From an optimization exercise on the open Yosys and OpenROAD flow, aimed at small area; shortcuts taken in it are not production practice. RTL that was checked went through simulation tests only; none was proved equivalent to the original. Not every run is shown, and edits may drop behaviour that the tests do not exercise. The RTL of run 2 was laid out without a check of its function.

run_1/zoom.png
Region (388, 388) to (428, 428) um. Cells in gray, sequential cells in the stronger gray; small squares are vias.
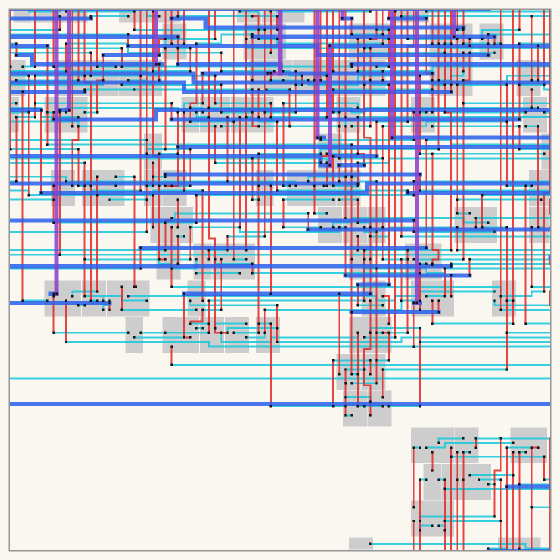
run_1/wire_density.png
27 x 27 tiles, from white (low) to dark blue (high), scaled to the fullest tile. Values are wire area over tile area, all layers added.
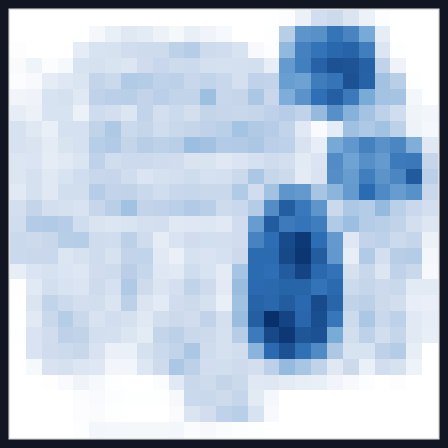
run_1/final_all.png
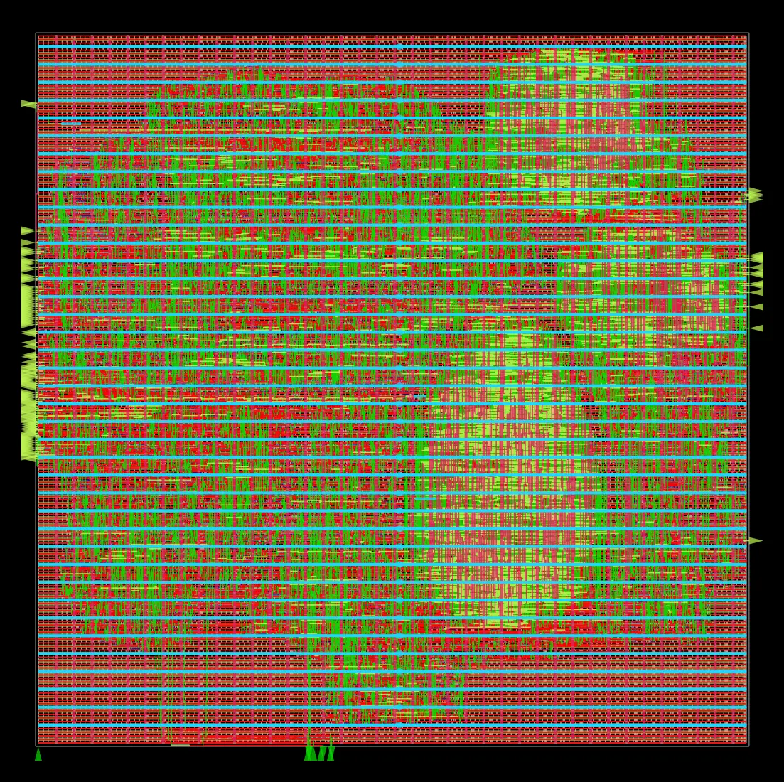
run_1/cell_classes.png
(1 px per um) Fill, decap, tap and diode cells in gray.
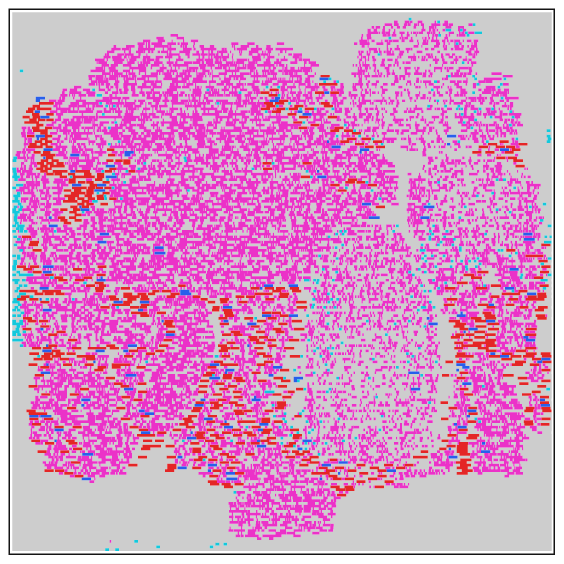
--- flow/design.v: outline only ---
// module hold_detect: 43 lines
// module sincos: 1061 lines
// module clark_tr: 10 lines
// module park_tr: 48 lines
// module pi_controller: 25 lines
// module cartesian2polar: 4178 lines
// module svpwm: 1086 lines
// module foc_top: 132 lines
module foc_top #(
    parameter              INIT_CYCLES  = 4000,      
    parameter logic        ANGLE_INV    = 1'b0,
    parameter logic [ 7:0] POLE_PAIR    = 8'd14,
    parameter logic [ 8:0] MAX_AMP      = 9'd384,
    parameter logic [ 8:0] SAMPLE_DELAY = 9'd120,
    parameter logic [23:0] Kp           = 24'd5169,
    parameter logic [23:0] Ki           = 24'd3
) (
    input  wire               rstn,
    input  wire               clk,
    input  wire        [11:0] phi,
    output wire               sn_adc,
    input  wire               en_adc,
    input  wire        [11:0] adc_a, adc_b, adc_c,
    output wire               pwm_en,
    output wire               pwm_a,
    output wire               pwm_b,
    output wire               pwm_c,
    output wire               en_idq,
    output wire signed [15:0] id,
    output wire signed [15:0] iq,
    input  wire signed [15:0] id_aim,
    input  wire signed [15:0] iq_aim,
    output reg                init_done
);
  // ...
==> flow/run.sh <==
#!/bin/bash
# synth_recipe.tcl (not shown) runs the flow's synth.tcl, then flattens the netlist and writes it again
# the make line also repeats each setting of config.mk as NAME=value (left out here)
make -C /OpenROAD-flow-scripts/flow DESIGN_CONFIG=/design/flow/config.mk WORK_HOME=/design/flow/orfs CLKGATE_MAP_FILE= SYNTH_SCRIPT=/design/flow/synth_recipe.tcl finish
==> flow/config.mk <==
export PLATFORM = sky130hd
export DESIGN_NAME = foc_top
export DESIGN_NICKNAME = foc_top
export VERILOG_FILES = /design/flow/design.v
export SDC_FILE = /design/flow/constraint.sdc
export NUM_CORES = 4
export LEC_CHECK = 0
export CAP_MARGIN = 20
export CORE_MARGIN = 2
export CORE_UTILIZATION = 40
export SLEW_MARGIN = 20
export SYNTH_MEMORY_MAX_BITS = 131072
==> flow/constraint.sdc <==
create_clock -name core_clock -period 16.0 [get_ports {clk}]
set_input_delay 3.2000 -clock core_clock [delete_from_list [all_inputs] [get_ports {clk}]]
set_output_delay 3.2000 -clock core_clock [all_outputs]
set_load 0.01 [all_outputs]
==> flow_results.xml, run 1 <==
<?xml version="1.0" encoding="UTF-8"?>
<metrics>
  <group name="synthesis">
    <metric name="post_synthesis_area_per_instance" unit="sq um">8.34</metric>
    <metric name="synth_fp_nets" unit="">16600</metric>
    <metric name="synth.distinct_cells" unit="">128</metric>
    <metric name="synth_sequential_area_ratio" unit="%">14.3</metric>
    <metric name="synthDominantCellAreaShare" unit="%">25.0</metric>
    <metric name="postSynth.asyncResetShare" unit="%">70.2</metric>
    <metric name="synth_warnings" unit="">7</metric>
    <metric name="synth_flop_cell" unit="">sky130_fd_sc_hd__dfrtp_1</metric>
    <metric name="synth.top_cells.by_area" unit="">sky130_fd_sc_hd__fa_1, sky130_fd_sc_hd__ha_1, sky130_fd_sc_hd__dfrtp_1</metric>
    <metric name="synth_top_cell_by_area" unit="">sky130_fd_sc_hd__fa_1</metric>
  </group>
  <group name="detailed_routing">
    <metric name="via_count" unit="">102000</metric>
    <metric name="wl_per_cell" unit="um">22.5</metric>
    <metric name="met3_wirelength" unit="um">39100</metric>
    <metric name="number_of_vias_per_cell" unit="">5.80</metric>
    <metric name="drt.antenna.violating_nets" unit="">0</metric>
  </group>
  <group name="place">
    <metric name="finalWeightedCongestion" unit="">1.07</metric>
    <metric name="place.detailed.hpwl" unit="um">291000</metric>
  </group>
  <group name="clocking">
    <metric name="clk_transition_reported_paths" unit="ns">0.07</metric>
    <metric name="cts_htree_levels" unit="">3</metric>
    <metric name="worstSkewPairLatency" unit="ns">0.75</metric>
    <metric name="cts.repair.resized" unit="">0</metric>
    <metric name="number_of_hold_repair_buffers_added_at_the_cts_stage" unit="">0</metric>
    <metric name="clock-sinks" unit="">685</metric>
    <metric name="cts.root.buffer_cell" unit="">sky130_fd_sc_hd__clkbuf_16</metric>
    <metric name="post_cts_setup_inserts" unit="">0</metric>
  </group>
  <group name="final_layout">
    <metric name="layout.non_clock_inverters" unit="">1975</metric>
    <metric name="regArea" unit="sq um">16700</metric>
    <metric name="non_clock_buffer_count" unit="">408</metric>
    <metric name="finalNonFillerCells" unit="">17600</metric>
    <metric name="layout_common_cells" unit="">sky130_fd_sc_hd__inv_1, sky130_fd_sc_hd__nand2_1, sky130_fd_sc_hd__fa_1</metric>
    <metric name="nonClkBufAreaFrac" unit="%">2.72</metric>
    <metric name="multi_input_comb_area" unit="sq um">89400</metric>
    <metric name="multi_input_gates" unit="">10500</metric>
    <metric name="final_nets" unit="">16200</metric>
  </group>
  <group name="sta">
    <metric name="period_utilization_post_route" unit="%">86.5</metric>
    <metric name="clock_skew" unit="ns">0.0501</metric>
    <metric name="report.final.setup_viol" unit="">0</metric>
    <metric name="peak_freq" unit="MHz">72.3</metric>
    <metric name="worst_pin_slew" unit="ns">1.29</metric>
    <metric name="timing.final.crit_period" unit="ns">13.83</metric>
    <metric name="slew_headroom" unit="%">13.8</metric>
  </group>
  <group name="global_route">
    <metric name="grt_pass1_vias" unit="">100000</metric>
    <metric name="groute.layer.met1.usage" unit="%">36.4</metric>
    <metric name="grt_start_max_net_pins" unit="">103</metric>
    <metric name="global_routing_usage_on_met3" unit="%">6.22</metric>
    <metric name="top_usage_layer" unit="">met2</metric>
    <metric name="groute.usage.overall" unit="%">26.7</metric>
    <metric name="grt_antenna_before_repair" unit="">18</metric>
    <metric name="gr-total-overflow" unit="">0</metric>
  </group>
  <group name="floorplanning">
    <metric name="initial_core_util" unit="%">40.1</metric>
    <metric name="n_tap_cell" unit="">3900</metric>
  </group>
  <group name="worst_setup_path">
    <metric name="worstSetupStartpointType" unit="">flip-flop</metric>
    <metric name="timing.reg2reg.worst_path_depth" unit="">46</metric>
    <metric name="timing.critical_path.to_type" unit="">flip-flop</metric>
    <metric name="timing.critical_path.required" unit="ns">16.67</metric>
    <metric name="r2r_setup_slack" unit="ns">2.17</metric>
    <metric name="cp_max_fo" unit="">32</metric>
  </group>
  <group name="run">
    <metric name="maxCapViolCount" unit="">0</metric>
  </group>
  <group name="min_path">
    <metric name="worst_hold_path.num_cells" unit="">0</metric>
  </group>
  <group name="status">
    <metric name="status" unit="">finished clean</metric>
  </group>
</metrics>
-- zoom.png (at the start) --
met2 -> red
met4 -> purple
met1 -> cyan
met3 -> blue
sequential cells in the window = 0
most frequent = nand3_1 (7), a21oi_1 (7), o21ai_0 (7)
cells with their middle in the window = 64

-- wire_density.png (at the start) --
tiles over half the peak = 14%
nearly empty tiles = 17%
mean over tiles = 0.23

-- final_all.png (at the start) --
num ports: 122
Die Width: 544 um

-- cell_classes.png (at the start) --
flip-flops -> red  # cells 685, share of their area 14%
other buffers and delay cells -> cyan  # cells 408, share of their area 2.8%
all other logic -> magenta  # cells 12,443, share of their area 81%
clock drivers and dummy loads -> blue  # cells 158, share of their area 2.6%

## run 1: Yosys cell counts, drive strengths merged (39+ instances only)
cell and count:
inv 1965, nand2 1537, fa 1454, ha 1080, a21oi 931, o21ai 881, nor2 832, clkbuf 639
and2 492, dfrtp 476, xnor2 463, a21o 208, nor3 208, buf 203, nand3 192, xor2 180
dfxtp 150, a211oi 141, o21bai 137, nand2b 131, o211ai 124, a31oi 122, o22ai 98, mux2i 76
nor2b 74, o31ai 73, a221oi 71, o221ai 67, o21a 56, edfxtp 54, a311oi 51, o311ai 49
and3 47, or3 47, a22oi 43, a2111oi 39
## run 1: worst max-delay path, delay by kind of cell (launching register included)
family / cells / cell delay (ns)
simple gates: 3 / 0.68
buf+inv: 8 / 1.00
xor+xnor: 3 / 0.45
flops: 1 / 0.68
fa+ha+maj: 15 / 6.69
compound gates: 17 / 4.22
## run 1: cell families (layout without fill, tap and decap cells)
kind of cell	count (synthesis)	after routing	share of synthesized area, %
fa+ha+maj	2541	2541	36.7
compound gates	3441	3441	19.0
buf+inv	2817	2541	9.26
xor+xnor	643	643	4.85
simple gates	3722	3722	14.7
mux	121	121	1.18
flops	685	685	14.3
other cells	0	11	0
--- run 2: outline of the changes from run 1 ---
flow/design.v: 6583 -> 6764 lines; modules unchanged: 1
  hold_detect: edited, 43 -> 34 lines
  sincos: edited, 1061 -> 1112 lines
  clark_tr: edited, 10 -> 48 lines
  park_tr: edited, 48 -> 53 lines
  pi_controller: edited, 25 -> 30 lines
  svpwm: edited, 1086 -> 1151 lines
  foc_top: edited, 132 -> 158 lines
==> module clark_tr as of run 2 <==
module clark_tr(
    input  wire               rstn,
    input  wire               clk,
    input  wire               i_en,
    input  wire signed [15:0] i_ia, i_ib, i_ic,    
    output reg                o_en,
    output reg  signed [15:0] o_ialpha, o_ibeta
);
reg               en_s1;
reg signed [15:0] ax2_s1, bmc_s1, bpc_s1;
reg               en_s2;
reg signed [15:0] ialpha_s2, i_beta1_s2, i_beta2_s2, i_beta3_s2;
always @ (posedge clk or negedge rstn)
    if(~rstn) begin
        {en_s1, ax2_s1, bmc_s1, bpc_s1} <= '0;
    end else begin
        en_s1 <= i_en;
        ax2_s1 <= i_ia << 1;
        bmc_s1 <= i_ib - i_ic;
        bpc_s1 <= i_ib + i_ic;
    end
always @ (posedge clk or negedge rstn)
    if(~rstn) begin
        {en_s2, ialpha_s2, i_beta1_s2, i_beta2_s2, i_beta3_s2} <= '0;
    end else begin
        en_s2 <= en_s1;
        ialpha_s2 <= ax2_s1 - bpc_s1;
        i_beta1_s2 <= bmc_s1                                     +
                      $signed({{ 1{bmc_s1[15]}}, bmc_s1[15: 1]}) +
                      $signed({{ 3{bmc_s1[15]}}, bmc_s1[15: 3]});
        i_beta2_s2 <= $signed({{ 4{bmc_s1[15]}}, bmc_s1[15: 4]}) +
                      $signed({{ 5{bmc_s1[15]}}, bmc_s1[15: 5]}) +
                      $signed({{ 7{bmc_s1[15]}}, bmc_s1[15: 7]});
        i_beta3_s2 <= $signed({{ 8{bmc_s1[15]}}, bmc_s1[15: 8]}) +
                      $signed({{10{bmc_s1[15]}}, bmc_s1[15:10]}) +
                      $signed({{11{bmc_s1[15]}}, bmc_s1[15:11]});
    end
always @ (posedge clk or negedge rstn)
    if(~rstn) begin
        {o_en, o_ialpha, o_ibeta} <= 1'b0;
    end else begin
        o_en <= en_s2;
        if(en_s2) begin
            o_ialpha <= ialpha_s2;
            o_ibeta <= i_beta1_s2 + i_beta2_s2 + i_beta3_s2;
        end
    end
endmodule
==> module hold_detect as of run 2 <==
module hold_detect #(
    parameter [15:0]  SAMPLE_DELAY = 16'd100
) (
    input  wire  rstn,
    input  wire  clk,
    input  wire  in,
    output reg   out
);
reg        latch1, latch2;
reg [15:0] cnt;
always @ (posedge clk or negedge rstn)
    if(~rstn)
        {latch1, latch2} <= '1;
    else
        {latch1, latch2} <= {in, latch1};
always @ (posedge clk or negedge rstn)
    if(~rstn) begin
        out <= 1'b0;
        cnt <= 16'd0;
    end else begin
        out <= 1'b0;
        if(latch1) begin
            if(latch2) begin
                if( cnt != 16'd0 )
                    cnt <= cnt - 16'd1;
                out <= cnt == 16'd1;
            end else begin
                cnt <= SAMPLE_DELAY;
            end
        end else begin
            cnt <= 16'd0;
        end
    end
endmodule
==> module foc_top as of run 2 <==
module foc_top #(
    parameter              INIT_CYCLES  = 4000,      
    parameter logic        ANGLE_INV    = 1'b0,      
    parameter logic [ 7:0] POLE_PAIR    = 8'd14,      
    parameter logic [ 8:0] MAX_AMP      = 9'd384,    
    parameter logic [ 8:0] SAMPLE_DELAY = 9'd120,    
    parameter logic [23:0] Kp           = 24'd5169, 
    parameter logic [23:0] Ki           = 24'd3      
) (
    input  wire               rstn,                  
    input  wire               clk,                   
    input  wire        [11:0] phi,                   
    output wire               sn_adc,                
    input  wire               en_adc,                
    input  wire        [11:0] adc_a, adc_b, adc_c,   
    output wire               pwm_en,                
    output wire               pwm_a,                 
    output wire               pwm_b,                 
    output wire               pwm_c,                 
    output wire               en_idq,                
    output wire signed [15:0] id,                    
    output wire signed [15:0] iq,                    
    input  wire signed [15:0] id_aim,                
    input  wire signed [15:0] iq_aim,                
    output reg                init_done              
);
reg         [31:0] init_cnt;
reg         [11:0] init_phi;       
reg         [11:0] psi;            
reg                en_iabc;        
reg  signed [15:0] ia, ib, ic;     
wire               en_ialphabeta;  
wire signed [15:0] ialpha, ibeta;  
wire signed [15:0] vd, vq;         
wire        [11:0] vr_rho;         
wire        [11:0] vr_theta;       
reg         [11:0] vs_rho;         
reg         [11:0] vs_theta;       
generate if(ANGLE_INV) begin                               
    always @ (posedge clk or negedge init_done) 
        if(~init_done)
            psi <= '0;
        else
            psi <= {4'h0, POLE_PAIR} * (init_phi - phi);   
end else begin                                             
    always @ (posedge clk or negedge init_done) 
        if(~init_done)
            psi <= '0;
        else
            psi <= {4'h0, POLE_PAIR} * (phi - init_phi);   
end endgenerate
always @ (posedge clk or negedge init_done)
    if(~init_done) begin
        {en_iabc, ia, ib, ic} <= '0;
    end else begin
        en_iabc <= en_adc;
        if(en_adc) begin
            ia <= $signed( ({4'b0, adc_b} + {4'b0, adc_c} - {3'b0, adc_a, 1'b0})*24 );    
            ib <= $signed( ({4'b0, adc_a} + {4'b0, adc_c} - {3'b0, adc_b, 1'b0})*24 );    
            ic <= $signed( ({4'b0, adc_a} + {4'b0, adc_b} - {3'b0, adc_c, 1'b0})*24 );    
        end
    end
clark_tr clark_tr_i(
    .rstn         ( init_done                ),
    .clk          ( clk                      ),
    .i_en         ( en_iabc                  ),
    .i_ia         ( ia                       ),   
    .i_ib         ( ib                       ),   
    .i_ic         ( ic                       ),   
    .o_en         ( en_ialphabeta            ),
    .o_ialpha     ( ialpha                   ),   
    .o_ibeta      ( ibeta                    )    
);
park_tr park_tr_i (
    .rstn         ( init_done                ),
    .clk          ( clk                      ),
    .psi          ( psi                      ),   
    .i_en         ( en_ialphabeta            ),
    .i_ialpha     ( ialpha                   ),   
    .i_ibeta      ( ibeta                    ),   
    .o_en         ( en_idq                   ),
    .o_id         ( id                       ),   
    .o_iq         ( iq                       )    
);
pi_controller #(
    .Kp           ( Kp                       ),
    .Ki           ( Ki                       )
) pi_id_i (
    .rstn         ( init_done                ),
    .clk          ( clk                      ),
    .i_en         ( en_idq                   ),
    .i_aim        ( id_aim                   ),   
    .i_real       ( id                       ),   
    .o_en         (                          ),
    .o_value      ( vd                       )    
);
pi_controller #(
    .Kp           ( Kp                       ),
    .Ki           ( Ki                       )
) pi_iq_i (
    .rstn         ( init_done                ),
    .clk          ( clk                      ),
    .i_en         ( en_idq                   ),
    .i_aim        ( iq_aim                   ),   
    .i_real       ( iq                       ),   
    .o_en         (                          ),
    .o_value      ( vq                       )    
);
cartesian2polar cartesian2polar_i (
    .rstn         ( init_done                ),
    .clk          ( clk                      ),
    .i_en         ( 1'b1                     ),
    .i_x          ( vd                       ),   
    .i_y          ( vq                       ),   
    .o_en         (                          ),
    .o_rho        ( vr_rho                   ),   
    .o_theta      ( vr_theta                 )    
);
always @ (posedge clk or negedge rstn)
    if(~rstn) begin
        {vs_rho, vs_theta} <= '0;
        init_cnt <= '0;
        init_phi <= '0;
        init_done <= 1'b0;
    end else begin
        if(init_cnt<=INIT_CYCLES) begin       
            vs_rho <= 12'd4095;               
            vs_theta <= 12'd0;                
            init_cnt <= init_cnt + 1;
            if(init_cnt==INIT_CYCLES) begin   
                init_phi <= phi;              
                init_done <= 1'b1;            
            end
        end else begin                        
            vs_rho <= vr_rho;                 
            vs_theta <= vr_theta + psi;       
        end
    end
svpwm svpwm_i (
    .rstn         ( rstn                     ),
    .clk          ( clk                      ),
    .v_amp        ( MAX_AMP                  ),
    .v_rho        ( vs_rho                   ),   
    .v_theta      ( vs_theta                 ),   
    .pwm_en       ( pwm_en                   ),   
    .pwm_a        ( pwm_a                    ),   
    .pwm_b        ( pwm_b                    ),   
    .pwm_c        ( pwm_c                    )    
);
hold_detect #(
    .SAMPLE_DELAY ( SAMPLE_DELAY             )
) adc_sn_ctrl_i (
    .rstn         ( init_done                ),
    .clk          ( clk                      ),
    .in           ( ~pwm_a & ~pwm_b & ~pwm_c ),   
    .out          ( sn_adc                   )    
);
endmodule
==> module park_tr as of run 2 <==
module park_tr(
    input  wire               rstn,
    input  wire               clk,
    input  wire        [11:0] psi,
    input  wire               i_en,
    input  wire signed [15:0] i_ialpha, i_ibeta,
    output reg                o_en,
    output signed [15:0] o_id, o_iq
);
reg  signed [15:0] o_id_now, o_iq_now;
reg  signed [15:0] o_id_last, o_iq_last;
wire  signed [27:0] o_id_low, o_iq_low;
reg signed [15:0] sin_psi, cos_psi;   
reg               en_s1;
reg signed [31:0] alpha_cos, alpha_sin, beta_cos, beta_sin;
wire signed[31:0] ide = alpha_cos + beta_sin;
wire signed[31:0] iqe = beta_cos  - alpha_sin;
sincos sincos_i(
    .rstn        ( rstn       ),
    .clk         ( clk        ),
    .i_en        ( 1'b1       ),
    .i_theta     ( psi        ),
    .o_en        (            ),
    .o_sin       ( sin_psi    ),
    .o_cos       ( cos_psi    )
);
always @ (posedge clk or negedge rstn)
    if(~rstn) begin
        {en_s1, alpha_cos, alpha_sin, beta_cos, beta_sin} <= '0;
    end else begin
        en_s1 <= i_en;
        alpha_cos <= i_ialpha * cos_psi;
        alpha_sin <= i_ialpha * sin_psi;
        beta_cos  <= i_ibeta  * cos_psi;
        beta_sin  <= i_ibeta  * sin_psi;
    end
always @ (posedge clk or negedge rstn)
    if(~rstn) begin
        {o_en, o_id_now, o_iq_now, o_id_last, o_iq_last} <= '0;
    end else begin
        o_en <= en_s1;
        if(en_s1) begin
            o_id_now <= ide[31:16];
            o_iq_now <= iqe[31:16];
			o_id_last <= o_id;
			o_iq_last <= o_iq;	
        end
    end
assign o_id_low = (26 * o_id_now)+ (4070 * o_id_last);
assign o_iq_low = (26 * o_iq_now)+ (4070 * o_iq_last);
assign o_id = o_id_low[27:12];
assign o_iq = o_iq_low[27:12];
endmodule
==> module pi_controller as of run 2 <==
module pi_controller #(
    parameter logic [23:0] Kp = 24'd25169,
    parameter logic [23:0] Ki = 24'd2
) (
    input  wire               rstn,
    input  wire               clk,
    input  wire               i_en,
    input  wire signed [15:0] i_aim,
    input  wire signed [15:0] i_real,
    output reg                o_en,
    output wire signed [15:0] o_value
);
parameter [23:0] Kp1 = 24'd243250;
parameter [23:0] Ki1 = 24'd1;
reg               en1, en2, en3, en4;
reg signed [31:0] pdelta, idelta, kpdelta1, kpdelta, kidelta, kpidelta, value;
assign o_value = value[31:16];
always @(posedge clk or negedge rstn)	begin
	if (!rstn) begin
		pdelta <= 'd0;
		idelta <= 'd0;
		value <= 'd0;
	end
	else begin
		pdelta <= i_aim - i_real;
		idelta <= idelta +  pdelta; 
		value <= $signed((Kp1 * pdelta) + (Ki1 * idelta));
	end
end
endmodule
run_2/final_all.png
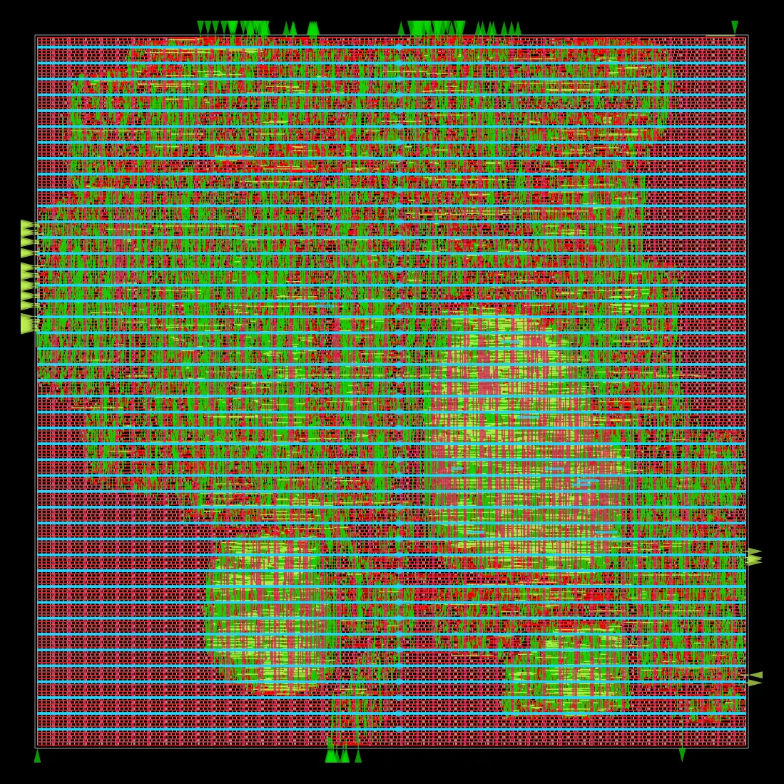
Post-Layout Inst Area: 159,000 sq um
final standard cell count with taps included and fillers excluded: 21,900
Die H: 612 um
final core utilization: 43.1%

run_2/cell_classes.png
(1 px per um) Fill, decap, tap and diode cells in gray.
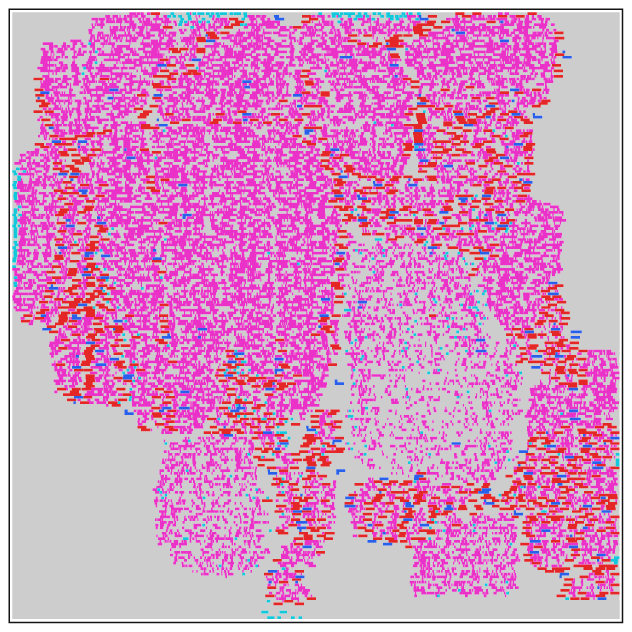
flip-flops -> red  # cells 1,106, share of their area 18%
all other logic -> magenta  # cells 15,278, share of their area 77%
other buffers and delay cells -> cyan  # cells 371, share of their area 2.1%
clock drivers and dummy loads -> blue  # cells 261, share of their area 3.2%

==> flow_results.xml, run 2 <==
<?xml version="1.0" encoding="UTF-8"?>
<metrics>
  <group name="status">
    <metric name="status" unit="">finished clean</metric>
  </group>
  <group name="synthesis">
    <metric name="synth.top_cells.by_area" unit="">sky130_fd_sc_hd__fa_1, sky130_fd_sc_hd__dfrtp_1, sky130_fd_sc_hd__ha_1</metric>
    <metric name="synth_flop_cell" unit="">sky130_fd_sc_hd__dfrtp_1</metric>
    <metric name="post_synthesis_area_per_instance" unit="sq um">8.55</metric>
    <metric name="synth.cell_area" unit="sq um">148000</metric>
    <metric name="synth_top_cell_by_area" unit="">sky130_fd_sc_hd__fa_1</metric>
    <metric name="synth.cells.most_frequent" unit="">sky130_fd_sc_hd__inv_1, sky130_fd_sc_hd__nand2_1, sky130_fd_sc_hd__fa_1</metric>
    <metric name="synth.distinct_cells" unit="">94</metric>
    <metric name="postSynth.asyncResetShare" unit="%">92.9</metric>
    <metric name="syn-instance-count" unit="">17300</metric>
    <metric name="synth.most_common_cell" unit="">sky130_fd_sc_hd__inv_1</metric>
    <metric name="synth_seq_cells" unit="">1106</metric>
    <metric name="synth_warnings" unit="">8</metric>
    <metric name="synth_sequential_area_ratio" unit="%">18.5</metric>
    <metric name="synthDominantCellAreaShare" unit="%">22.7</metric>
    <metric name="synth_fp_nets" unit="">20500</metric>
  </group>
  <group name="floorplanning">
    <metric name="design.portCount" unit="">122</metric>
    <metric name="n_tap_cell" unit="">4837</metric>
    <metric name="placement_rows" unit="">223</metric>
    <metric name="die-width" unit="um">612</metric>
    <metric name="initial_core_util" unit="%">40.1</metric>
    <metric name="design.core.area" unit="sq um">368000</metric>
    <metric name="dieArea" unit="sq um">374000</metric>
  </group>
  <group name="sta">
    <metric name="slew_headroom" unit="%">17.6</metric>
    <metric name="rsz0062_at_grt" unit="">no</metric>
    <metric name="timing.final.crit_period" unit="ns">13.29</metric>
    <metric name="peak_freq" unit="MHz">75.3</metric>
    <metric name="report.final.setup_viol" unit="">0</metric>
    <metric name="clock_skew" unit="ns">0.118</metric>
    <metric name="worst_pin_slew" unit="ns">1.23</metric>
    <metric name="final-max-slew-violation-count" unit="">0</metric>
    <metric name="period_utilization_post_route" unit="%">83.0</metric>
    <metric name="finalHoldViolCount" unit="">0</metric>
    <metric name="worst_slack" unit="ns">2.71</metric>
  </group>
  <group name="clocking">
    <metric name="max-clock-path-buffers" unit="">4</metric>
    <metric name="cts.repair.resized" unit="">0</metric>
    <metric name="cts_htree_levels" unit="">4</metric>
    <metric name="clk_transition_reported_paths" unit="ns">0.06</metric>
    <metric name="cts.root.buffer_cell" unit="">sky130_fd_sc_hd__clkbuf_16</metric>
    <metric name="tritoncts" unit="">done</metric>
    <metric name="number_of_hold_repair_buffers_added_at_the_cts_stage" unit="">0</metric>
    <metric name="cts_made_buffers" unit="">146</metric>
    <metric name="clock-sinks" unit="">1106</metric>
    <metric name="worstSkewPairLatency" unit="ns">0.95</metric>
    <metric name="post_cts_setup_inserts" unit="">0</metric>
  </group>
  <group name="final_layout">
    <metric name="final_nets" unit="">20100</metric>
    <metric name="multi_input_comb_area" unit="sq um">107000</metric>
    <metric name="cell_kind_with_the_greatest_summed_area" unit="">multi-input combinational cells</metric>
    <metric name="most_common_cell_after_layout_fill_and_taps_aside" unit="">sky130_fd_sc_hd__inv_1</metric>
    <metric name="post_route_cells_drive_above_1_share" unit="%">4.55</metric>
    <metric name="regArea" unit="sq um">27400</metric>
    <metric name="nFillCells" unit="">36700</metric>
    <metric name="nonClkBufAreaFrac" unit="%">1.98</metric>
    <metric name="layout.non_clock_inverters" unit="">2610</metric>
    <metric name="layout_common_cells" unit="">sky130_fd_sc_hd__inv_1, sky130_fd_sc_hd__nand2_1, sky130_fd_sc_hd__fa_1</metric>
    <metric name="multi_input_gates" unit="">12700</metric>
    <metric name="non_clock_buffer_count" unit="">371</metric>
    <metric name="seq_cells" unit="">1106</metric>
    <metric name="clock_buffers" unit="">189</metric>
  </group>
  <group name="worst_setup_path">
    <metric name="timing.reg2reg.worst_path_depth" unit="">37</metric>
    <metric name="timing.critical_path.to_type" unit="">output port</metric>
    <metric name="critical-path-slowest-cell" unit="">sky130_fd_sc_hd__a2111oi_1</metric>
    <metric name="r2r_setup_slack" unit="ns">6.70</metric>
    <metric name="crit_path_depth" unit="">31</metric>
    <metric name="worstSetupStartpointType" unit="">flip-flop</metric>
    <metric name="worstSetupPathType" unit="">flip-flop to output port</metric>
    <metric name="cp_max_fo" unit="">7</metric>
    <metric name="worstPathBufferInverterCount" unit="">6</metric>
    <metric name="worst_path_dominant_cell_family" unit="">compound AO/OA/AOI/OAI gates</metric>
    <metric name="crit_arrival" unit="ns">10.09</metric>
    <metric name="timing.critical_path.required" unit="ns">12.80</metric>
  </group>
  <group name="place">
    <metric name="dpl_cell_area" unit="sq um">154000</metric>
    <metric name="place.detailed.hpwl" unit="um">335000</metric>
    <metric name="placed_cells" unit="">21600</metric>
    <metric name="finalWeightedCongestion" unit="">1.01</metric>
    <metric name="io_buf_count" unit="">120</metric>
    <metric name="pre_cts_ws" unit="ns">3.78</metric>
  </group>
  <group name="min_path">
    <metric name="min-delay-path-class" unit="">flip-flop to async pin</metric>
  </group>
  <group name="detailed_routing">
    <metric name="met3_wirelength" unit="um">30500</metric>
    <metric name="route.top_layer_used" unit="">met5</metric>
    <metric name="dr.first_iter.drc_count" unit="">10100</metric>
    <metric name="drt.antenna.violating_nets" unit="">0</metric>
    <metric name="drt-met1-wl" unit="um">192000</metric>
    <metric name="drt_pre_antenna_iters" unit="">7</metric>
    <metric name="number_of_vias_per_cell" unit="">5.54</metric>
    <metric name="route.detailed.drc" unit="">0</metric>
  </group>
  <group name="global_route">
    <metric name="groute.layer.met1.usage" unit="%">31.9</metric>
    <metric name="grt_start_max_net_pins" unit="">158</metric>
    <metric name="top_usage_layer" unit="">met2</metric>
    <metric name="global_routing_usage_on_met3" unit="%">3.73</metric>
    <metric name="grt_pass1_wl" unit="um">710000</metric>
    <metric name="grt_pass1_vias" unit="">123000</metric>
    <metric name="gr-total-overflow" unit="">0</metric>
    <metric name="grt_antenna_before_repair" unit="">20</metric>
  </group>
  <group name="run">
    <metric name="maxCapViolCount" unit="">0</metric>
  </group>
</metrics>
run_2/wire_density.png
(0.5 px per um) 31 x 31 tiles, from white (low) to dark blue (high), scaled to the fullest tile. Values are wire area over tile area, all layers added.
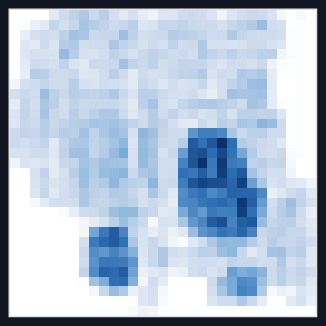
emptiest ninth of the die = bottom left
mean over tiles = 0.20
fullest tile = 0.80
densest ninth of the die = middle
nearly empty tiles = 20%
total wire length: 449,000 um
drt wl/cell: 20.5 um
All-Layer GR Usage: 24.0%
number of vias after detailed routing: 121,000

run_2/zoom.png
Region (439, 439) to (479, 479) um. Cells in gray, sequential cells in the stronger gray; small squares are vias.
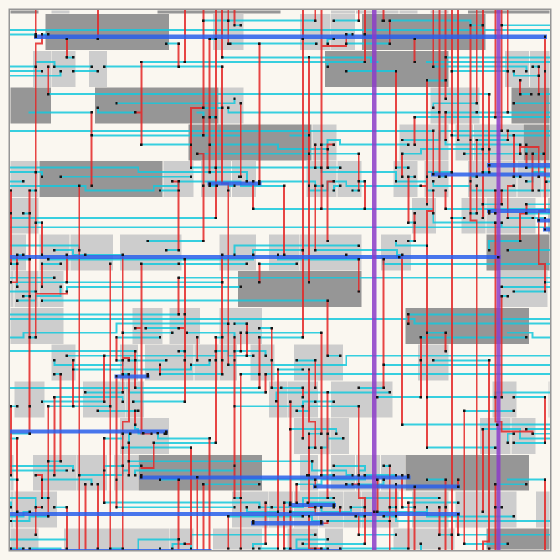
met1 -> cyan
met3 -> blue
met2 -> red
met4 -> purple
sequential cells in the window = 12
most frequent = dfrtp_1 (12), a21oi_1 (11), o21ai_0 (10)
cells with their middle in the window = 95

## run 2: cell count changes in the layout (fill, tap and decap cells not counted), sizes merged, moves of 73 or more
cell	delta
xnor2	+142
dfrtp	+547
o21ai	+256
mux2	+73
nand2	+338
nor2	+154
fa	+223
a21oi	+171
inv	+640
ha	+380
clkbuf	+75
## run 2: cells by family (layout without fill, tap and decap cells)
family	Yosys count	in the layout	share of synthesized area [%]
simple gates	4597	4597	14.4
compound gates	3840	3840	16.1
buf+inv	3501	3242	8.92
fa+ha+maj	3150	3150	35.2
flops	1106	1106	18.5
xor+xnor	848	848	5.05
mux	233	233	1.92
other cells	0	14	0
## run 2: worst register-to-register path: cells and delay by family (launching register included)
| kind | cells | cell delay, ns |
|---|---|---|
| adder cells (fa/ha/maj) | 9 | 3.31 |
| XOR/XNOR | 2 | 0.69 |
| buffers and inverters | 5 | 0.41 |
| AO/OA/AOI/OAI | 13 | 3.07 |
| flip-flops | 1 | 0.54 |
| AND/OR/NAND/NOR | 8 | 1.18 |
==> run 3: too many edits to list; what changed since run 2 <==
flow/design.v: 6764 -> 6250 lines; modules unchanged: 0
  hold_detect: edited, 34 -> 56 lines
  sincos: edited, 1112 -> 1077 lines
  clark_tr: edited, 48 -> 7 lines
  clark_sum: new, 170 lines
  park_tr: edited, 53 -> 44 lines
  park_beta: new, 181 lines
  park_mul: new, 2012 lines
  park_filt: new, 259 lines
  pi_controller: edited, 30 -> 25 lines
  pi_adders: new, 170 lines
  pi_value: new, 314 lines
  cartesian2polar: edited, 4178 -> 645 lines
  svpwm: edited, 1151 -> 1129 lines
  foc_top: edited, 158 -> 161 lines
==> module pi_adders as of run 3 <==
module pi_adders (
    input  wire [15:0] aim, rl,
    input  wire [16:0] pd,
    input  wire [31:0] idelta,
    output wire [16:0] d,
    output wire [31:0] inext
);
wire pa0 = aim[0] ^ ~rl[0];
wire pa1 = aim[0] & ~rl[0];
wire pa2 = aim[1] ^ ~rl[1];
wire pa3 = aim[1] & ~rl[1];
wire pa4 = aim[2] ^ ~rl[2];
wire pa5 = aim[2] & ~rl[2];
wire pa6 = aim[3] ^ ~rl[3];
wire pa7 = aim[3] & ~rl[3];
wire pa8 = aim[4] ^ ~rl[4];
wire pa9 = aim[4] & ~rl[4];
wire pa10 = aim[5] ^ ~rl[5];
wire pa11 = aim[5] & ~rl[5];
wire pa12 = aim[6] ^ ~rl[6];
wire pa13 = aim[6] & ~rl[6];
wire pa14 = aim[7] ^ ~rl[7];
wire pa15 = aim[7] & ~rl[7];
wire pa16 = aim[8] ^ ~rl[8];
wire pa17 = aim[8] & ~rl[8];
wire pa18 = aim[9] ^ ~rl[9];
wire pa19 = aim[9] & ~rl[9];
wire pa20 = aim[10] ^ ~rl[10];
wire pa21 = aim[10] & ~rl[10];
wire pa22 = aim[11] ^ ~rl[11];
wire pa23 = aim[11] & ~rl[11];
wire pa24 = aim[12] ^ ~rl[12];
wire pa25 = aim[12] & ~rl[12];
wire pa26 = aim[13] ^ ~rl[13];
wire pa27 = aim[13] & ~rl[13];
wire pa28 = aim[14] ^ ~rl[14];
wire pa29 = aim[14] & ~rl[14];
wire pa30 = ~aim[15] ^ rl[15];
wire pa31 = ~aim[15] & rl[15];
wire pa32 = 1'b1 ^ pa0;
wire pa33 = 1'b1 & pa0;
wire pa34 = pa1 ^ pa2 ^ pa33;
wire pa35 = (pa1 & pa2) | (pa1 & pa33) | (pa2 & pa33);
wire pa36 = pa3 ^ pa4 ^ pa35;
wire pa37 = (pa3 & pa4) | (pa3 & pa35) | (pa4 & pa35);
wire pa38 = pa5 ^ pa6 ^ pa37;
wire pa39 = (pa5 & pa6) | (pa5 & pa37) | (pa6 & pa37);
wire pa40 = pa7 ^ pa8 ^ pa39;
wire pa41 = (pa7 & pa8) | (pa7 & pa39) | (pa8 & pa39);
wire pa42 = pa9 ^ pa10 ^ pa41;
wire pa43 = (pa9 & pa10) | (pa9 & pa41) | (pa10 & pa41);
wire pa44 = pa11 ^ pa12 ^ pa43;
wire pa45 = (pa11 & pa12) | (pa11 & pa43) | (pa12 & pa43);
wire pa46 = pa13 ^ pa14 ^ pa45;
wire pa47 = (pa13 & pa14) | (pa13 & pa45) | (pa14 & pa45);
wire pa48 = pa15 ^ pa16 ^ pa47;
wire pa49 = (pa15 & pa16) | (pa15 & pa47) | (pa16 & pa47);
wire pa50 = pa17 ^ pa18 ^ pa49;
wire pa51 = (pa17 & pa18) | (pa17 & pa49) | (pa18 & pa49);
wire pa52 = pa19 ^ pa20 ^ pa51;
wire pa53 = (pa19 & pa20) | (pa19 & pa51) | (pa20 & pa51);
wire pa54 = pa21 ^ pa22 ^ pa53;
wire pa55 = (pa21 & pa22) | (pa21 & pa53) | (pa22 & pa53);
wire pa56 = pa23 ^ pa24 ^ pa55;
wire pa57 = (pa23 & pa24) | (pa23 & pa55) | (pa24 & pa55);
wire pa58 = pa25 ^ pa26 ^ pa57;
wire pa59 = (pa25 & pa26) | (pa25 & pa57) | (pa26 & pa57);
wire pa60 = pa27 ^ pa28 ^ pa59;
wire pa61 = (pa27 & pa28) | (pa27 & pa59) | (pa28 & pa59);
wire pa62 = pa29 ^ pa30 ^ pa61;
wire pa63 = (pa29 & pa30) | (pa29 & pa61) | (pa30 & pa61);
wire pa64 = 1'b1 ^ pa31 ^ pa63;
wire pi0 = idelta[16] ^ ~pd[16];
wire pi1 = idelta[16] & ~pd[16];
wire pi2 = idelta[17] ^ 1'b1;
wire pi3 = idelta[17] & 1'b1;
wire pi4 = idelta[18] ^ 1'b1;
wire pi5 = idelta[18] & 1'b1;
wire pi6 = idelta[19] ^ 1'b1;
wire pi7 = idelta[19] & 1'b1;
wire pi8 = idelta[20] ^ 1'b1;
wire pi9 = idelta[20] & 1'b1;
wire pi10 = idelta[21] ^ 1'b1;
wire pi11 = idelta[21] & 1'b1;
wire pi12 = idelta[22] ^ 1'b1;
wire pi13 = idelta[22] & 1'b1;
wire pi14 = idelta[23] ^ 1'b1;
wire pi15 = idelta[23] & 1'b1;
wire pi16 = idelta[24] ^ 1'b1;
wire pi17 = idelta[24] & 1'b1;
wire pi18 = idelta[25] ^ 1'b1;
wire pi19 = idelta[25] & 1'b1;
wire pi20 = idelta[26] ^ 1'b1;
wire pi21 = idelta[26] & 1'b1;
wire pi22 = idelta[27] ^ 1'b1;
wire pi23 = idelta[27] & 1'b1;
wire pi24 = idelta[28] ^ 1'b1;
wire pi25 = idelta[28] & 1'b1;
wire pi26 = idelta[29] ^ 1'b1;
wire pi27 = idelta[29] & 1'b1;
wire pi28 = idelta[30] ^ 1'b1;
wire pi29 = idelta[30] & 1'b1;
wire pi30 = idelta[31] ^ 1'b1;
wire pi31 = idelta[31] & 1'b1;
wire pi32 = idelta[0] ^ pd[0];
wire pi33 = idelta[0] & pd[0];
wire pi34 = idelta[1] ^ pd[1] ^ pi33;
wire pi35 = (idelta[1] & pd[1]) | (idelta[1] & pi33) | (pd[1] & pi33);
wire pi36 = idelta[2] ^ pd[2] ^ pi35;
wire pi37 = (idelta[2] & pd[2]) | (idelta[2] & pi35) | (pd[2] & pi35);
wire pi38 = idelta[3] ^ pd[3] ^ pi37;
wire pi39 = (idelta[3] & pd[3]) | (idelta[3] & pi37) | (pd[3] & pi37);
wire pi40 = idelta[4] ^ pd[4] ^ pi39;
wire pi41 = (idelta[4] & pd[4]) | (idelta[4] & pi39) | (pd[4] & pi39);
wire pi42 = idelta[5] ^ pd[5] ^ pi41;
wire pi43 = (idelta[5] & pd[5]) | (idelta[5] & pi41) | (pd[5] & pi41);
wire pi44 = idelta[6] ^ pd[6] ^ pi43;
wire pi45 = (idelta[6] & pd[6]) | (idelta[6] & pi43) | (pd[6] & pi43);
wire pi46 = idelta[7] ^ pd[7] ^ pi45;
wire pi47 = (idelta[7] & pd[7]) | (idelta[7] & pi45) | (pd[7] & pi45);
wire pi48 = idelta[8] ^ pd[8] ^ pi47;
wire pi49 = (idelta[8] & pd[8]) | (idelta[8] & pi47) | (pd[8] & pi47);
wire pi50 = idelta[9] ^ pd[9] ^ pi49;
wire pi51 = (idelta[9] & pd[9]) | (idelta[9] & pi49) | (pd[9] & pi49);
wire pi52 = idelta[10] ^ pd[10] ^ pi51;
wire pi53 = (idelta[10] & pd[10]) | (idelta[10] & pi51) | (pd[10] & pi51);
wire pi54 = idelta[11] ^ pd[11] ^ pi53;
wire pi55 = (idelta[11] & pd[11]) | (idelta[11] & pi53) | (pd[11] & pi53);
wire pi56 = idelta[12] ^ pd[12] ^ pi55;
wire pi57 = (idelta[12] & pd[12]) | (idelta[12] & pi55) | (pd[12] & pi55);
wire pi58 = idelta[13] ^ pd[13] ^ pi57;
wire pi59 = (idelta[13] & pd[13]) | (idelta[13] & pi57) | (pd[13] & pi57);
wire pi60 = idelta[14] ^ pd[14] ^ pi59;
wire pi61 = (idelta[14] & pd[14]) | (idelta[14] & pi59) | (pd[14] & pi59);
wire pi62 = idelta[15] ^ pd[15] ^ pi61;
wire pi63 = (idelta[15] & pd[15]) | (idelta[15] & pi61) | (pd[15] & pi61);
wire pi64 = 1'b1 ^ pi0 ^ pi63;
wire pi65 = (1'b1 & pi0) | (1'b1 & pi63) | (pi0 & pi63);
wire pi66 = pi1 ^ pi2 ^ pi65;
wire pi67 = (pi1 & pi2) | (pi1 & pi65) | (pi2 & pi65);
wire pi68 = pi3 ^ pi4 ^ pi67;
wire pi69 = (pi3 & pi4) | (pi3 & pi67) | (pi4 & pi67);
wire pi70 = pi5 ^ pi6 ^ pi69;
wire pi71 = (pi5 & pi6) | (pi5 & pi69) | (pi6 & pi69);
wire pi72 = pi7 ^ pi8 ^ pi71;
wire pi73 = (pi7 & pi8) | (pi7 & pi71) | (pi8 & pi71);
wire pi74 = pi9 ^ pi10 ^ pi73;
wire pi75 = (pi9 & pi10) | (pi9 & pi73) | (pi10 & pi73);
wire pi76 = pi11 ^ pi12 ^ pi75;
wire pi77 = (pi11 & pi12) | (pi11 & pi75) | (pi12 & pi75);
wire pi78 = pi13 ^ pi14 ^ pi77;
wire pi79 = (pi13 & pi14) | (pi13 & pi77) | (pi14 & pi77);
wire pi80 = pi15 ^ pi16 ^ pi79;
wire pi81 = (pi15 & pi16) | (pi15 & pi79) | (pi16 & pi79);
wire pi82 = pi17 ^ pi18 ^ pi81;
wire pi83 = (pi17 & pi18) | (pi17 & pi81) | (pi18 & pi81);
wire pi84 = pi19 ^ pi20 ^ pi83;
wire pi85 = (pi19 & pi20) | (pi19 & pi83) | (pi20 & pi83);
wire pi86 = pi21 ^ pi22 ^ pi85;
wire pi87 = (pi21 & pi22) | (pi21 & pi85) | (pi22 & pi85);
wire pi88 = pi23 ^ pi24 ^ pi87;
wire pi89 = (pi23 & pi24) | (pi23 & pi87) | (pi24 & pi87);
wire pi90 = pi25 ^ pi26 ^ pi89;
wire pi91 = (pi25 & pi26) | (pi25 & pi89) | (pi26 & pi89);
wire pi92 = pi27 ^ pi28 ^ pi91;
wire pi93 = (pi27 & pi28) | (pi27 & pi91) | (pi28 & pi91);
wire pi94 = pi29 ^ pi30 ^ pi93;
assign d = {pa64,pa62,pa60,pa58,pa56,pa54,pa52,pa50,pa48,pa46,pa44,pa42,pa40,pa38,pa36,pa34,pa32};
assign inext = {pi94,pi92,pi90,pi88,pi86,pi84,pi82,pi80,pi78,pi76,pi74,pi72,pi70,pi68,pi66,pi64,pi62,pi60,pi58,pi56,pi54,pi52,pi50,pi48,pi46,pi44,pi42,pi40,pi38,pi36,pi34,pi32};
endmodule
==> module hold_detect as of run 3 <==
module hold_detect #(
    parameter [15:0]  SAMPLE_DELAY = 16'd100
) (
    input  wire  rstn,
    input  wire  clk,
    input  wire  in,
    output reg   out
);
function integer bits_for(input integer v);
    integer n;
    begin
        n = 1;
        while ((1 << n) <= v) n = n + 1;
        bits_for = n;
    end
endfunction
localparam W = bits_for(SAMPLE_DELAY);
reg         latch1, latch2;
reg [W-1:0] cnt;
function automatic [32:0] rca (input [31:0] a, input [31:0] b, input ci);
    integer i;
    reg c;
    begin
        c = ci;
        for (i = 0; i < 32; i = i + 1) begin
            rca[i] = a[i] ^ b[i] ^ c;
            c = (a[i] & b[i]) | (a[i] & c) | (b[i] & c);
        end
        rca[32] = c;
    end
endfunction
wire [32:0] dec_w = rca({{(32-W){1'b0}}, cnt}, 32'hffffffff, 1'b0);
always @ (posedge clk or negedge rstn)
    if(~rstn)
        {latch1, latch2} <= '1;
    else
        {latch1, latch2} <= {in, latch1};
always @ (posedge clk or negedge rstn)
    if(~rstn) begin
        out <= 1'b0;
        cnt <= '0;
    end else begin
        out <= 1'b0;
        if(latch1) begin
            if(latch2) begin
                if( cnt != '0 )
                    cnt <= dec_w[W-1:0];
                out <= cnt == 1;
            end else begin
                cnt <= SAMPLE_DELAY[W-1:0];
            end
        end else begin
            cnt <= '0;
        end
    end
endmodule
==> module park_tr as of run 3 <==
module park_tr(
    input  wire               rstn,
    input  wire               clk,
    input  wire               i_en,        
    input  wire        [12:0] i_a,         
    input  wire        [12:0] i_m,         
    input  wire signed [15:0] sin_psi, cos_psi,
    output reg                o_en,
    output reg  signed [15:0] o_id, o_iq
);
reg  [ 4:0] en_d;
reg  [25:0] s0, s1, s2;
reg  [12:0] s3a;
reg  [15:0] s3b;
reg  [15:0] pd, pq;
wire [15:0] beta, pd_w, pq_w, id_w, iq_w;
park_beta park_beta_i ( .m(s2[12:0]), .beta(beta) );
park_mul  park_mul_i  ( .a3(s3a), .beta(s3b), .c(cos_psi), .s(sin_psi), .pd(pd_w), .pq(pq_w) );
park_filt park_filt_d ( .x(o_id), .p(pd), .y(id_w) );
park_filt park_filt_q ( .x(o_iq), .p(pq), .y(iq_w) );
always @ (posedge clk) begin
    s0  <= {i_a, i_m};
    s1  <= s0;
    s2  <= s1;
    s3a <= s2[25:13];
    s3b <= beta;
    pd  <= pd_w;
    pq  <= pq_w;
end
always @ (posedge clk or negedge rstn)
    if(~rstn) begin
        en_d <= '0;
        o_en <= 1'b0;
        o_id <= '0;
        o_iq <= '0;
    end else begin
        en_d <= {en_d[3:0], i_en};
        o_en <= en_d[4];
        if(en_d[4]) begin
            o_id <= id_w;
            o_iq <= iq_w;
        end
    end
endmodule
==> module pi_controller as of run 3 <==
module pi_controller #(
    parameter logic [23:0] Kp = 24'd25169,
    parameter logic [23:0] Ki = 24'd2
) (
    input  wire               rstn,
    input  wire               clk,
    input  wire signed [15:0] i_aim,
    input  wire signed [15:0] i_real,
    output wire signed [15:0] o_value
);
reg  [16:0] pdelta;
reg  [31:0] idelta;
wire [16:0] pd_w;
wire [31:0] id_w;
pi_adders pi_adders_i ( .aim(i_aim), .rl(i_real), .pd(pdelta), .idelta(idelta), .d(pd_w), .inext(id_w) );
pi_value  pi_value_i  ( .pd(pdelta), .idelta(idelta), .v(o_value) );
always @(posedge clk or negedge rstn)
    if (!rstn) begin
        pdelta  <= '0;
        idelta  <= '0;
    end else begin
        pdelta  <= pd_w;
        idelta  <= id_w;
    end
endmodule
==> module clark_tr as of run 3 <==
module clark_tr(
    input  wire [11:0] adc_a, adc_b, adc_c,
    output wire [12:0] o_a,     
    output wire [12:0] o_m      
);
clark_sum clark_sum_i ( .adc_a(adc_a), .adc_b(adc_b), .adc_c(adc_c), .o_a(o_a), .o_m(o_m) );
endmodule
==> flow/flow/run.sh (new file) <==
#!/bin/bash
# Layout: the standard ORFS flow (standard.sh), plus one netlist pass between synthesis
# and floorplan: flow/polarity.py lets full adders work on complemented values where that
# saves inverters (a full adder is self-dual), and drops the synthesis buffers (the
# placement repair adds the buffers the layout needs). Registers are not touched.
set -euo pipefail
R=orfs/results/${FLOW_PLATFORM}/foc_top/base
bash standard.sh synth > synth.log 2>&1
cp "$R/1_2_yosys.v" 1_2_yosys.standard.v
python3 flow/polarity.py 1_2_yosys.standard.v "$R/1_2_yosys.v" --buffers > polarity.log 2>&1
touch "$R/1_2_yosys.v"
bash standard.sh > layout.log 2>&1
==> flow/flow/polarity.py (new file) <==
#!/usr/bin/env python3
"""Remove inverters around full adders in a Yosys-mapped sky130 netlist.

A full adder is self-dual: FA(~a, ~b, ~c) = (~sum, ~cout). Synthesis leaves many
inverters between full adders; this chooses, for each full adder, whether it works on
the true or the complemented values so that as few inverters as possible are needed,
then rewrites the netlist. Registers and all other cells are left as they are.
Usage: polarity.py IN.v OUT.v [--buffers]   (--buffers: also drop synthesis buffers;
the placer's repair adds the buffers the layout needs)"""
import re, sys
from collections import defaultdict

src = open(sys.argv[1]).read()
src = re.sub(r'\(\*.*?\*\)', '', src, flags=re.S)     # drop attributes
m = re.search(r'^module\s+(\S+)\s*\((.*?)\);', src, re.S | re.M)
body_start = m.end()
end = src.rindex('endmodule')
head, body, tail = src[:body_start], src[body_start:end], src[end:]

# split body into statements ending with ';'
stmts = []
cur = ''
for line in body.splitlines(keepends=True):
    cur += line
    if line.rstrip().endswith(';'):
        stmts.append(cur); cur = ''
if cur.strip():
    stmts.append(cur)

cell_re = re.compile(r'^\s*(\S+)\s+(\S+)\s*\((.*)\)\s*;\s*$', re.S)
pin_re = re.compile(r'\.(\w+)\s*\(\s*(.*?)\s*\)\s*(?:,|$)', re.S)
OUTPINS = {'X', 'Y', 'Q', 'Q_N', 'SUM', 'COUT', 'HI', 'LO'}

cells = []      # (idx, type, name, [(pin, net)])
protected = set()
for i, s in enumerate(stmts):
    t = s.strip()
    if t.startswith(('wire', 'input', 'output', 'inout', 'reg')):
        continue
    if t.startswith('assign'):
        for tok in re.findall(r'(\\\S+\s|[A-Za-z_][\w$]*(?:\s*\[\d+(?::\d+)?\])?)', t[6:]):
            protected.add(tok.strip())
        continue
    mm = cell_re.match(s)
    if not mm:
        continue
    typ, name, pins = mm.group(1), mm.group(2), mm.group(3)
    if not typ.startswith('sky130_'):
        continue
    pl = [(p, n.strip()) for p, n in pin_re.findall(pins)]
    cells.append((i, typ, name, pl))

# ports are protected
for kind in ('input', 'output', 'inout'):
    for s in stmts:
        t = s.strip()
        if t.startswith(kind):
            nm = t.rstrip(';').split()[-1]
            protected.add(nm)
# also bit-selects of port vectors
portnames = set(p.split('[')[0].strip() for p in protected)

def is_prot(n):
    return n in protected or n.split('[')[0].strip() in portnames or "'" in n

isinv = lambda t: re.match(r'sky130_fd_sc_hd__inv_\d+$', t) is not None
isfa = lambda t: re.match(r'sky130_fd_sc_hd__fa_\d+$', t) is not None

isbuf = lambda t: re.match(r'sky130_fd_sc_hd__(buf|clkbuf)_\d+$', t) is not None
BUFS = '--buffers' in sys.argv

comp = {}       # collapsed inverter/buffer output net -> (input net, inversion)
dead = set()    # statement indexes of collapsed cells
nbuf = 0
for (i, typ, name, pl) in cells:
    d = dict(pl)
    if isinv(typ) and 'A' in d and 'Y' in d and not is_prot(d['Y']):
        comp[d['Y']] = (d['A'], 1)
        dead.add(i)
    elif BUFS and isbuf(typ) and 'A' in d and 'X' in d and not is_prot(d['X']):
        comp[d['X']] = (d['A'], 0)
        dead.add(i); nbuf += 1

def base(n):
    p = 0
    seen = 0
    while n in comp:
        n, q = comp[n]; p ^= q; seen += 1
        if seen > 1000:
            raise SystemExit('inverter loop')
    return n, p

driver = {}     # base net -> (cell idx, pin)
for (i, typ, name, pl) in cells:
    if i in dead:
        continue
    for p, n in pl:
        if p in OUTPINS:
            driver[n] = (i, typ)

fa_ids = [i for (i, typ, name, pl) in cells if isfa(typ) and i not in dead]
flip = {i: 0 for i in fa_ids}
# an FA is flippable only if its outputs are not protected nets
for (i, typ, name, pl) in cells:
    if i in flip:
        for p, n in pl:
            if p in OUTPINS and is_prot(n):
                del flip[i]; break

loads = defaultdict(list)        # base -> list of (cell idx, pin, pol)
cnt = defaultdict(lambda: [0, 0])
fa_in = defaultdict(list)        # fa idx -> list of (base, pol)
fa_out = defaultdict(list)       # fa idx -> bases driven
for (i, typ, name, pl) in cells:
    if i in dead:
        continue
    for p, n in pl:
        if p in OUTPINS:
            if i in flip:
                fa_out[i].append(n)
            continue
        b, q = base(n)
        loads[b].append((i, p, q))
        cnt[b][q] += 1
        if i in flip:
            fa_in[i].append((b, q))
# loads of protected nets that are complements (e.g. a port driven through a kept inverter) are normal cells

def prov(b):
    d = driver.get(b)
    return flip.get(d[0], 0) if d else 0

def cost(b):
    return 1 if cnt[b][1 - prov(b)] > 0 else 0

before = sum(cost(b) for b in list(cnt.keys()))
changed = True
passes = 0
while changed and passes < 50:
    changed = False
    passes += 1
    for f in list(flip.keys()):
        aff = set(b for b, q in fa_in[f]) | set(fa_out[f])
        c0 = sum(cost(b) for b in aff)
        old = flip[f]
        for b, q in fa_in[f]:
            cnt[b][q ^ old] -= 1; cnt[b][q ^ old ^ 1] += 1
        flip[f] ^= 1
        c1 = sum(cost(b) for b in aff)
        if c1 < c0:
            changed = True
        else:
            for b, q in fa_in[f]:
                cnt[b][q ^ old ^ 1] -= 1; cnt[b][q ^ old] += 1
            flip[f] = old
after = sum(cost(b) for b in list(cnt.keys()))

# rewrite
def esc(n):
    return n + " " if n.startswith("\\") else n
newwires = []
newcells = []
compnet = {}
k = [0]
def phys(b, r):
    p = prov(b)
    if r == p:
        return b
    if "'" in b:   # constant
        return {"1'h0": "1'h1", "1'h1": "1'h0", "1'b0": "1'b1", "1'b1": "1'b0"}[b]
    if b not in compnet:
        nm = f"_pol{k[0]}_"; k[0] += 1
        compnet[b] = nm
        newwires.append(f"  wire {nm};\n")
        newcells.append(f"  sky130_fd_sc_hd__inv_1 _polinv{k[0]}_ (\n    .A({esc(b)}),\n    .Y({nm})\n  );\n")
    return compnet[b]

out = []
for i, s in enumerate(stmts):
    if i in dead:
        continue
    out.append(s)
idx_of = {}
for (i, typ, name, pl) in cells:
    if i in dead:
        continue
    f = flip.get(i, 0)
    newpl = []
    for p, n in pl:
        if p in OUTPINS:
            newpl.append((p, n))
        else:
            b, q = base(n)
            newpl.append((p, phys(b, q ^ f)))
    if newpl != pl:
        s = stmts[i]
        lead = s[:len(s) - len(s.lstrip())]
        txt = lead + f"{typ} {name} (\n" + ",\n".join(f"    .{p}({esc(n)})" for p, n in newpl) + "\n  );\n"
        idx_of[i] = txt
out = []
for i, s in enumerate(stmts):
    if i in dead:
        continue
    out.append(idx_of.get(i, s))
res = head + "".join(newwires) + "".join(out) + "".join(newcells) + tail
open(sys.argv[2], 'w').write(res)
ninv_before = sum(1 for (i, t, n, pl) in cells if isinv(t))
print(f"full adders {len(fa_ids)}, flippable {len(flip)}, flipped {sum(flip.values())}, passes {passes}")
print(f"inverters before {ninv_before}, buffers removed {nbuf}, collapsed {len(dead)}, added {len(newcells)}, after {ninv_before - len(dead) + nbuf + len(newcells)}")
==> flow/standard.sh (new file) <==
#!/bin/bash
# synth_recipe.tcl (not shown) runs the flow's synth.tcl, then flattens the netlist and writes it again
# the make line also repeats each setting of config.mk as NAME=value (left out here)
make -C /OpenROAD-flow-scripts/flow DESIGN_CONFIG=/design/flow/config.mk WORK_HOME=/design/flow/orfs CLKGATE_MAP_FILE= SYNTH_SCRIPT=/design/flow/synth_recipe.tcl "${@:-finish}"
--- a/flow/config.mk
+++ b/flow/config.mk
@@ -6,7 +6,11 @@
 export NUM_CORES = 4
 export LEC_CHECK = 0
+export ABC_AREA = 1
 export CAP_MARGIN = 20
+export CELL_PAD_IN_SITES_DETAIL_PLACEMENT = 1
+export CELL_PAD_IN_SITES_GLOBAL_PLACEMENT = 1
 export CORE_MARGIN = 2
-export CORE_UTILIZATION = 40
+export CORE_UTILIZATION = 25
+export PLACE_DENSITY = 0.4
 export SLEW_MARGIN = 20
 export SYNTH_MEMORY_MAX_BITS = 131072
removed: flow/run.sh
run_3/wire_density.png
(0.5 px per um) 28 x 28 tiles, from white (low) to dark blue (high), scaled to the fullest tile. Values are wire area over tile area, all layers added.
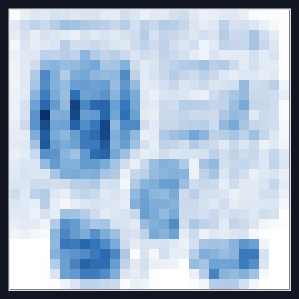
nearly empty tiles = 7.1%
mean over tiles = 0.18
tiles over half the peak = 14%
densest ninth of the die = left middle
total wire length: 350,000 um
drt wl/cell: 26.4 um
All-Layer GR Usage: 22.5%
number of vias after detailed routing: 67,400

run_3/zoom.png
Region (399, 399) to (439, 439) um. Cells in gray, sequential cells in the stronger gray; small squares are vias.
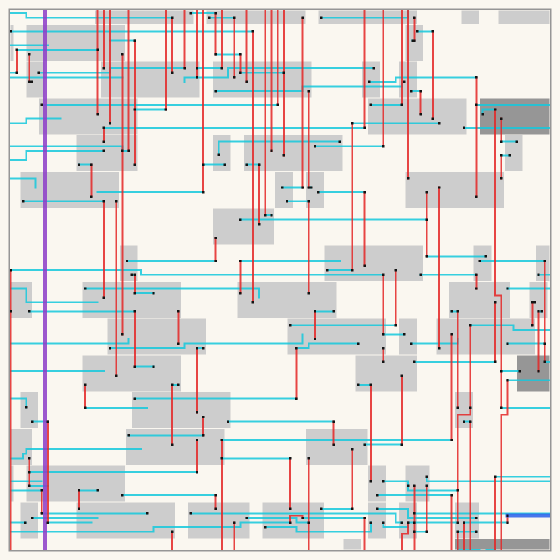
met4 -> purple
met3 -> blue
met2 -> red
met1 -> cyan
cells with their middle in the window = 47
most frequent = fa_1 (19), inv_1 (14), ha_1 (7)
sequential cells in the window = 1

run_3/final_all.png
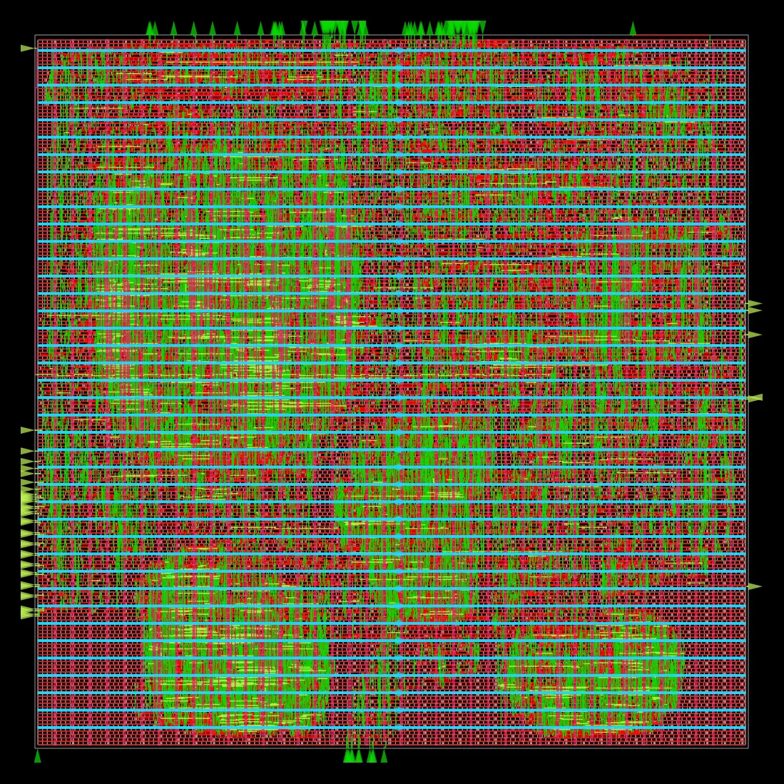
number of rows in the core area: 203
Die Width: 559 um
final standard cell count with taps included and fillers excluded: 13,200

run_3/cell_classes.png
(1 px per um) Fill, decap, tap and diode cells in gray.
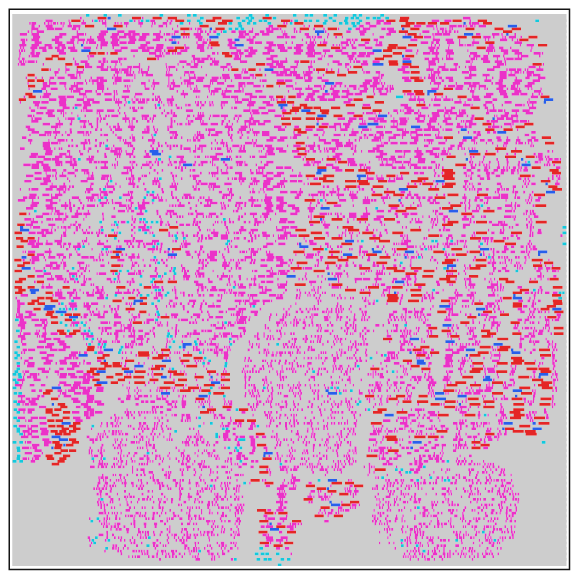
clock drivers and dummy loads -> blue  # cells 166, share of their area 3.6%
flip-flops -> red  # cells 615, share of their area 19%
all other logic -> magenta  # cells 8,014, share of their area 74%
other buffers and delay cells -> cyan  # cells 348, share of their area 3.5%

==> flow_results.xml, run 3 <==
<?xml version="1.0" encoding="UTF-8"?>
<metrics>
  <group name="status">
    <metric name="status" unit="">finished clean</metric>
  </group>
  <group name="place">
    <metric name="placed_cells" unit="">13100</metric>
    <metric name="dpl_cell_area" unit="sq um">85000</metric>
    <metric name="finalWeightedCongestion" unit="">0.890</metric>
    <metric name="pre_cts_ws" unit="ns">0.282</metric>
    <metric name="place.detailed.hpwl" unit="um">269000</metric>
    <metric name="io_buf_count" unit="">120</metric>
  </group>
  <group name="floorplanning">
    <metric name="design.portCount" unit="">122</metric>
    <metric name="initial_core_util" unit="%">25.1</metric>
    <metric name="dieArea" unit="sq um">312000</metric>
  </group>
  <group name="detailed_routing">
    <metric name="route.detailed.drc" unit="">0</metric>
    <metric name="drt.antenna.violating_nets" unit="">0</metric>
    <metric name="drt_pre_antenna_iters" unit="">5</metric>
    <metric name="dr.first_iter.drc_count" unit="">4574</metric>
  </group>
  <group name="run">
    <metric name="maxCapViolCount" unit="">0</metric>
  </group>
  <group name="worst_setup_path">
    <metric name="r2r_setup_slack" unit="ns">0.67</metric>
    <metric name="worstPathBufferInverterCount" unit="">6</metric>
    <metric name="crit_arrival" unit="ns">16.05</metric>
    <metric name="timing.critical_path.to_type" unit="">flip-flop</metric>
    <metric name="crit_path_depth" unit="">46</metric>
    <metric name="worst_path_dominant_cell_family" unit="">adder cells</metric>
    <metric name="critical-path-slowest-cell" unit="">sky130_fd_sc_hd__fa_1</metric>
    <metric name="timing.reg2reg.worst_path_depth" unit="">46</metric>
    <metric name="worstSetupStartpointType" unit="">flip-flop</metric>
    <metric name="timing.critical_path.required" unit="ns">16.72</metric>
    <metric name="worstSetupPathType" unit="">flip-flop to flip-flop</metric>
    <metric name="cp_max_fo" unit="">3</metric>
  </group>
  <group name="global_route">
    <metric name="grt_start_max_net_pins" unit="">116</metric>
    <metric name="gr-total-overflow" unit="">0</metric>
    <metric name="grt_pass1_vias" unit="">74900</metric>
    <metric name="grt_antenna_before_repair" unit="">8</metric>
  </group>
  <group name="clocking">
    <metric name="max-clock-path-buffers" unit="">4</metric>
    <metric name="clock-sinks" unit="">615</metric>
    <metric name="number_of_hold_repair_buffers_added_at_the_cts_stage" unit="">0</metric>
    <metric name="cts.root.buffer_cell" unit="">sky130_fd_sc_hd__clkbuf_16</metric>
    <metric name="cts_made_buffers" unit="">92</metric>
    <metric name="clk_transition_reported_paths" unit="ns">0.07</metric>
    <metric name="cts_htree_levels" unit="">3</metric>
  </group>
  <group name="synthesis">
    <metric name="syn-instance-count" unit="">8641</metric>
    <metric name="synth_fp_nets" unit="">10500</metric>
    <metric name="synth.cell_area" unit="sq um">77000</metric>
  </group>
  <group name="min_path">
    <metric name="min-delay-path-class" unit="">flip-flop to async pin</metric>
  </group>
  <group name="sta">
    <metric name="clock_skew" unit="ns">0.0960</metric>
    <metric name="slew_headroom" unit="%">22.1</metric>
    <metric name="rsz0062_at_grt" unit="">no</metric>
    <metric name="peak_freq" unit="MHz">65.2</metric>
    <metric name="timing.final.crit_period" unit="ns">15.33</metric>
    <metric name="period_utilization_post_route" unit="%">95.8</metric>
    <metric name="worst_slack" unit="ns">0.673</metric>
    <metric name="final-max-slew-violation-count" unit="">0</metric>
    <metric name="worst_pin_slew" unit="ns">1.16</metric>
    <metric name="report.final.setup_viol" unit="">0</metric>
  </group>
  <group name="final_layout">
    <metric name="layout_common_cells" unit="">sky130_fd_sc_hd__nand2_1, sky130_fd_sc_hd__inv_1, sky130_fd_sc_hd__fa_1</metric>
    <metric name="final_nets" unit="">11000</metric>
    <metric name="most_common_cell_after_layout_fill_and_taps_aside" unit="">sky130_fd_sc_hd__nand2_1</metric>
    <metric name="post_layout_inst_area" unit="sq um">88000</metric>
    <metric name="final_util" unit="%">28.8</metric>
  </group>
</metrics>
[run 3: cell types whose count changed in the layout (fill, tap and decap cells not counted), sizes merged, moves of 559 or more]
cell	previous run	this run
a21oi	1102	506
inv	2614	1452
dfrtp	1023	273
xnor2	605	46
o21ai	1137	525
ha	1460	626
[run 3: timing repair]
action | 4_1_cts | 5_1_grt
resized for setup | 0 | 9
setup buffers | 0 | 0
setup endpoints to repair | 0 | 2
[run 3: per-layer routing]
layer | global-route usage, % | share of wire (%)
met1 | 30.8 | 46
met2 | 37.2 | 47
met3 | 2.17 | 4.3
met4 | 7.40 | 3.6
met5 | 0 | 0
[run 3: final cells by class]
class	count	area (sq um)
Clock inverter	47	472
Inverter	1486	5580
Antenna cell	1	2.50
Fill cell	35700	218000
Multi-Input combinational cell	6528	55700
Clock buffer	119	2510
Sequential cell	615	15700
Timing Repair Buffer	348	2930
Tap cell	4100	5130
==> inputs of run 4 (changes only) <==
--- a/flow/config.mk
+++ b/flow/config.mk
@@ -11,6 +11,7 @@
 export CELL_PAD_IN_SITES_GLOBAL_PLACEMENT = 1
 export CORE_MARGIN = 2
 export CORE_UTILIZATION = 25
+export CTS_BUF_LIST = sky130_fd_sc_hd__clkbuf_8
 export PLACE_DENSITY = 0.4
 export SLEW_MARGIN = 20
 export SYNTH_MEMORY_MAX_BITS = 131072
run_4/cell_classes.png
(1 px per um) Fill, decap, tap and diode cells in gray.
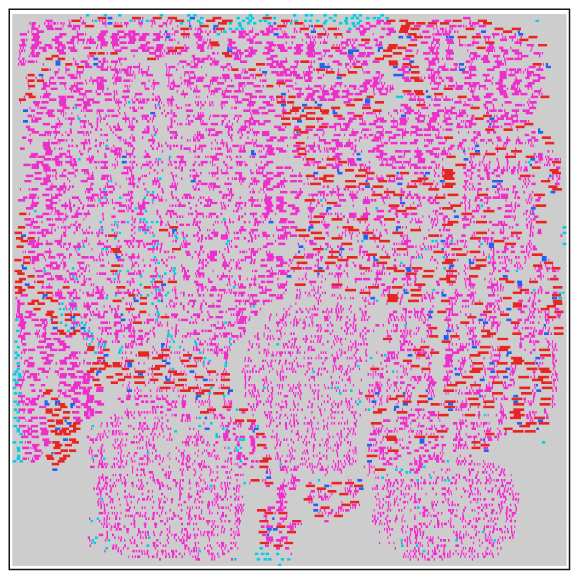
all other logic -> magenta  # cells 8,014, share of their area 74%
clock drivers and dummy loads -> blue  # cells 254, share of their area 3.4%
flip-flops -> red  # cells 615, share of their area 19%
other buffers and delay cells -> cyan  # cells 348, share of their area 3.5%

run_4/wire_density.png
(0.5 px per um) 28 x 28 tiles, from white (low) to dark blue (high), scaled to the fullest tile. Values are wire area over tile area, all layers added.
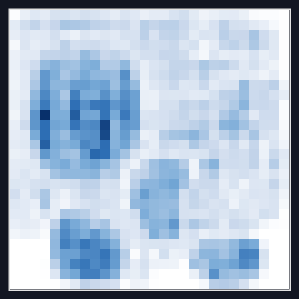
fullest tile = 0.68
tiles over half the peak = 12%
mean over tiles = 0.18
emptiest ninth of the die = top right
densest ninth of the die = left middle
nearly empty tiles = 7.5%
total wire length: 351,000 um
drt wl/cell: 26.3 um

run_4/zoom.png
Region (399, 399) to (439, 439) um. Cells in gray, sequential cells in the stronger gray; small squares are vias.
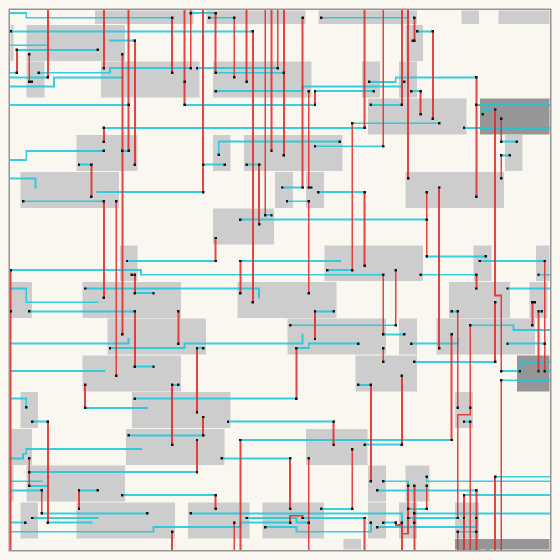
met1 -> cyan
met2 -> red
most frequent = fa_1 (18), inv_1 (14), ha_1 (7)
cells with their middle in the window = 46
sequential cells in the window = 1

run_4/final_all.png
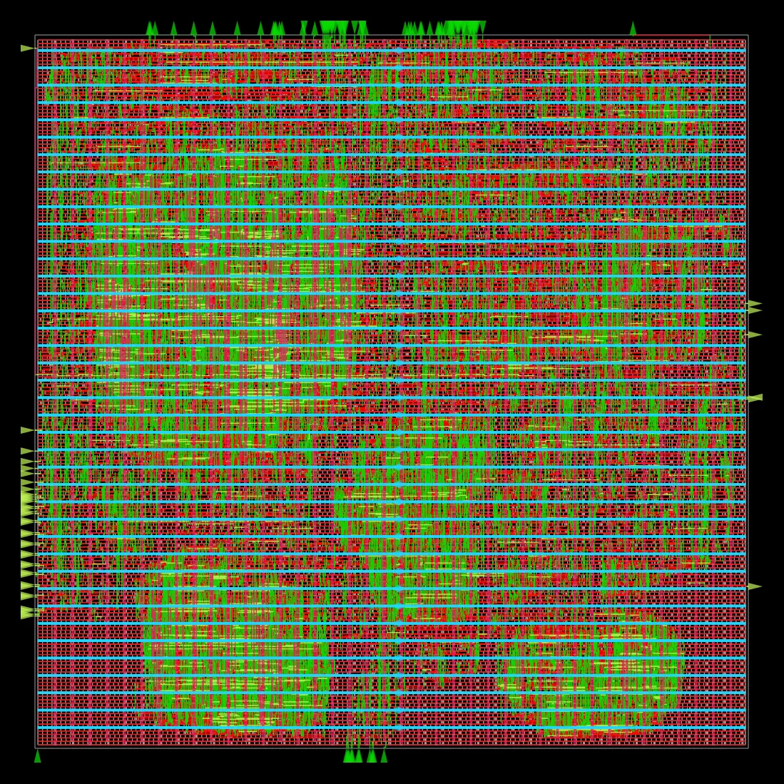
area of the die: 312,000 sq um
Die H: 559 um
final core utilization: 28.7%
final standard cell count with taps included and fillers excluded: 13,300
Post-Layout Inst Area: 87,900 sq um

==> flow_results.xml, run 4 <==
<?xml version="1.0" encoding="UTF-8"?>
<metrics>
  <group name="global_route">
    <metric name="grt_start_max_net_pins" unit="">116</metric>
    <metric name="grt_pass1_vias" unit="">75500</metric>
    <metric name="groute.usage.overall" unit="%">22.6</metric>
    <metric name="gr-total-overflow" unit="">0</metric>
  </group>
  <group name="worst_setup_path">
    <metric name="crit_arrival" unit="ns">16.16</metric>
    <metric name="timing.critical_path.to_type" unit="">flip-flop</metric>
    <metric name="worstSetupStartpointType" unit="">flip-flop</metric>
    <metric name="timing.reg2reg.worst_path_depth" unit="">46</metric>
    <metric name="r2r_setup_slack" unit="ns">0.72</metric>
    <metric name="worstSetupPathType" unit="">flip-flop to flip-flop</metric>
    <metric name="cp_max_fo" unit="">3</metric>
    <metric name="timing.critical_path.required" unit="ns">16.88</metric>
    <metric name="crit_path_depth" unit="">46</metric>
    <metric name="worstPathBufferInverterCount" unit="">6</metric>
  </group>
  <group name="sta">
    <metric name="timing.final.crit_period" unit="ns">15.28</metric>
    <metric name="final-max-slew-violation-count" unit="">0</metric>
    <metric name="worst_pin_slew" unit="ns">1.19</metric>
    <metric name="rsz0062_at_grt" unit="">no</metric>
    <metric name="clock_skew" unit="ns">0.0936</metric>
    <metric name="slew_headroom" unit="%">20.1</metric>
    <metric name="period_utilization_post_route" unit="%">95.5</metric>
    <metric name="peak_freq" unit="MHz">65.5</metric>
  </group>
  <group name="place">
    <metric name="placed_cells" unit="">13100</metric>
    <metric name="io_buf_count" unit="">120</metric>
    <metric name="finalWeightedCongestion" unit="">0.890</metric>
    <metric name="place.detailed.hpwl" unit="um">269000</metric>
    <metric name="dpl_cell_area" unit="sq um">85000</metric>
  </group>
  <group name="floorplanning">
    <metric name="die-width" unit="um">559</metric>
    <metric name="placement_rows" unit="">203</metric>
    <metric name="initial_core_util" unit="%">25.1</metric>
    <metric name="design.portCount" unit="">122</metric>
  </group>
  <group name="run">
    <metric name="maxCapViolCount" unit="">0</metric>
  </group>
  <group name="clocking">
    <metric name="clk_transition_reported_paths" unit="ns">0.06</metric>
    <metric name="clock-sinks" unit="">615</metric>
    <metric name="post_cts_setup_inserts" unit="">0</metric>
    <metric name="cts_htree_levels" unit="">4</metric>
    <metric name="cts.root.buffer_cell" unit="">sky130_fd_sc_hd__clkbuf_8</metric>
    <metric name="cts_made_buffers" unit="">141</metric>
    <metric name="max-clock-path-buffers" unit="">4</metric>
  </group>
  <group name="synthesis">
    <metric name="synth_fp_nets" unit="">10500</metric>
    <metric name="synth.cell_area" unit="sq um">77000</metric>
    <metric name="syn-instance-count" unit="">8641</metric>
  </group>
  <group name="detailed_routing">
    <metric name="drt_pre_antenna_iters" unit="">5</metric>
    <metric name="drt.antenna.violating_nets" unit="">0</metric>
    <metric name="route.detailed.drc" unit="">0</metric>
    <metric name="dr.first_iter.drc_count" unit="">4431</metric>
  </group>
  <group name="min_path">
    <metric name="min-delay-path-class" unit="">flip-flop to async pin</metric>
  </group>
  <group name="final_layout">
    <metric name="final_nets" unit="">11000</metric>
  </group>
  <group name="status">
    <metric name="status" unit="">finished clean</metric>
  </group>
</metrics>
-- run 4: timing repair --
action | 4_1_cts | 5_1_grt
hold buffers | 0 | 0
resized for setup | 0 | 10
endpoints found under the setup margin | 0 | 2
-- run 4: final cells by class --
type,count,area [sq um]
fill,35700,218000
clock buffer,167,2300
multi-input combinational,6528,55700
antenna,3,7.51
timing repair buffer,348,2930
clock inverter,87,538
tap,4100,5130
inverter,1486,5580
sequential,615,15700
-- run 4: metal layers --
metal	track usage [%]	up-vias	share of wire, %
met5	0	-	0
met4	7.82	0	3.8
met3	2.54	672	4.6
met2	37.1	1988	46
met1	30.7	35000	45
li1	-	30100	-
-- run 4: through the flow --
stage	setup slack [ns]	hold slack [ns]	util, %
global route	0.0408	0.307	28.7
CTS	0.195	0.301	28.7
floorplan	0.705	0.310	-
detailed placement	0.282	0.297	27.8
finish	0.723	0.289	28.7
global placement	0.265	0.291	27.8
==> inputs of run 5 (changes only) <==
--- a/flow/config.mk
+++ b/flow/config.mk
@@ -12,6 +12,7 @@
 export CORE_MARGIN = 2
 export CORE_UTILIZATION = 25
 export CTS_BUF_LIST = sky130_fd_sc_hd__clkbuf_8
+export GPL_TIMING_DRIVEN = 0
 export PLACE_DENSITY = 0.4
 export SLEW_MARGIN = 20
 export SYNTH_MEMORY_MAX_BITS = 131072
run_5/cell_classes.png
(1 px per um) Fill, decap, tap and diode cells in gray.
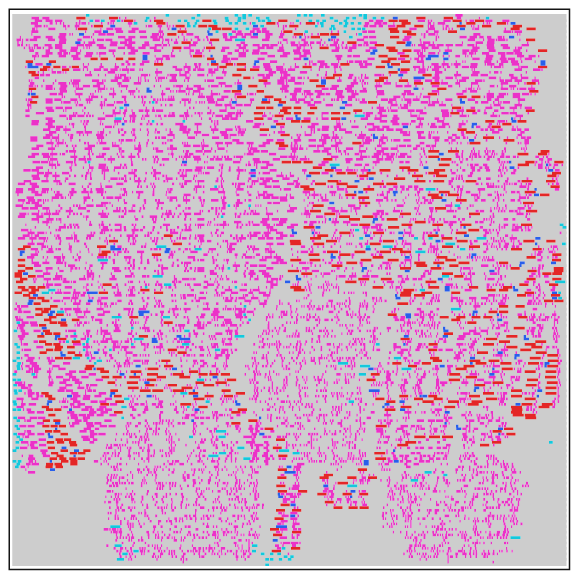
other buffers and delay cells -> cyan  # cells 231, share of their area 3.5%
clock drivers and dummy loads -> blue  # cells 255, share of their area 3.6%
flip-flops -> red  # cells 615, share of their area 19%
all other logic -> magenta  # cells 8,014, share of their area 74%

run_5/final_all.png
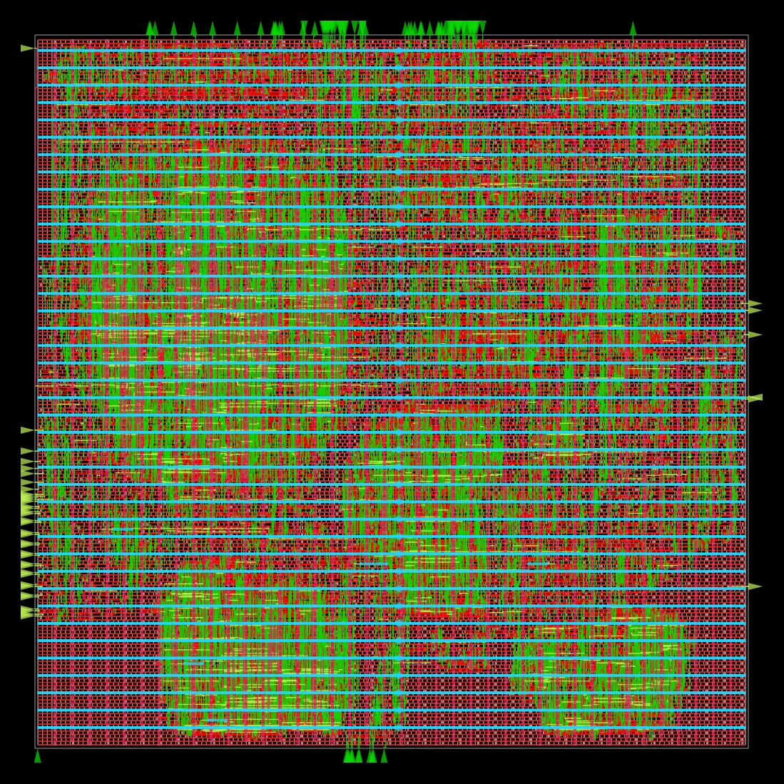
total wire length: 349,000 um
final standard cell count with taps included and fillers excluded: 13,200

==> flow_results.xml, run 5 <==
<?xml version="1.0" encoding="UTF-8"?>
<metrics>
  <group name="final_layout">
    <metric name="non_clock_buffer_count" unit="">231</metric>
    <metric name="clock_tree_area_fraction" unit="%">3.35</metric>
    <metric name="nFillCells" unit="">35500</metric>
    <metric name="clock_buffers" unit="">167</metric>
    <metric name="final_nets" unit="">10900</metric>
    <metric name="multi_input_comb_area" unit="sq um">55900</metric>
    <metric name="multi_input_area_share" unit="%">63.3</metric>
    <metric name="cell_kind_with_the_greatest_summed_area" unit="">multi-input combinational cells</metric>
    <metric name="post_route_cells_drive_above_1_share" unit="%">5.73</metric>
    <metric name="layout.non_clock_inverters" unit="">1486</metric>
    <metric name="layout_common_cells" unit="">sky130_fd_sc_hd__nand2_1, sky130_fd_sc_hd__inv_1, sky130_fd_sc_hd__fa_1</metric>
    <metric name="multi_input_gates" unit="">6528</metric>
    <metric name="nonClkBufAreaFrac" unit="%">3.34</metric>
    <metric name="n_antenna_cell" unit="">8</metric>
    <metric name="seq_area_share" unit="%">17.9</metric>
    <metric name="regArea" unit="sq um">15800</metric>
    <metric name="seq_cells" unit="">615</metric>
  </group>
  <group name="status">
    <metric name="status" unit="">finished clean</metric>
  </group>
  <group name="clocking">
    <metric name="worstSkewPairLatency" unit="ns">0.97</metric>
    <metric name="tritoncts" unit="">done</metric>
    <metric name="max-clock-path-buffers" unit="">4</metric>
    <metric name="clk_transition_reported_paths" unit="ns">0.06</metric>
    <metric name="number_of_hold_repair_buffers_added_at_the_cts_stage" unit="">0</metric>
    <metric name="cts_made_buffers" unit="">142</metric>
    <metric name="clock-sinks" unit="">615</metric>
    <metric name="cts.root.buffer_cell" unit="">sky130_fd_sc_hd__clkbuf_8</metric>
    <metric name="cts_htree_levels" unit="">4</metric>
  </group>
  <group name="run">
    <metric name="maxCapViolCount" unit="">0</metric>
  </group>
  <group name="worst_setup_path">
    <metric name="timing.critical_path.to_type" unit="">flip-flop</metric>
    <metric name="worstSetupStartpointType" unit="">flip-flop</metric>
    <metric name="worst_path_largest_cell_delay" unit="ns">0.88</metric>
    <metric name="crit_path_depth" unit="">40</metric>
    <metric name="timing.reg2reg.worst_path_depth" unit="">40</metric>
    <metric name="worstPathBufferInverterCount" unit="">5</metric>
    <metric name="cp_max_fo" unit="">18</metric>
    <metric name="critical-path-slowest-cell" unit="">sky130_fd_sc_hd__dfxtp_2</metric>
    <metric name="worst_path_dominant_cell_family" unit="">adder cells</metric>
    <metric name="timing.critical_path.required" unit="ns">16.87</metric>
    <metric name="r2r_setup_slack" unit="ns">0.52</metric>
    <metric name="crit_arrival" unit="ns">16.34</metric>
    <metric name="worstSetupPathType" unit="">flip-flop to flip-flop</metric>
  </group>
  <group name="global_route">
    <metric name="grt_pass1_vias" unit="">74800</metric>
    <metric name="grt_antenna_before_repair" unit="">8</metric>
    <metric name="gr-total-overflow" unit="">0</metric>
    <metric name="groute.layer.met2.usage" unit="%">37.5</metric>
    <metric name="groute.layer.met1.usage" unit="%">30.2</metric>
    <metric name="top_usage_layer" unit="">met2</metric>
    <metric name="grt_start_max_net_pins" unit="">73</metric>
    <metric name="global_routing_usage_on_met3" unit="%">2.63</metric>
    <metric name="groute.usage.overall" unit="%">22.5</metric>
  </group>
  <group name="floorplanning">
    <metric name="die-width" unit="um">559</metric>
    <metric name="design.core.area" unit="sq um">306000</metric>
    <metric name="placement_rows" unit="">203</metric>
    <metric name="n_tap_cell" unit="">4100</metric>
    <metric name="dieArea" unit="sq um">312000</metric>
    <metric name="design.portCount" unit="">122</metric>
    <metric name="initial_core_util" unit="%">25.1</metric>
    <metric name="chipHeight" unit="um">559</metric>
  </group>
  <group name="sta">
    <metric name="clock_skew" unit="ns">0.0863</metric>
    <metric name="peak_freq" unit="MHz">64.6</metric>
    <metric name="period_utilization_post_route" unit="%">96.7</metric>
    <metric name="slew_headroom" unit="%">16.8</metric>
    <metric name="timing.final.crit_period" unit="ns">15.48</metric>
    <metric name="worst_pin_slew" unit="ns">1.25</metric>
    <metric name="final-max-slew-violation-count" unit="">0</metric>
    <metric name="fin_setup_tns" unit="ns">0</metric>
    <metric name="rsz0062_at_grt" unit="">no</metric>
  </group>
  <group name="detailed_routing">
    <metric name="route.detailed.drc" unit="">0</metric>
    <metric name="dr.first_iter.drc_count" unit="">4201</metric>
    <metric name="route.top_layer_used" unit="">met5</metric>
    <metric name="drt.antenna.violating_nets" unit="">0</metric>
    <metric name="drt-met1-wl" unit="um">158000</metric>
    <metric name="number_of_vias_per_cell" unit="">5.07</metric>
    <metric name="met3_wirelength" unit="um">13500</metric>
    <metric name="wl_per_cell" unit="um">26.4</metric>
    <metric name="route.met2.wl" unit="um">165000</metric>
    <metric name="drt_pre_antenna_iters" unit="">5</metric>
  </group>
  <group name="place">
    <metric name="finalWeightedCongestion" unit="">0.878</metric>
    <metric name="place.detailed.hpwl" unit="um">265000</metric>
    <metric name="io_buf_count" unit="">120</metric>
  </group>
  <group name="synthesis">
    <metric name="synth_warnings" unit="">7</metric>
    <metric name="syn-instance-count" unit="">8641</metric>
    <metric name="synth.cell_area" unit="sq um">77000</metric>
    <metric name="synth_fp_nets" unit="">10500</metric>
    <metric name="post_synthesis_area_per_instance" unit="sq um">8.91</metric>
  </group>
  <group name="min_path">
    <metric name="min-delay-path-class" unit="">flip-flop to async pin</metric>
  </group>
</metrics>
run_5/zoom.png
Region (399, 399) to (439, 439) um. Cells in gray, sequential cells in the stronger gray; small squares are vias.
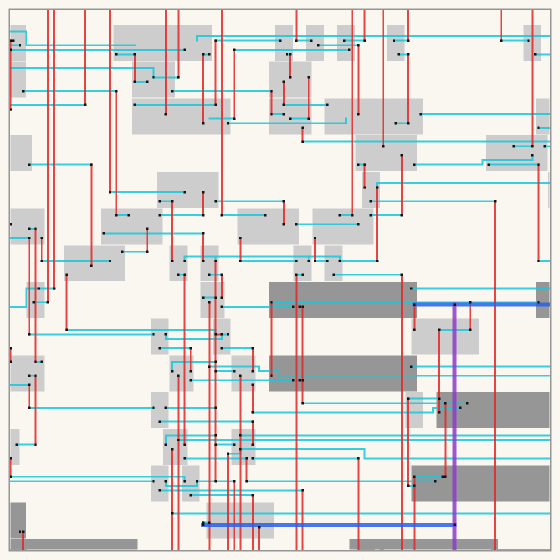
met1 -> cyan
met4 -> purple
met2 -> red
met3 -> blue
most frequent = nand2_1 (10), ha_1 (9), inv_1 (7)
sequential cells in the window = 4
cells with their middle in the window = 44

run_5/wire_density.png
(0.5 px per um) 28 x 28 tiles, from white (low) to dark blue (high), scaled to the fullest tile. Values are wire area over tile area, all layers added.
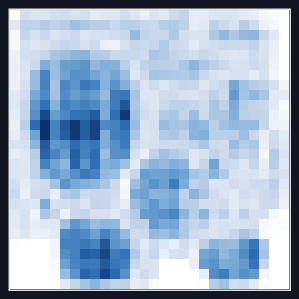
mean over tiles = 0.18
tiles over half the peak = 20%
emptiest ninth of the die = top right

## run 5: repair_timing
item,4_1_cts,5_1_grt
setup endpoints to repair,9,4
setup buffers,21,11
gates resized for setup,22,19
pin swaps,3,6
## run 5: stage by stage
stage | hold WS [ns] | std cells | setup slack (ns) | cell area, sq um | util, %
global route | 0.179 | 13200 | 0.0290 | 88400 | 28.9
finish | 0.171 | 13200 | 0.524 | 88400 | 28.9
detailed placement | 0.171 | 12900 | -1.58 | 85000 | 27.8
floorplan | 0.310 | 8641 | 0.705 | 77000 | -
CTS | 0.172 | 13200 | 0.00447 | 88200 | 28.8
global placement | 0.310 | 12900 | -3.83 | 83300 | 27.2
==> inputs of run 6 (changes only) <==
==> flow/flow/run.sh (replaced) <==
#!/bin/bash
# Layout: the standard ORFS flow (standard.sh), plus two netlist passes between synthesis
# and floorplan. flow/polarity.py lets full adders work on complemented values where that
# saves inverters (a full adder is self-dual) and drops the synthesis buffers (placement
# repair adds the buffers the layout needs); flow/resyn.sh then re-maps the remaining
# combinational cells with ABC for area. Registers, full and half adders are not touched.
set -euo pipefail
R=orfs/results/${FLOW_PLATFORM}/foc_top/base
LIB=${FLOW_HOME}/platforms/sky130hd/lib/sky130_fd_sc_hd__tt_025C_1v80.lib
bash standard.sh synth > synth.log 2>&1
cp "$R/1_2_yosys.v" 1_2_yosys.standard.v
python3 flow/polarity.py 1_2_yosys.standard.v 1_2_yosys.polarity.v --buffers > polarity.log 2>&1
bash flow/resyn.sh 1_2_yosys.polarity.v "$R/1_2_yosys.v" "$LIB" > resyn.log 2>&1
touch "$R/1_2_yosys.v"
bash standard.sh > layout.log 2>&1
==> flow/flow/resyn.sh (new file) <==
#!/bin/bash
# resyn.sh IN.v OUT.v LIB: re-map the combinational cells of a mapped netlist with ABC
# (area mapping), keeping every register, full adder, half adder and tie cell as it is.
set -euo pipefail
IN=$1; OUT=$2; LIB=$3
KEEP=$(grep -o 'sky130_fd_sc_hd__[a-z0-9_]*' "$IN" | sort -u | grep -E '__(fa|ha)_|__(e|s)?df|__dl|__conb' | tr '\n' ' ')
DONT=""
for c in probe_p_8 probec_p_8 lpflow_bleeder_1 lpflow_clkbufkapwr_1 lpflow_clkbufkapwr_16 lpflow_clkbufkapwr_2 \
         lpflow_clkbufkapwr_4 lpflow_clkbufkapwr_8 lpflow_clkinvkapwr_1 lpflow_clkinvkapwr_16 lpflow_clkinvkapwr_2 \
         lpflow_clkinvkapwr_4 lpflow_clkinvkapwr_8 lpflow_decapkapwr_12 lpflow_decapkapwr_3 lpflow_decapkapwr_4 \
         lpflow_decapkapwr_6 lpflow_decapkapwr_8 lpflow_inputiso0n_1 lpflow_inputiso0p_1 lpflow_inputiso1n_1 \
         lpflow_inputiso1p_1 lpflow_inputisolatch_1 lpflow_isobufsrc_1 lpflow_isobufsrc_16 lpflow_isobufsrc_2 \
         lpflow_isobufsrc_4 lpflow_isobufsrc_8 lpflow_isobufsrckapwr_16 lpflow_lsbuf_lh_hl_isowell_tap_1 \
         lpflow_lsbuf_lh_hl_isowell_tap_2 lpflow_lsbuf_lh_hl_isowell_tap_4 lpflow_lsbuf_lh_isowell_4 \
         lpflow_lsbuf_lh_isowell_tap_1 lpflow_lsbuf_lh_isowell_tap_2 lpflow_lsbuf_lh_isowell_tap_4; do
    DONT="$DONT -dont_use sky130_fd_sc_hd__$c"
done
cat > resyn.ys <<EOT
read_liberty -ignore_miss_func $LIB
read_verilog $IN
hierarchy -top foc_top
blackbox $KEEP
flatten
opt_clean
abc -liberty $LIB $DONT -script +strash;dch;map,-a;topo
opt_clean
hierarchy -top foc_top
stat -liberty $LIB
write_verilog -noattr -nohex -nodec $OUT
EOT
yosys -s resyn.ys
--- a/flow/config.mk
+++ b/flow/config.mk
@@ -11,8 +11,6 @@
 export CELL_PAD_IN_SITES_GLOBAL_PLACEMENT = 1
 export CORE_MARGIN = 2
 export CORE_UTILIZATION = 25
-export CTS_BUF_LIST = sky130_fd_sc_hd__clkbuf_8
-export GPL_TIMING_DRIVEN = 0
 export PLACE_DENSITY = 0.4
 export SLEW_MARGIN = 20
 export SYNTH_MEMORY_MAX_BITS = 131072
run_6/cell_classes.png
(1 px per um) Fill, decap, tap and diode cells in gray.
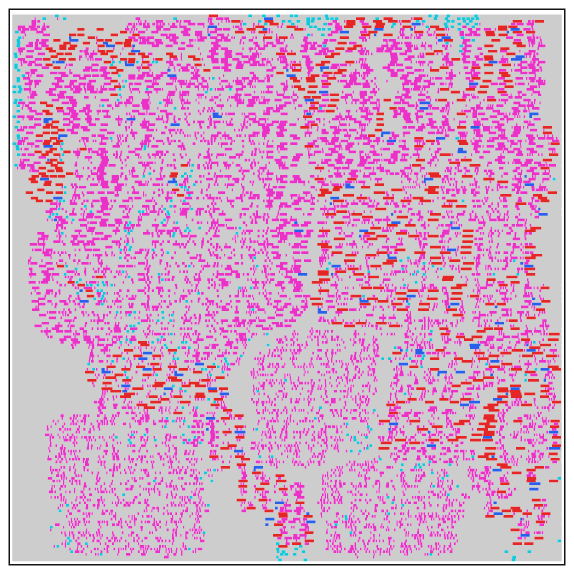
all other logic -> magenta  # cells 7,637, share of their area 73%
clock drivers and dummy loads -> blue  # cells 163, share of their area 3.6%
other buffers and delay cells -> cyan  # cells 413, share of their area 4.1%
flip-flops -> red  # cells 615, share of their area 19%
final core utilization: 29.0%
Post-Layout Inst Area: 87,100 sq um

run_6/final_all.png
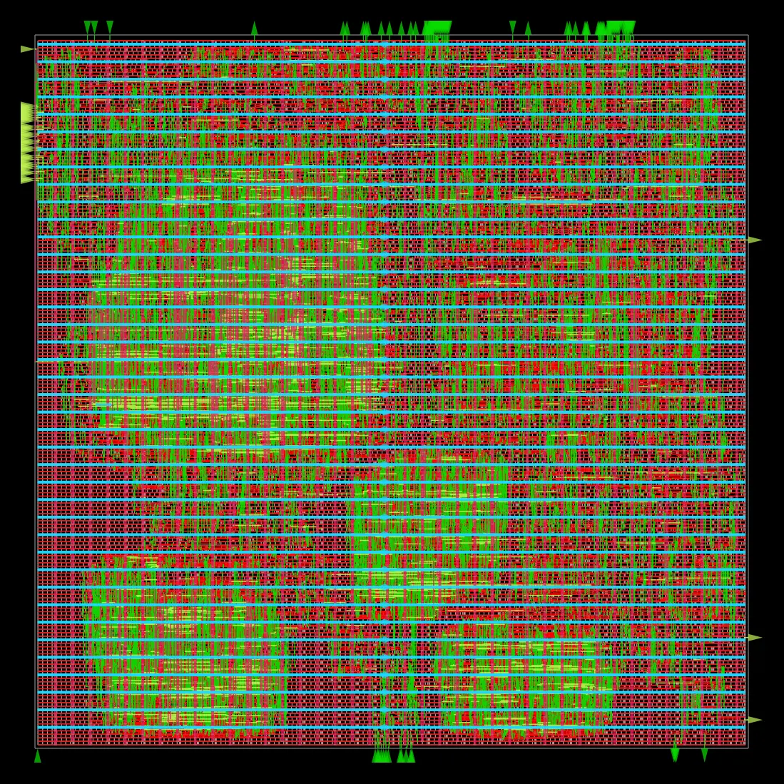
number of rows in the core area: 201
Die H: 554 um
Die Width: 554 um
area of the die: 307,000 sq um
total wire length: 363,000 um

run_6/zoom.png
Region (395, 395) to (435, 435) um. Cells in gray, sequential cells in the stronger gray; small squares are vias.
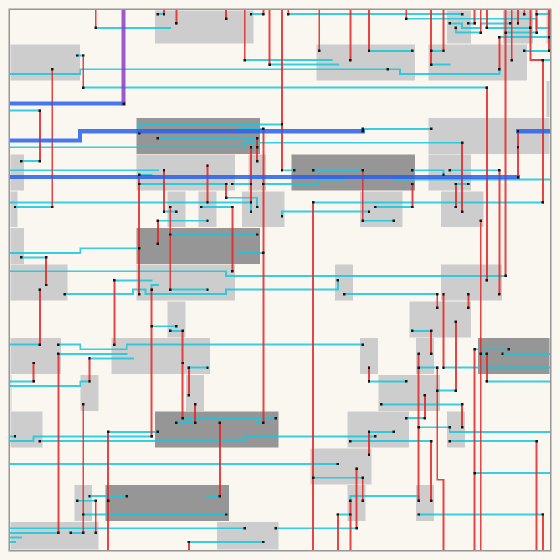
met2 -> red
met3 -> blue
met1 -> cyan
met4 -> purple
sequential cells in the window = 5
most frequent = fa_1 (10), clkinv_1 (9), ha_1 (6)
cells with their middle in the window = 41

run_6/wire_density.png
28 x 28 tiles, from white (low) to dark blue (high), scaled to the fullest tile. Values are wire area over tile area, all layers added.
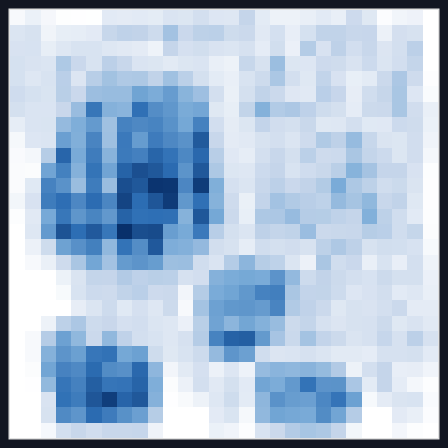
tiles over half the peak = 20%
nearly empty tiles = 7.4%
mean over tiles = 0.19
emptiest ninth of the die = top right
fullest tile = 0.63
All-Layer GR Usage: 23.5%
drt wl/cell: 28.4 um
number of vias after detailed routing: 67,100

==> flow_results.xml, run 6 <==
<?xml version="1.0" encoding="UTF-8"?>
<metrics>
  <group name="floorplanning">
    <metric name="n_tap_cell" unit="">3958</metric>
    <metric name="initial_core_util" unit="%">25.2</metric>
    <metric name="design.portCount" unit="">122</metric>
    <metric name="design.core.area" unit="sq um">300000</metric>
  </group>
  <group name="detailed_routing">
    <metric name="drt.antenna.violating_nets" unit="">0</metric>
    <metric name="route.met2.wl" unit="um">166000</metric>
    <metric name="drt-met1-wl" unit="um">163000</metric>
    <metric name="route.detailed.drc" unit="">0</metric>
    <metric name="drt_pre_antenna_iters" unit="">5</metric>
    <metric name="met3_wirelength" unit="um">19100</metric>
    <metric name="number_of_vias_per_cell" unit="">5.24</metric>
    <metric name="dr.first_iter.drc_count" unit="">4846</metric>
  </group>
  <group name="worst_setup_path">
    <metric name="crit_path_depth" unit="">47</metric>
    <metric name="timing.critical_path.required" unit="ns">16.74</metric>
    <metric name="critical-path-slowest-cell" unit="">sky130_fd_sc_hd__fa_1</metric>
    <metric name="crit_arrival" unit="ns">16.14</metric>
    <metric name="worst_path_dominant_cell_family" unit="">adder cells</metric>
    <metric name="r2r_setup_slack" unit="ns">0.61</metric>
    <metric name="timing.critical_path.to_type" unit="">flip-flop</metric>
    <metric name="worstPathBufferInverterCount" unit="">6</metric>
    <metric name="worstSetupStartpointType" unit="">flip-flop</metric>
    <metric name="timing.reg2reg.worst_path_depth" unit="">47</metric>
    <metric name="worstSetupPathType" unit="">flip-flop to flip-flop</metric>
  </group>
  <group name="clocking">
    <metric name="clk_transition_reported_paths" unit="ns">0.07</metric>
    <metric name="number_of_hold_repair_buffers_added_at_the_cts_stage" unit="">0</metric>
    <metric name="cts_made_buffers" unit="">91</metric>
    <metric name="max-clock-path-buffers" unit="">4</metric>
    <metric name="clock-sinks" unit="">615</metric>
    <metric name="cts.root.buffer_cell" unit="">sky130_fd_sc_hd__clkbuf_16</metric>
    <metric name="tritoncts" unit="">done</metric>
    <metric name="worstSkewPairLatency" unit="ns">0.87</metric>
    <metric name="cts.repair.resized" unit="">1</metric>
  </group>
  <group name="final_layout">
    <metric name="clock_tree_area_fraction" unit="%">3.42</metric>
    <metric name="seq_cells" unit="">615</metric>
    <metric name="nFillCells" unit="">34700</metric>
    <metric name="n_antenna_cell" unit="">10</metric>
    <metric name="layout_common_cells" unit="">sky130_fd_sc_hd__clkinv_1, sky130_fd_sc_hd__fa_1, sky130_fd_sc_hd__nor2_1</metric>
    <metric name="clock_buffers" unit="">111</metric>
    <metric name="nonClkBufAreaFrac" unit="%">3.90</metric>
    <metric name="non_clock_buffer_count" unit="">413</metric>
    <metric name="multi_input_gates" unit="">6194</metric>
    <metric name="multi_input_comb_area" unit="sq um">54600</metric>
    <metric name="regArea" unit="sq um">15700</metric>
    <metric name="seq_area_share" unit="%">18.1</metric>
    <metric name="final_nets" unit="">10600</metric>
    <metric name="layout.non_clock_inverters" unit="">1443</metric>
    <metric name="post_route_cells_drive_above_1_share" unit="%">6.15</metric>
  </group>
  <group name="synthesis">
    <metric name="syn-instance-count" unit="">8252</metric>
    <metric name="synth_warnings" unit="">7</metric>
    <metric name="post_synthesis_area_per_instance" unit="sq um">9.16</metric>
    <metric name="synth_fp_nets" unit="">10100</metric>
  </group>
  <group name="place">
    <metric name="finalWeightedCongestion" unit="">0.942</metric>
    <metric name="io_buf_count" unit="">120</metric>
  </group>
  <group name="global_route">
    <metric name="grt_start_max_net_pins" unit="">63</metric>
    <metric name="gr-total-overflow" unit="">0</metric>
  </group>
  <group name="min_path">
    <metric name="min-delay-path-class" unit="">flip-flop to async pin</metric>
  </group>
  <group name="status">
    <metric name="status" unit="">finished clean</metric>
  </group>
  <group name="sta">
    <metric name="clock_skew" unit="ns">0.110</metric>
    <metric name="period_utilization_post_route" unit="%">96.2</metric>
    <metric name="worst_pin_slew" unit="ns">1.30</metric>
    <metric name="timing.final.crit_period" unit="ns">15.39</metric>
    <metric name="finalHoldWorstSlack" unit="ns">0.193</metric>
    <metric name="final-max-slew-violation-count" unit="">0</metric>
  </group>
  <group name="run">
    <metric name="maxCapViolCount" unit="">0</metric>
  </group>
</metrics>
[run 6: cell types whose count changed in the layout (fill, tap and decap cells not counted), sizes merged, moves of 56 or more]
cell,change
a21oi,+69
clkbuf,-56
o221ai,-183
o21ai,+154
a22oi,+217
nor3,+59
buf,+182
nand2,-997
inv,-1482
nand3,-174
clkinv,+1407
nor2,+469
[run 6: routing by layer]
metal,global-route usage (%),vias to the layer above
met5,0,-
met4,8.47,2
met3,3.19,722
met2,38.0,2291
met1,31.9,34700
li1,-,29300
[run 6: metrics by stage]
step | setup TNS (ns) | cell area [sq um] | setup slack, ns | utilization (%) | cells
finish | 0 | 87100 | 0.606 | 29.0 | 12800
global placement | -0.000599 | 84100 | -0.000599 | 28.0 | 12600
detailed placement | 0 | 84100 | 0.0627 | 28.0 | 12600
global route | -0.00842 | 87100 | -0.00842 | 29.0 | 12800
floorplan | 0 | 75600 | 0.425 | - | 8252
CTS | 0 | 87000 | 0.0188 | 29.0 | 12800
==> inputs of run 7 (changes only) <==
--- a/flow/flow/resyn.sh
+++ b/flow/flow/resyn.sh
@@ -22,7 +22,7 @@
 blackbox $KEEP
 flatten
 opt_clean
-abc -liberty $LIB $DONT -script +strash;dch;map,-a;topo
+abc -liberty $LIB $DONT -script +strash;dch,-f;map,-a;strash;dch,-f;map,-a;topo
 opt_clean
 hierarchy -top foc_top
 stat -liberty $LIB
run_7/cell_classes.png
(1 px per um) Fill, decap, tap and diode cells in gray.
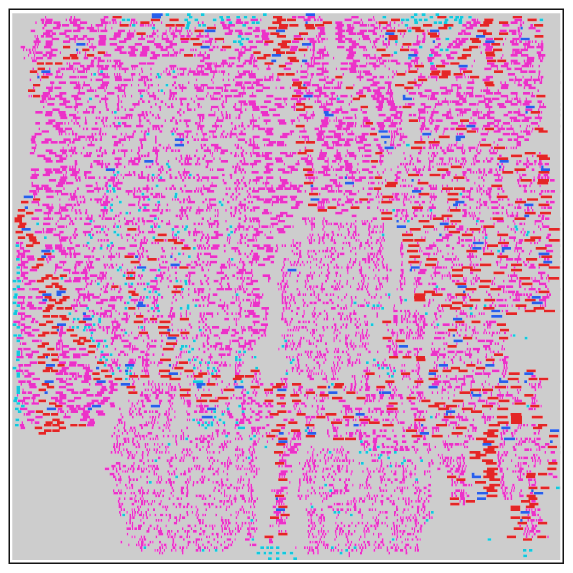
clock drivers and dummy loads -> blue  # cells 164, share of their area 3.8%
flip-flops -> red  # cells 615, share of their area 19%
all other logic -> magenta  # cells 7,555, share of their area 73%
other buffers and delay cells -> cyan  # cells 395, share of their area 4.0%

run_7/final_all.png
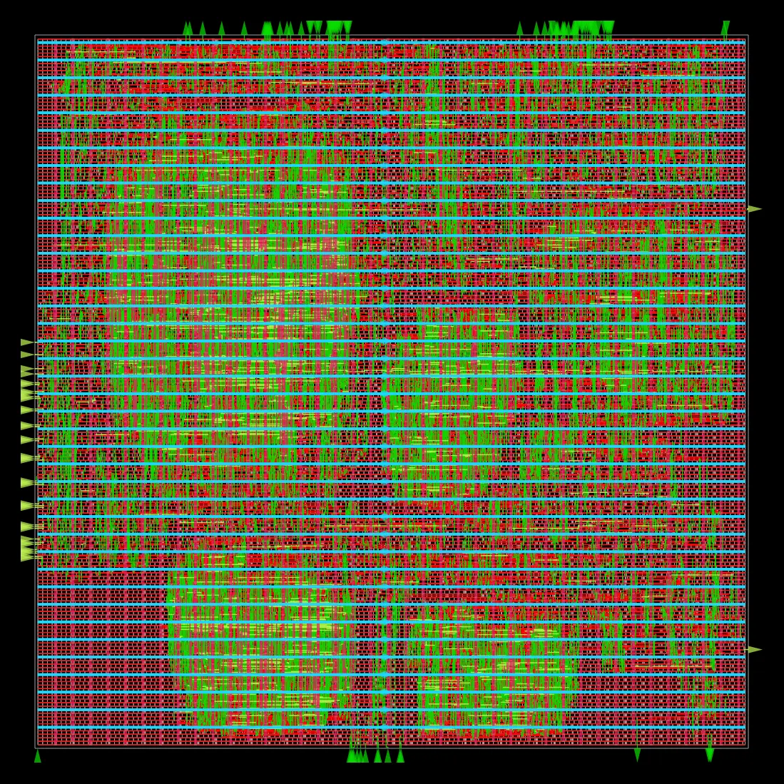
area of the die: 305,000 sq um
final core utilization: 28.9%

==> flow_results.xml, run 7 <==
<?xml version="1.0" encoding="UTF-8"?>
<metrics>
  <group name="clocking">
    <metric name="tritoncts" unit="">done</metric>
    <metric name="worstSkewPairLatency" unit="ns">0.87</metric>
    <metric name="cts_made_buffers" unit="">92</metric>
    <metric name="cts.root.buffer_cell" unit="">sky130_fd_sc_hd__clkbuf_16</metric>
    <metric name="clk_transition_reported_paths" unit="ns">0.06</metric>
    <metric name="clock-sinks" unit="">615</metric>
    <metric name="post_cts_setup_inserts" unit="">0</metric>
    <metric name="max-clock-path-buffers" unit="">4</metric>
    <metric name="cts_htree_levels" unit="">3</metric>
  </group>
  <group name="final_layout">
    <metric name="regArea" unit="sq um">15700</metric>
    <metric name="post_layout_inst_area" unit="sq um">86700</metric>
    <metric name="multi_input_comb_area" unit="sq um">54500</metric>
    <metric name="flow.area_growth_from_synthesis" unit="%">15.2</metric>
    <metric name="most_common_cell_after_layout_fill_and_taps_aside" unit="">sky130_fd_sc_hd__clkinv_1</metric>
    <metric name="post_route_cells_drive_above_1_share" unit="%">5.81</metric>
    <metric name="final_nets" unit="">10500</metric>
    <metric name="layout_common_cells" unit="">sky130_fd_sc_hd__clkinv_1, sky130_fd_sc_hd__fa_1, sky130_fd_sc_hd__nor2_1</metric>
    <metric name="nFillCells" unit="">34500</metric>
    <metric name="finalNonFillerCells" unit="">12700</metric>
  </group>
  <group name="global_route">
    <metric name="grt_pass1_vias" unit="">73600</metric>
    <metric name="grt_antenna_before_repair" unit="">10</metric>
    <metric name="grt_pass1_wl" unit="um">523000</metric>
    <metric name="gr-total-overflow" unit="">0</metric>
    <metric name="grt_start_max_net_pins" unit="">65</metric>
    <metric name="groute.usage.overall" unit="%">23.0</metric>
  </group>
  <group name="worst_setup_path">
    <metric name="timing.reg2reg.worst_path_depth" unit="">47</metric>
    <metric name="crit_path_depth" unit="">47</metric>
    <metric name="worst_path_dominant_cell_family" unit="">adder cells</metric>
    <metric name="cp_max_fo" unit="">5</metric>
    <metric name="worst_path_largest_cell_delay" unit="ns">0.60</metric>
    <metric name="worstPathBufferInverterCount" unit="">6</metric>
    <metric name="crit_arrival" unit="ns">16.01</metric>
    <metric name="worst_path_most_repeated_cell" unit="">sky130_fd_sc_hd__fa_1</metric>
    <metric name="critical-path-slowest-cell" unit="">sky130_fd_sc_hd__fa_1</metric>
    <metric name="timing.critical_path.required" unit="ns">16.73</metric>
    <metric name="r2r_setup_slack" unit="ns">0.72</metric>
    <metric name="timing.critical_path.to_type" unit="">flip-flop</metric>
    <metric name="worstSetupPathType" unit="">flip-flop to flip-flop</metric>
    <metric name="worstSetupStartpointType" unit="">flip-flop</metric>
  </group>
  <group name="detailed_routing">
    <metric name="finalWirelength" unit="um">354000</metric>
    <metric name="drt.antenna.violating_nets" unit="">0</metric>
    <metric name="number_of_vias_per_cell" unit="">5.23</metric>
    <metric name="route.detailed.drc" unit="">0</metric>
    <metric name="drt_pre_antenna_iters" unit="">6</metric>
    <metric name="dr.first_iter.drc_count" unit="">4667</metric>
  </group>
  <group name="sta">
    <metric name="peak_freq" unit="MHz">65.5</metric>
    <metric name="worst_pin_slew" unit="ns">1.18</metric>
    <metric name="period_utilization_post_route" unit="%">95.5</metric>
    <metric name="slew_headroom" unit="%">21.0</metric>
    <metric name="timing.final.crit_period" unit="ns">15.28</metric>
    <metric name="fin_setup_tns" unit="ns">0</metric>
    <metric name="worst_slack" unit="ns">0.723</metric>
    <metric name="report.final.setup_viol" unit="">0</metric>
    <metric name="clock_skew" unit="ns">0.0705</metric>
    <metric name="final-max-slew-violation-count" unit="">0</metric>
    <metric name="finalHoldViolCount" unit="">0</metric>
    <metric name="finalHoldWorstSlack" unit="ns">0.312</metric>
  </group>
  <group name="run">
    <metric name="maxCapViolCount" unit="">0</metric>
  </group>
  <group name="synthesis">
    <metric name="synth_fp_nets" unit="">10100</metric>
    <metric name="synth_warnings" unit="">7</metric>
    <metric name="post_synthesis_area_per_instance" unit="sq um">9.21</metric>
    <metric name="syn-instance-count" unit="">8170</metric>
    <metric name="synth.cell_area" unit="sq um">75200</metric>
  </group>
  <group name="place">
    <metric name="place.detailed.hpwl" unit="um">273000</metric>
    <metric name="dpl_cell_area" unit="sq um">83500</metric>
    <metric name="placed_cells" unit="">12500</metric>
    <metric name="pre_cts_ws" unit="ns">0.0957</metric>
    <metric name="finalWeightedCongestion" unit="">0.932</metric>
    <metric name="io_buf_count" unit="">120</metric>
  </group>
  <group name="floorplanning">
    <metric name="chipHeight" unit="um">553</metric>
    <metric name="die-width" unit="um">553</metric>
    <metric name="initial_core_util" unit="%">25.1</metric>
    <metric name="design.core.area" unit="sq um">300000</metric>
    <metric name="placement_rows" unit="">201</metric>
    <metric name="design.portCount" unit="">122</metric>
  </group>
  <group name="min_path">
    <metric name="worst_hold_path.num_cells" unit="">0</metric>
    <metric name="min-delay-path-class" unit="">flip-flop to flip-flop</metric>
  </group>
  <group name="status">
    <metric name="status" unit="">finished clean</metric>
  </group>
</metrics>
run_7/zoom.png
Region (394, 394) to (434, 434) um. Cells in gray, sequential cells in the stronger gray; small squares are vias.
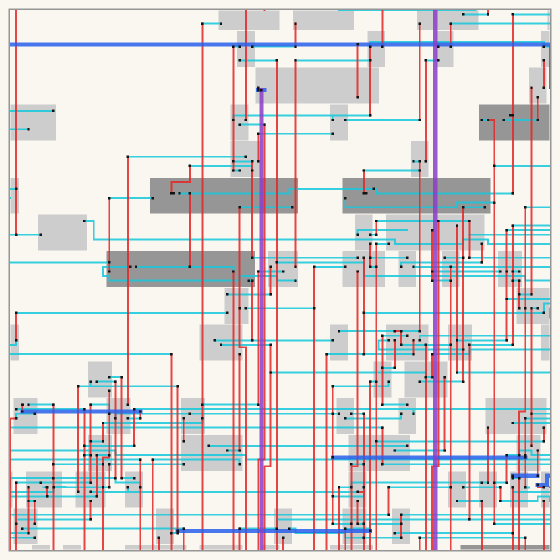
met3 -> blue
met1 -> cyan
met2 -> red
met4 -> purple
sequential cells in the window = 3
cells with their middle in the window = 54
most frequent = nor2_1 (9), o21ai_0 (8), nand2_1 (8)

run_7/wire_density.png
28 x 28 tiles, from white (low) to dark blue (high), scaled to the fullest tile. Values are wire area over tile area, all layers added.
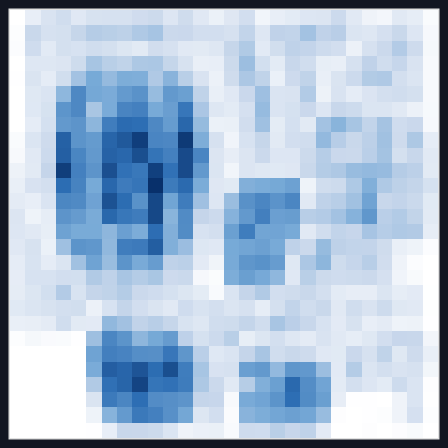
tiles over half the peak = 21%
mean over tiles = 0.18
emptiest ninth of the die = bottom right
fullest tile = 0.63
number of vias after detailed routing: 66,400
drt wl/cell: 27.9 um

## run 7: cell count changes in the layout (fill, tap and decap cells not counted), sizes merged, moves of 7 or more
cell     change
buf         -18
nor2        -37
nand2       +43
o22a        -10
a221oi       +8
clkinv      -76
a211oi      -13
o221ai      -14
o31ai       +10
nand3       -25
a22oi       +10
clkbuf      +11
o22ai       +17
a2111oi      -7
## run 7: layout make-up
cell class	instances	share of cell area (%)
diodes	5	0.0144
inverters	1372	5.94
repair buffers	395	3.80
clock buffers	122	2.98
clock inverters	42	0.573
flip-flops and latches	615	18.1
well taps	3958	5.71
multi-input cells	6183	62.8
## run 7: what timing repair did
action	CTS	global route
endpoints found under the setup margin	1	3
resized for setup	1	9
endpoints found under the hold margin	0	0
cloned	0	0
hold buffers	0	0
pin swaps	0	2
## run 7: per-layer routing
metal | global-route usage [%] | vias up | routed length, um
met5 | 0 | - | 0
met4 | 9.17 | 0 | 15700
met3 | 2.52 | 774 | 15800
met2 | 37.8 | 2056 | 164000
met1 | 30.9 | 34500 | 158000
li1 | - | 29100 | -
==> inputs of run 8 (changes only) <==
--- a/flow/config.mk
+++ b/flow/config.mk
@@ -11,6 +11,7 @@
 export CELL_PAD_IN_SITES_GLOBAL_PLACEMENT = 1
 export CORE_MARGIN = 2
 export CORE_UTILIZATION = 25
+export CTS_BUF_LIST = sky130_fd_sc_hd__clkbuf_8
 export PLACE_DENSITY = 0.4
 export SLEW_MARGIN = 20
 export SYNTH_MEMORY_MAX_BITS = 131072
run_8/wire_density.png
28 x 28 tiles, from white (low) to dark blue (high), scaled to the fullest tile. Values are wire area over tile area, all layers added.
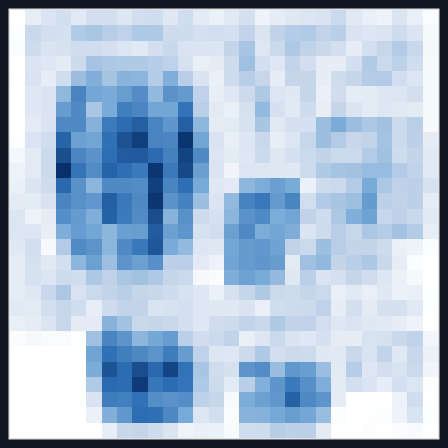
fullest tile = 0.62
nearly empty tiles = 8.2%
tiles over half the peak = 21%
mean over tiles = 0.18
drt wl/cell: 27.8 um
total wire length: 355,000 um
number of vias after detailed routing: 66,800
All-Layer GR Usage: 23.1%

run_8/final_all.png
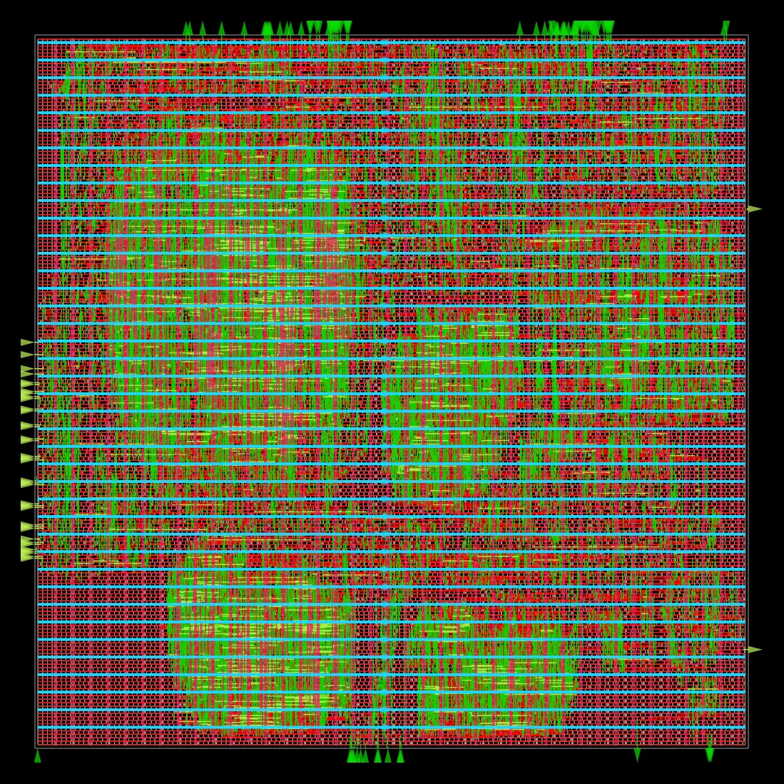
final standard cell count with taps included and fillers excluded: 12,800
Die Width: 553 um
Die H: 553 um
Post-Layout Inst Area: 86,400 sq um
final core utilization: 28.8%

run_8/cell_classes.png
(1 px per um) Fill, decap, tap and diode cells in gray.
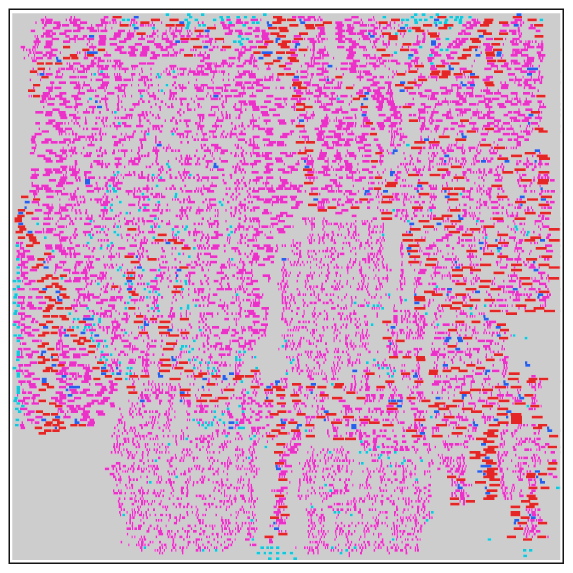
flip-flops -> red  # cells 615, share of their area 19%
other buffers and delay cells -> cyan  # cells 394, share of their area 4.0%
all other logic -> magenta  # cells 7,555, share of their area 73%
clock drivers and dummy loads -> blue  # cells 253, share of their area 3.5%

run_8/zoom.png
Region (394, 394) to (434, 434) um. Cells in gray, sequential cells in the stronger gray; small squares are vias.
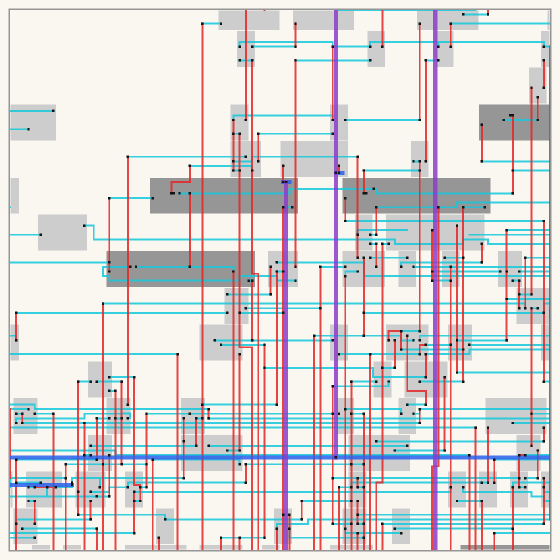
met1 -> cyan
met2 -> red
met4 -> purple
met3 -> blue
cells with their middle in the window = 54
most frequent = nor2_1 (9), o21ai_0 (8), nand2_1 (8)
sequential cells in the window = 3

==> flow_results.xml, run 8 <==
<?xml version="1.0" encoding="UTF-8"?>
<metrics>
  <group name="status">
    <metric name="status" unit="">finished clean</metric>
  </group>
  <group name="place">
    <metric name="placed_cells" unit="">12500</metric>
    <metric name="dpl_cell_area" unit="sq um">83500</metric>
    <metric name="io_buf_count" unit="">120</metric>
    <metric name="place.detailed.hpwl" unit="um">273000</metric>
    <metric name="pre_cts_ws" unit="ns">0.0957</metric>
    <metric name="finalWeightedCongestion" unit="">0.932</metric>
  </group>
  <group name="synthesis">
    <metric name="synth_fp_nets" unit="">10100</metric>
    <metric name="synth_warnings" unit="">7</metric>
    <metric name="synth.cell_area" unit="sq um">75200</metric>
    <metric name="syn-instance-count" unit="">8170</metric>
    <metric name="post_synthesis_area_per_instance" unit="sq um">9.21</metric>
  </group>
  <group name="sta">
    <metric name="timing.final.crit_period" unit="ns">15.26</metric>
    <metric name="report.final.setup_viol" unit="">0</metric>
    <metric name="peak_freq" unit="MHz">65.5</metric>
    <metric name="worst_slack" unit="ns">0.739</metric>
    <metric name="finalHoldWorstSlack" unit="ns">0.304</metric>
    <metric name="rsz0062_at_grt" unit="">no</metric>
    <metric name="fin_setup_tns" unit="ns">0</metric>
    <metric name="finalHoldViolCount" unit="">0</metric>
    <metric name="worst_pin_slew" unit="ns">1.19</metric>
    <metric name="slew_headroom" unit="%">20.7</metric>
    <metric name="clock_skew" unit="ns">0.0794</metric>
    <metric name="period_utilization_post_route" unit="%">95.4</metric>
    <metric name="final-max-slew-violation-count" unit="">0</metric>
  </group>
  <group name="floorplanning">
    <metric name="design.core.area" unit="sq um">300000</metric>
    <metric name="placement_rows" unit="">201</metric>
    <metric name="dieArea" unit="sq um">305000</metric>
    <metric name="initial_core_util" unit="%">25.1</metric>
    <metric name="design.portCount" unit="">122</metric>
  </group>
  <group name="worst_setup_path">
    <metric name="critical-path-slowest-cell" unit="">sky130_fd_sc_hd__fa_1</metric>
    <metric name="worst_path_most_repeated_cell" unit="">sky130_fd_sc_hd__fa_1</metric>
    <metric name="timing.reg2reg.worst_path_depth" unit="">47</metric>
    <metric name="cp_max_fo" unit="">5</metric>
    <metric name="worstSetupStartpointType" unit="">flip-flop</metric>
    <metric name="timing.critical_path.required" unit="ns">16.78</metric>
    <metric name="worstSetupPathType" unit="">flip-flop to flip-flop</metric>
    <metric name="r2r_setup_slack" unit="ns">0.74</metric>
    <metric name="worst_path_largest_cell_delay" unit="ns">0.60</metric>
    <metric name="timing.critical_path.to_type" unit="">flip-flop</metric>
    <metric name="crit_arrival" unit="ns">16.04</metric>
  </group>
  <group name="clocking">
    <metric name="number_of_hold_repair_buffers_added_at_the_cts_stage" unit="">0</metric>
    <metric name="post_cts_setup_inserts" unit="">0</metric>
    <metric name="worstSkewPairLatency" unit="ns">0.97</metric>
    <metric name="cts.root.buffer_cell" unit="">sky130_fd_sc_hd__clkbuf_8</metric>
    <metric name="cts_htree_levels" unit="">4</metric>
    <metric name="cts_made_buffers" unit="">143</metric>
    <metric name="clock-sinks" unit="">615</metric>
    <metric name="clk_transition_reported_paths" unit="ns">0.05</metric>
    <metric name="max-clock-path-buffers" unit="">4</metric>
    <metric name="tritoncts" unit="">done</metric>
  </group>
  <group name="detailed_routing">
    <metric name="dr.first_iter.drc_count" unit="">4437</metric>
    <metric name="drt.antenna.violating_nets" unit="">0</metric>
    <metric name="route.detailed.drc" unit="">0</metric>
    <metric name="drt_pre_antenna_iters" unit="">6</metric>
    <metric name="number_of_vias_per_cell" unit="">5.23</metric>
  </group>
  <group name="min_path">
    <metric name="min-delay-path-class" unit="">flip-flop to flip-flop</metric>
    <metric name="worst_hold_path.num_cells" unit="">0</metric>
  </group>
  <group name="final_layout">
    <metric name="layout_common_cells" unit="">sky130_fd_sc_hd__clkinv_1, sky130_fd_sc_hd__fa_1, sky130_fd_sc_hd__nor2_1</metric>
    <metric name="most_common_cell_after_layout_fill_and_taps_aside" unit="">sky130_fd_sc_hd__clkinv_1</metric>
    <metric name="flow.area_growth_from_synthesis" unit="%">14.8</metric>
    <metric name="post_route_cells_drive_above_1_share" unit="%">6.33</metric>
    <metric name="final_nets" unit="">10600</metric>
  </group>
  <group name="global_route">
    <metric name="grt_start_max_net_pins" unit="">65</metric>
    <metric name="grt_antenna_before_repair" unit="">7</metric>
    <metric name="gr-total-overflow" unit="">0</metric>
    <metric name="grt_pass1_wl" unit="um">525000</metric>
    <metric name="grt_pass1_vias" unit="">74200</metric>
  </group>
  <group name="run">
    <metric name="maxCapViolCount" unit="">0</metric>
  </group>
</metrics>
[run 8: what timing repair did]
item,in CTS,in global routing
gates cloned,0,0
setup endpoints to repair,1,4
pin swaps,0,3
gates resized for setup,1,12
[run 8: routing by layer]
layer | up-vias | share of wire (%) | global-route usage (%)
met5 | - | 0 | 0
met4 | 0 | 4.4 | 9.26
met3 | 818 | 4.7 | 2.77
met2 | 2164 | 46 | 37.8
met1 | 34600 | 45 | 30.9
li1 | 29200 | - | -
[run 8: final cells by class]
type / instances / area, sq um
sequential: 615 / 15700
inverter: 1372 / 5150
multi-input combinational: 6183 / 54500
clock buffer: 160 / 2200
antenna: 6 / 15.0
fill: 34700 / 213000
clock inverter: 93 / 608
tap: 3958 / 4950
timing repair buffer: 394 / 3270
[run 8: critical path: cells and delay by family, from the launching register on]
kind	cells	cell delay (ns)
buffers and inverters	6	0.52
XOR/XNOR	3	0.42
AO/OA/AOI/OAI	3	0.38
adder cells (fa/ha/maj)	35	13.42
flip-flops	1	0.38

## afterwards: timing with drivers on the ports
In the flow no input, the clock included, has a driving cell. The finished layouts below were timed again as built, in two steps. Step 1 (the two cells are an assumption about what drives the block):
set clk [get_ports {clk}]
set_driving_cell -lib_cell sky130_fd_sc_hd__clkbuf_16 $clk
set_driving_cell -lib_cell sky130_fd_sc_hd__buf_2 [delete_from_list [all_inputs] $clk]
Step 2 also shifts input and output timing later by t, the mid clock arrival at the registers, as if the neighbouring blocks saw the same clock. a / b / c = ideal / step 1 / step 2; a / b = the first two.
run | shift t [ns] | slack for setup (ns) | hold slack, ns | slew at the worst register clock pin (ns) | worst data-port slew with drivers (ns)
run 1 | 0.830 | 2.166 / 2.166 / 2.166 | 0.322 / 0.322 / 0.322 | 0.09 / 0.09 | 0.11
run 2 | 1.000 | 2.713 / 2.596 / 3.596 | 0.248 / 0.248 / 0.248 | 0.09 / 0.09 | 0.08
run 3 | 0.893 | 0.673 / 0.673 / 0.673 | 0.273 / 0.273 / 0.273 | 0.07 / 0.07 | 0.05
run 4 | 1.012 | 0.723 / 0.723 / 0.723 | 0.289 / 0.289 / 0.289 | 0.07 / 0.07 | 0.05
run 5 | 1.020 | 0.524 / 0.524 / 0.524 | 0.171 / 0.171 / 0.171 | 0.07 / 0.07 | 0.05
run 6 | 0.918 | 0.606 / 0.606 / 0.606 | 0.193 / 0.193 / 0.193 | 0.08 / 0.08 | 0.06
run 7 | 0.939 | 0.723 / 0.723 / 0.723 | 0.312 / 0.312 / 0.312 | 0.07 / 0.07 | 0.06
run 8 | 1.035 | 0.739 / 0.739 / 0.739 | 0.304 / 0.304 / 0.304 | 0.07 / 0.07 | 0.06
After both steps setup and hold are still met in every run listed.
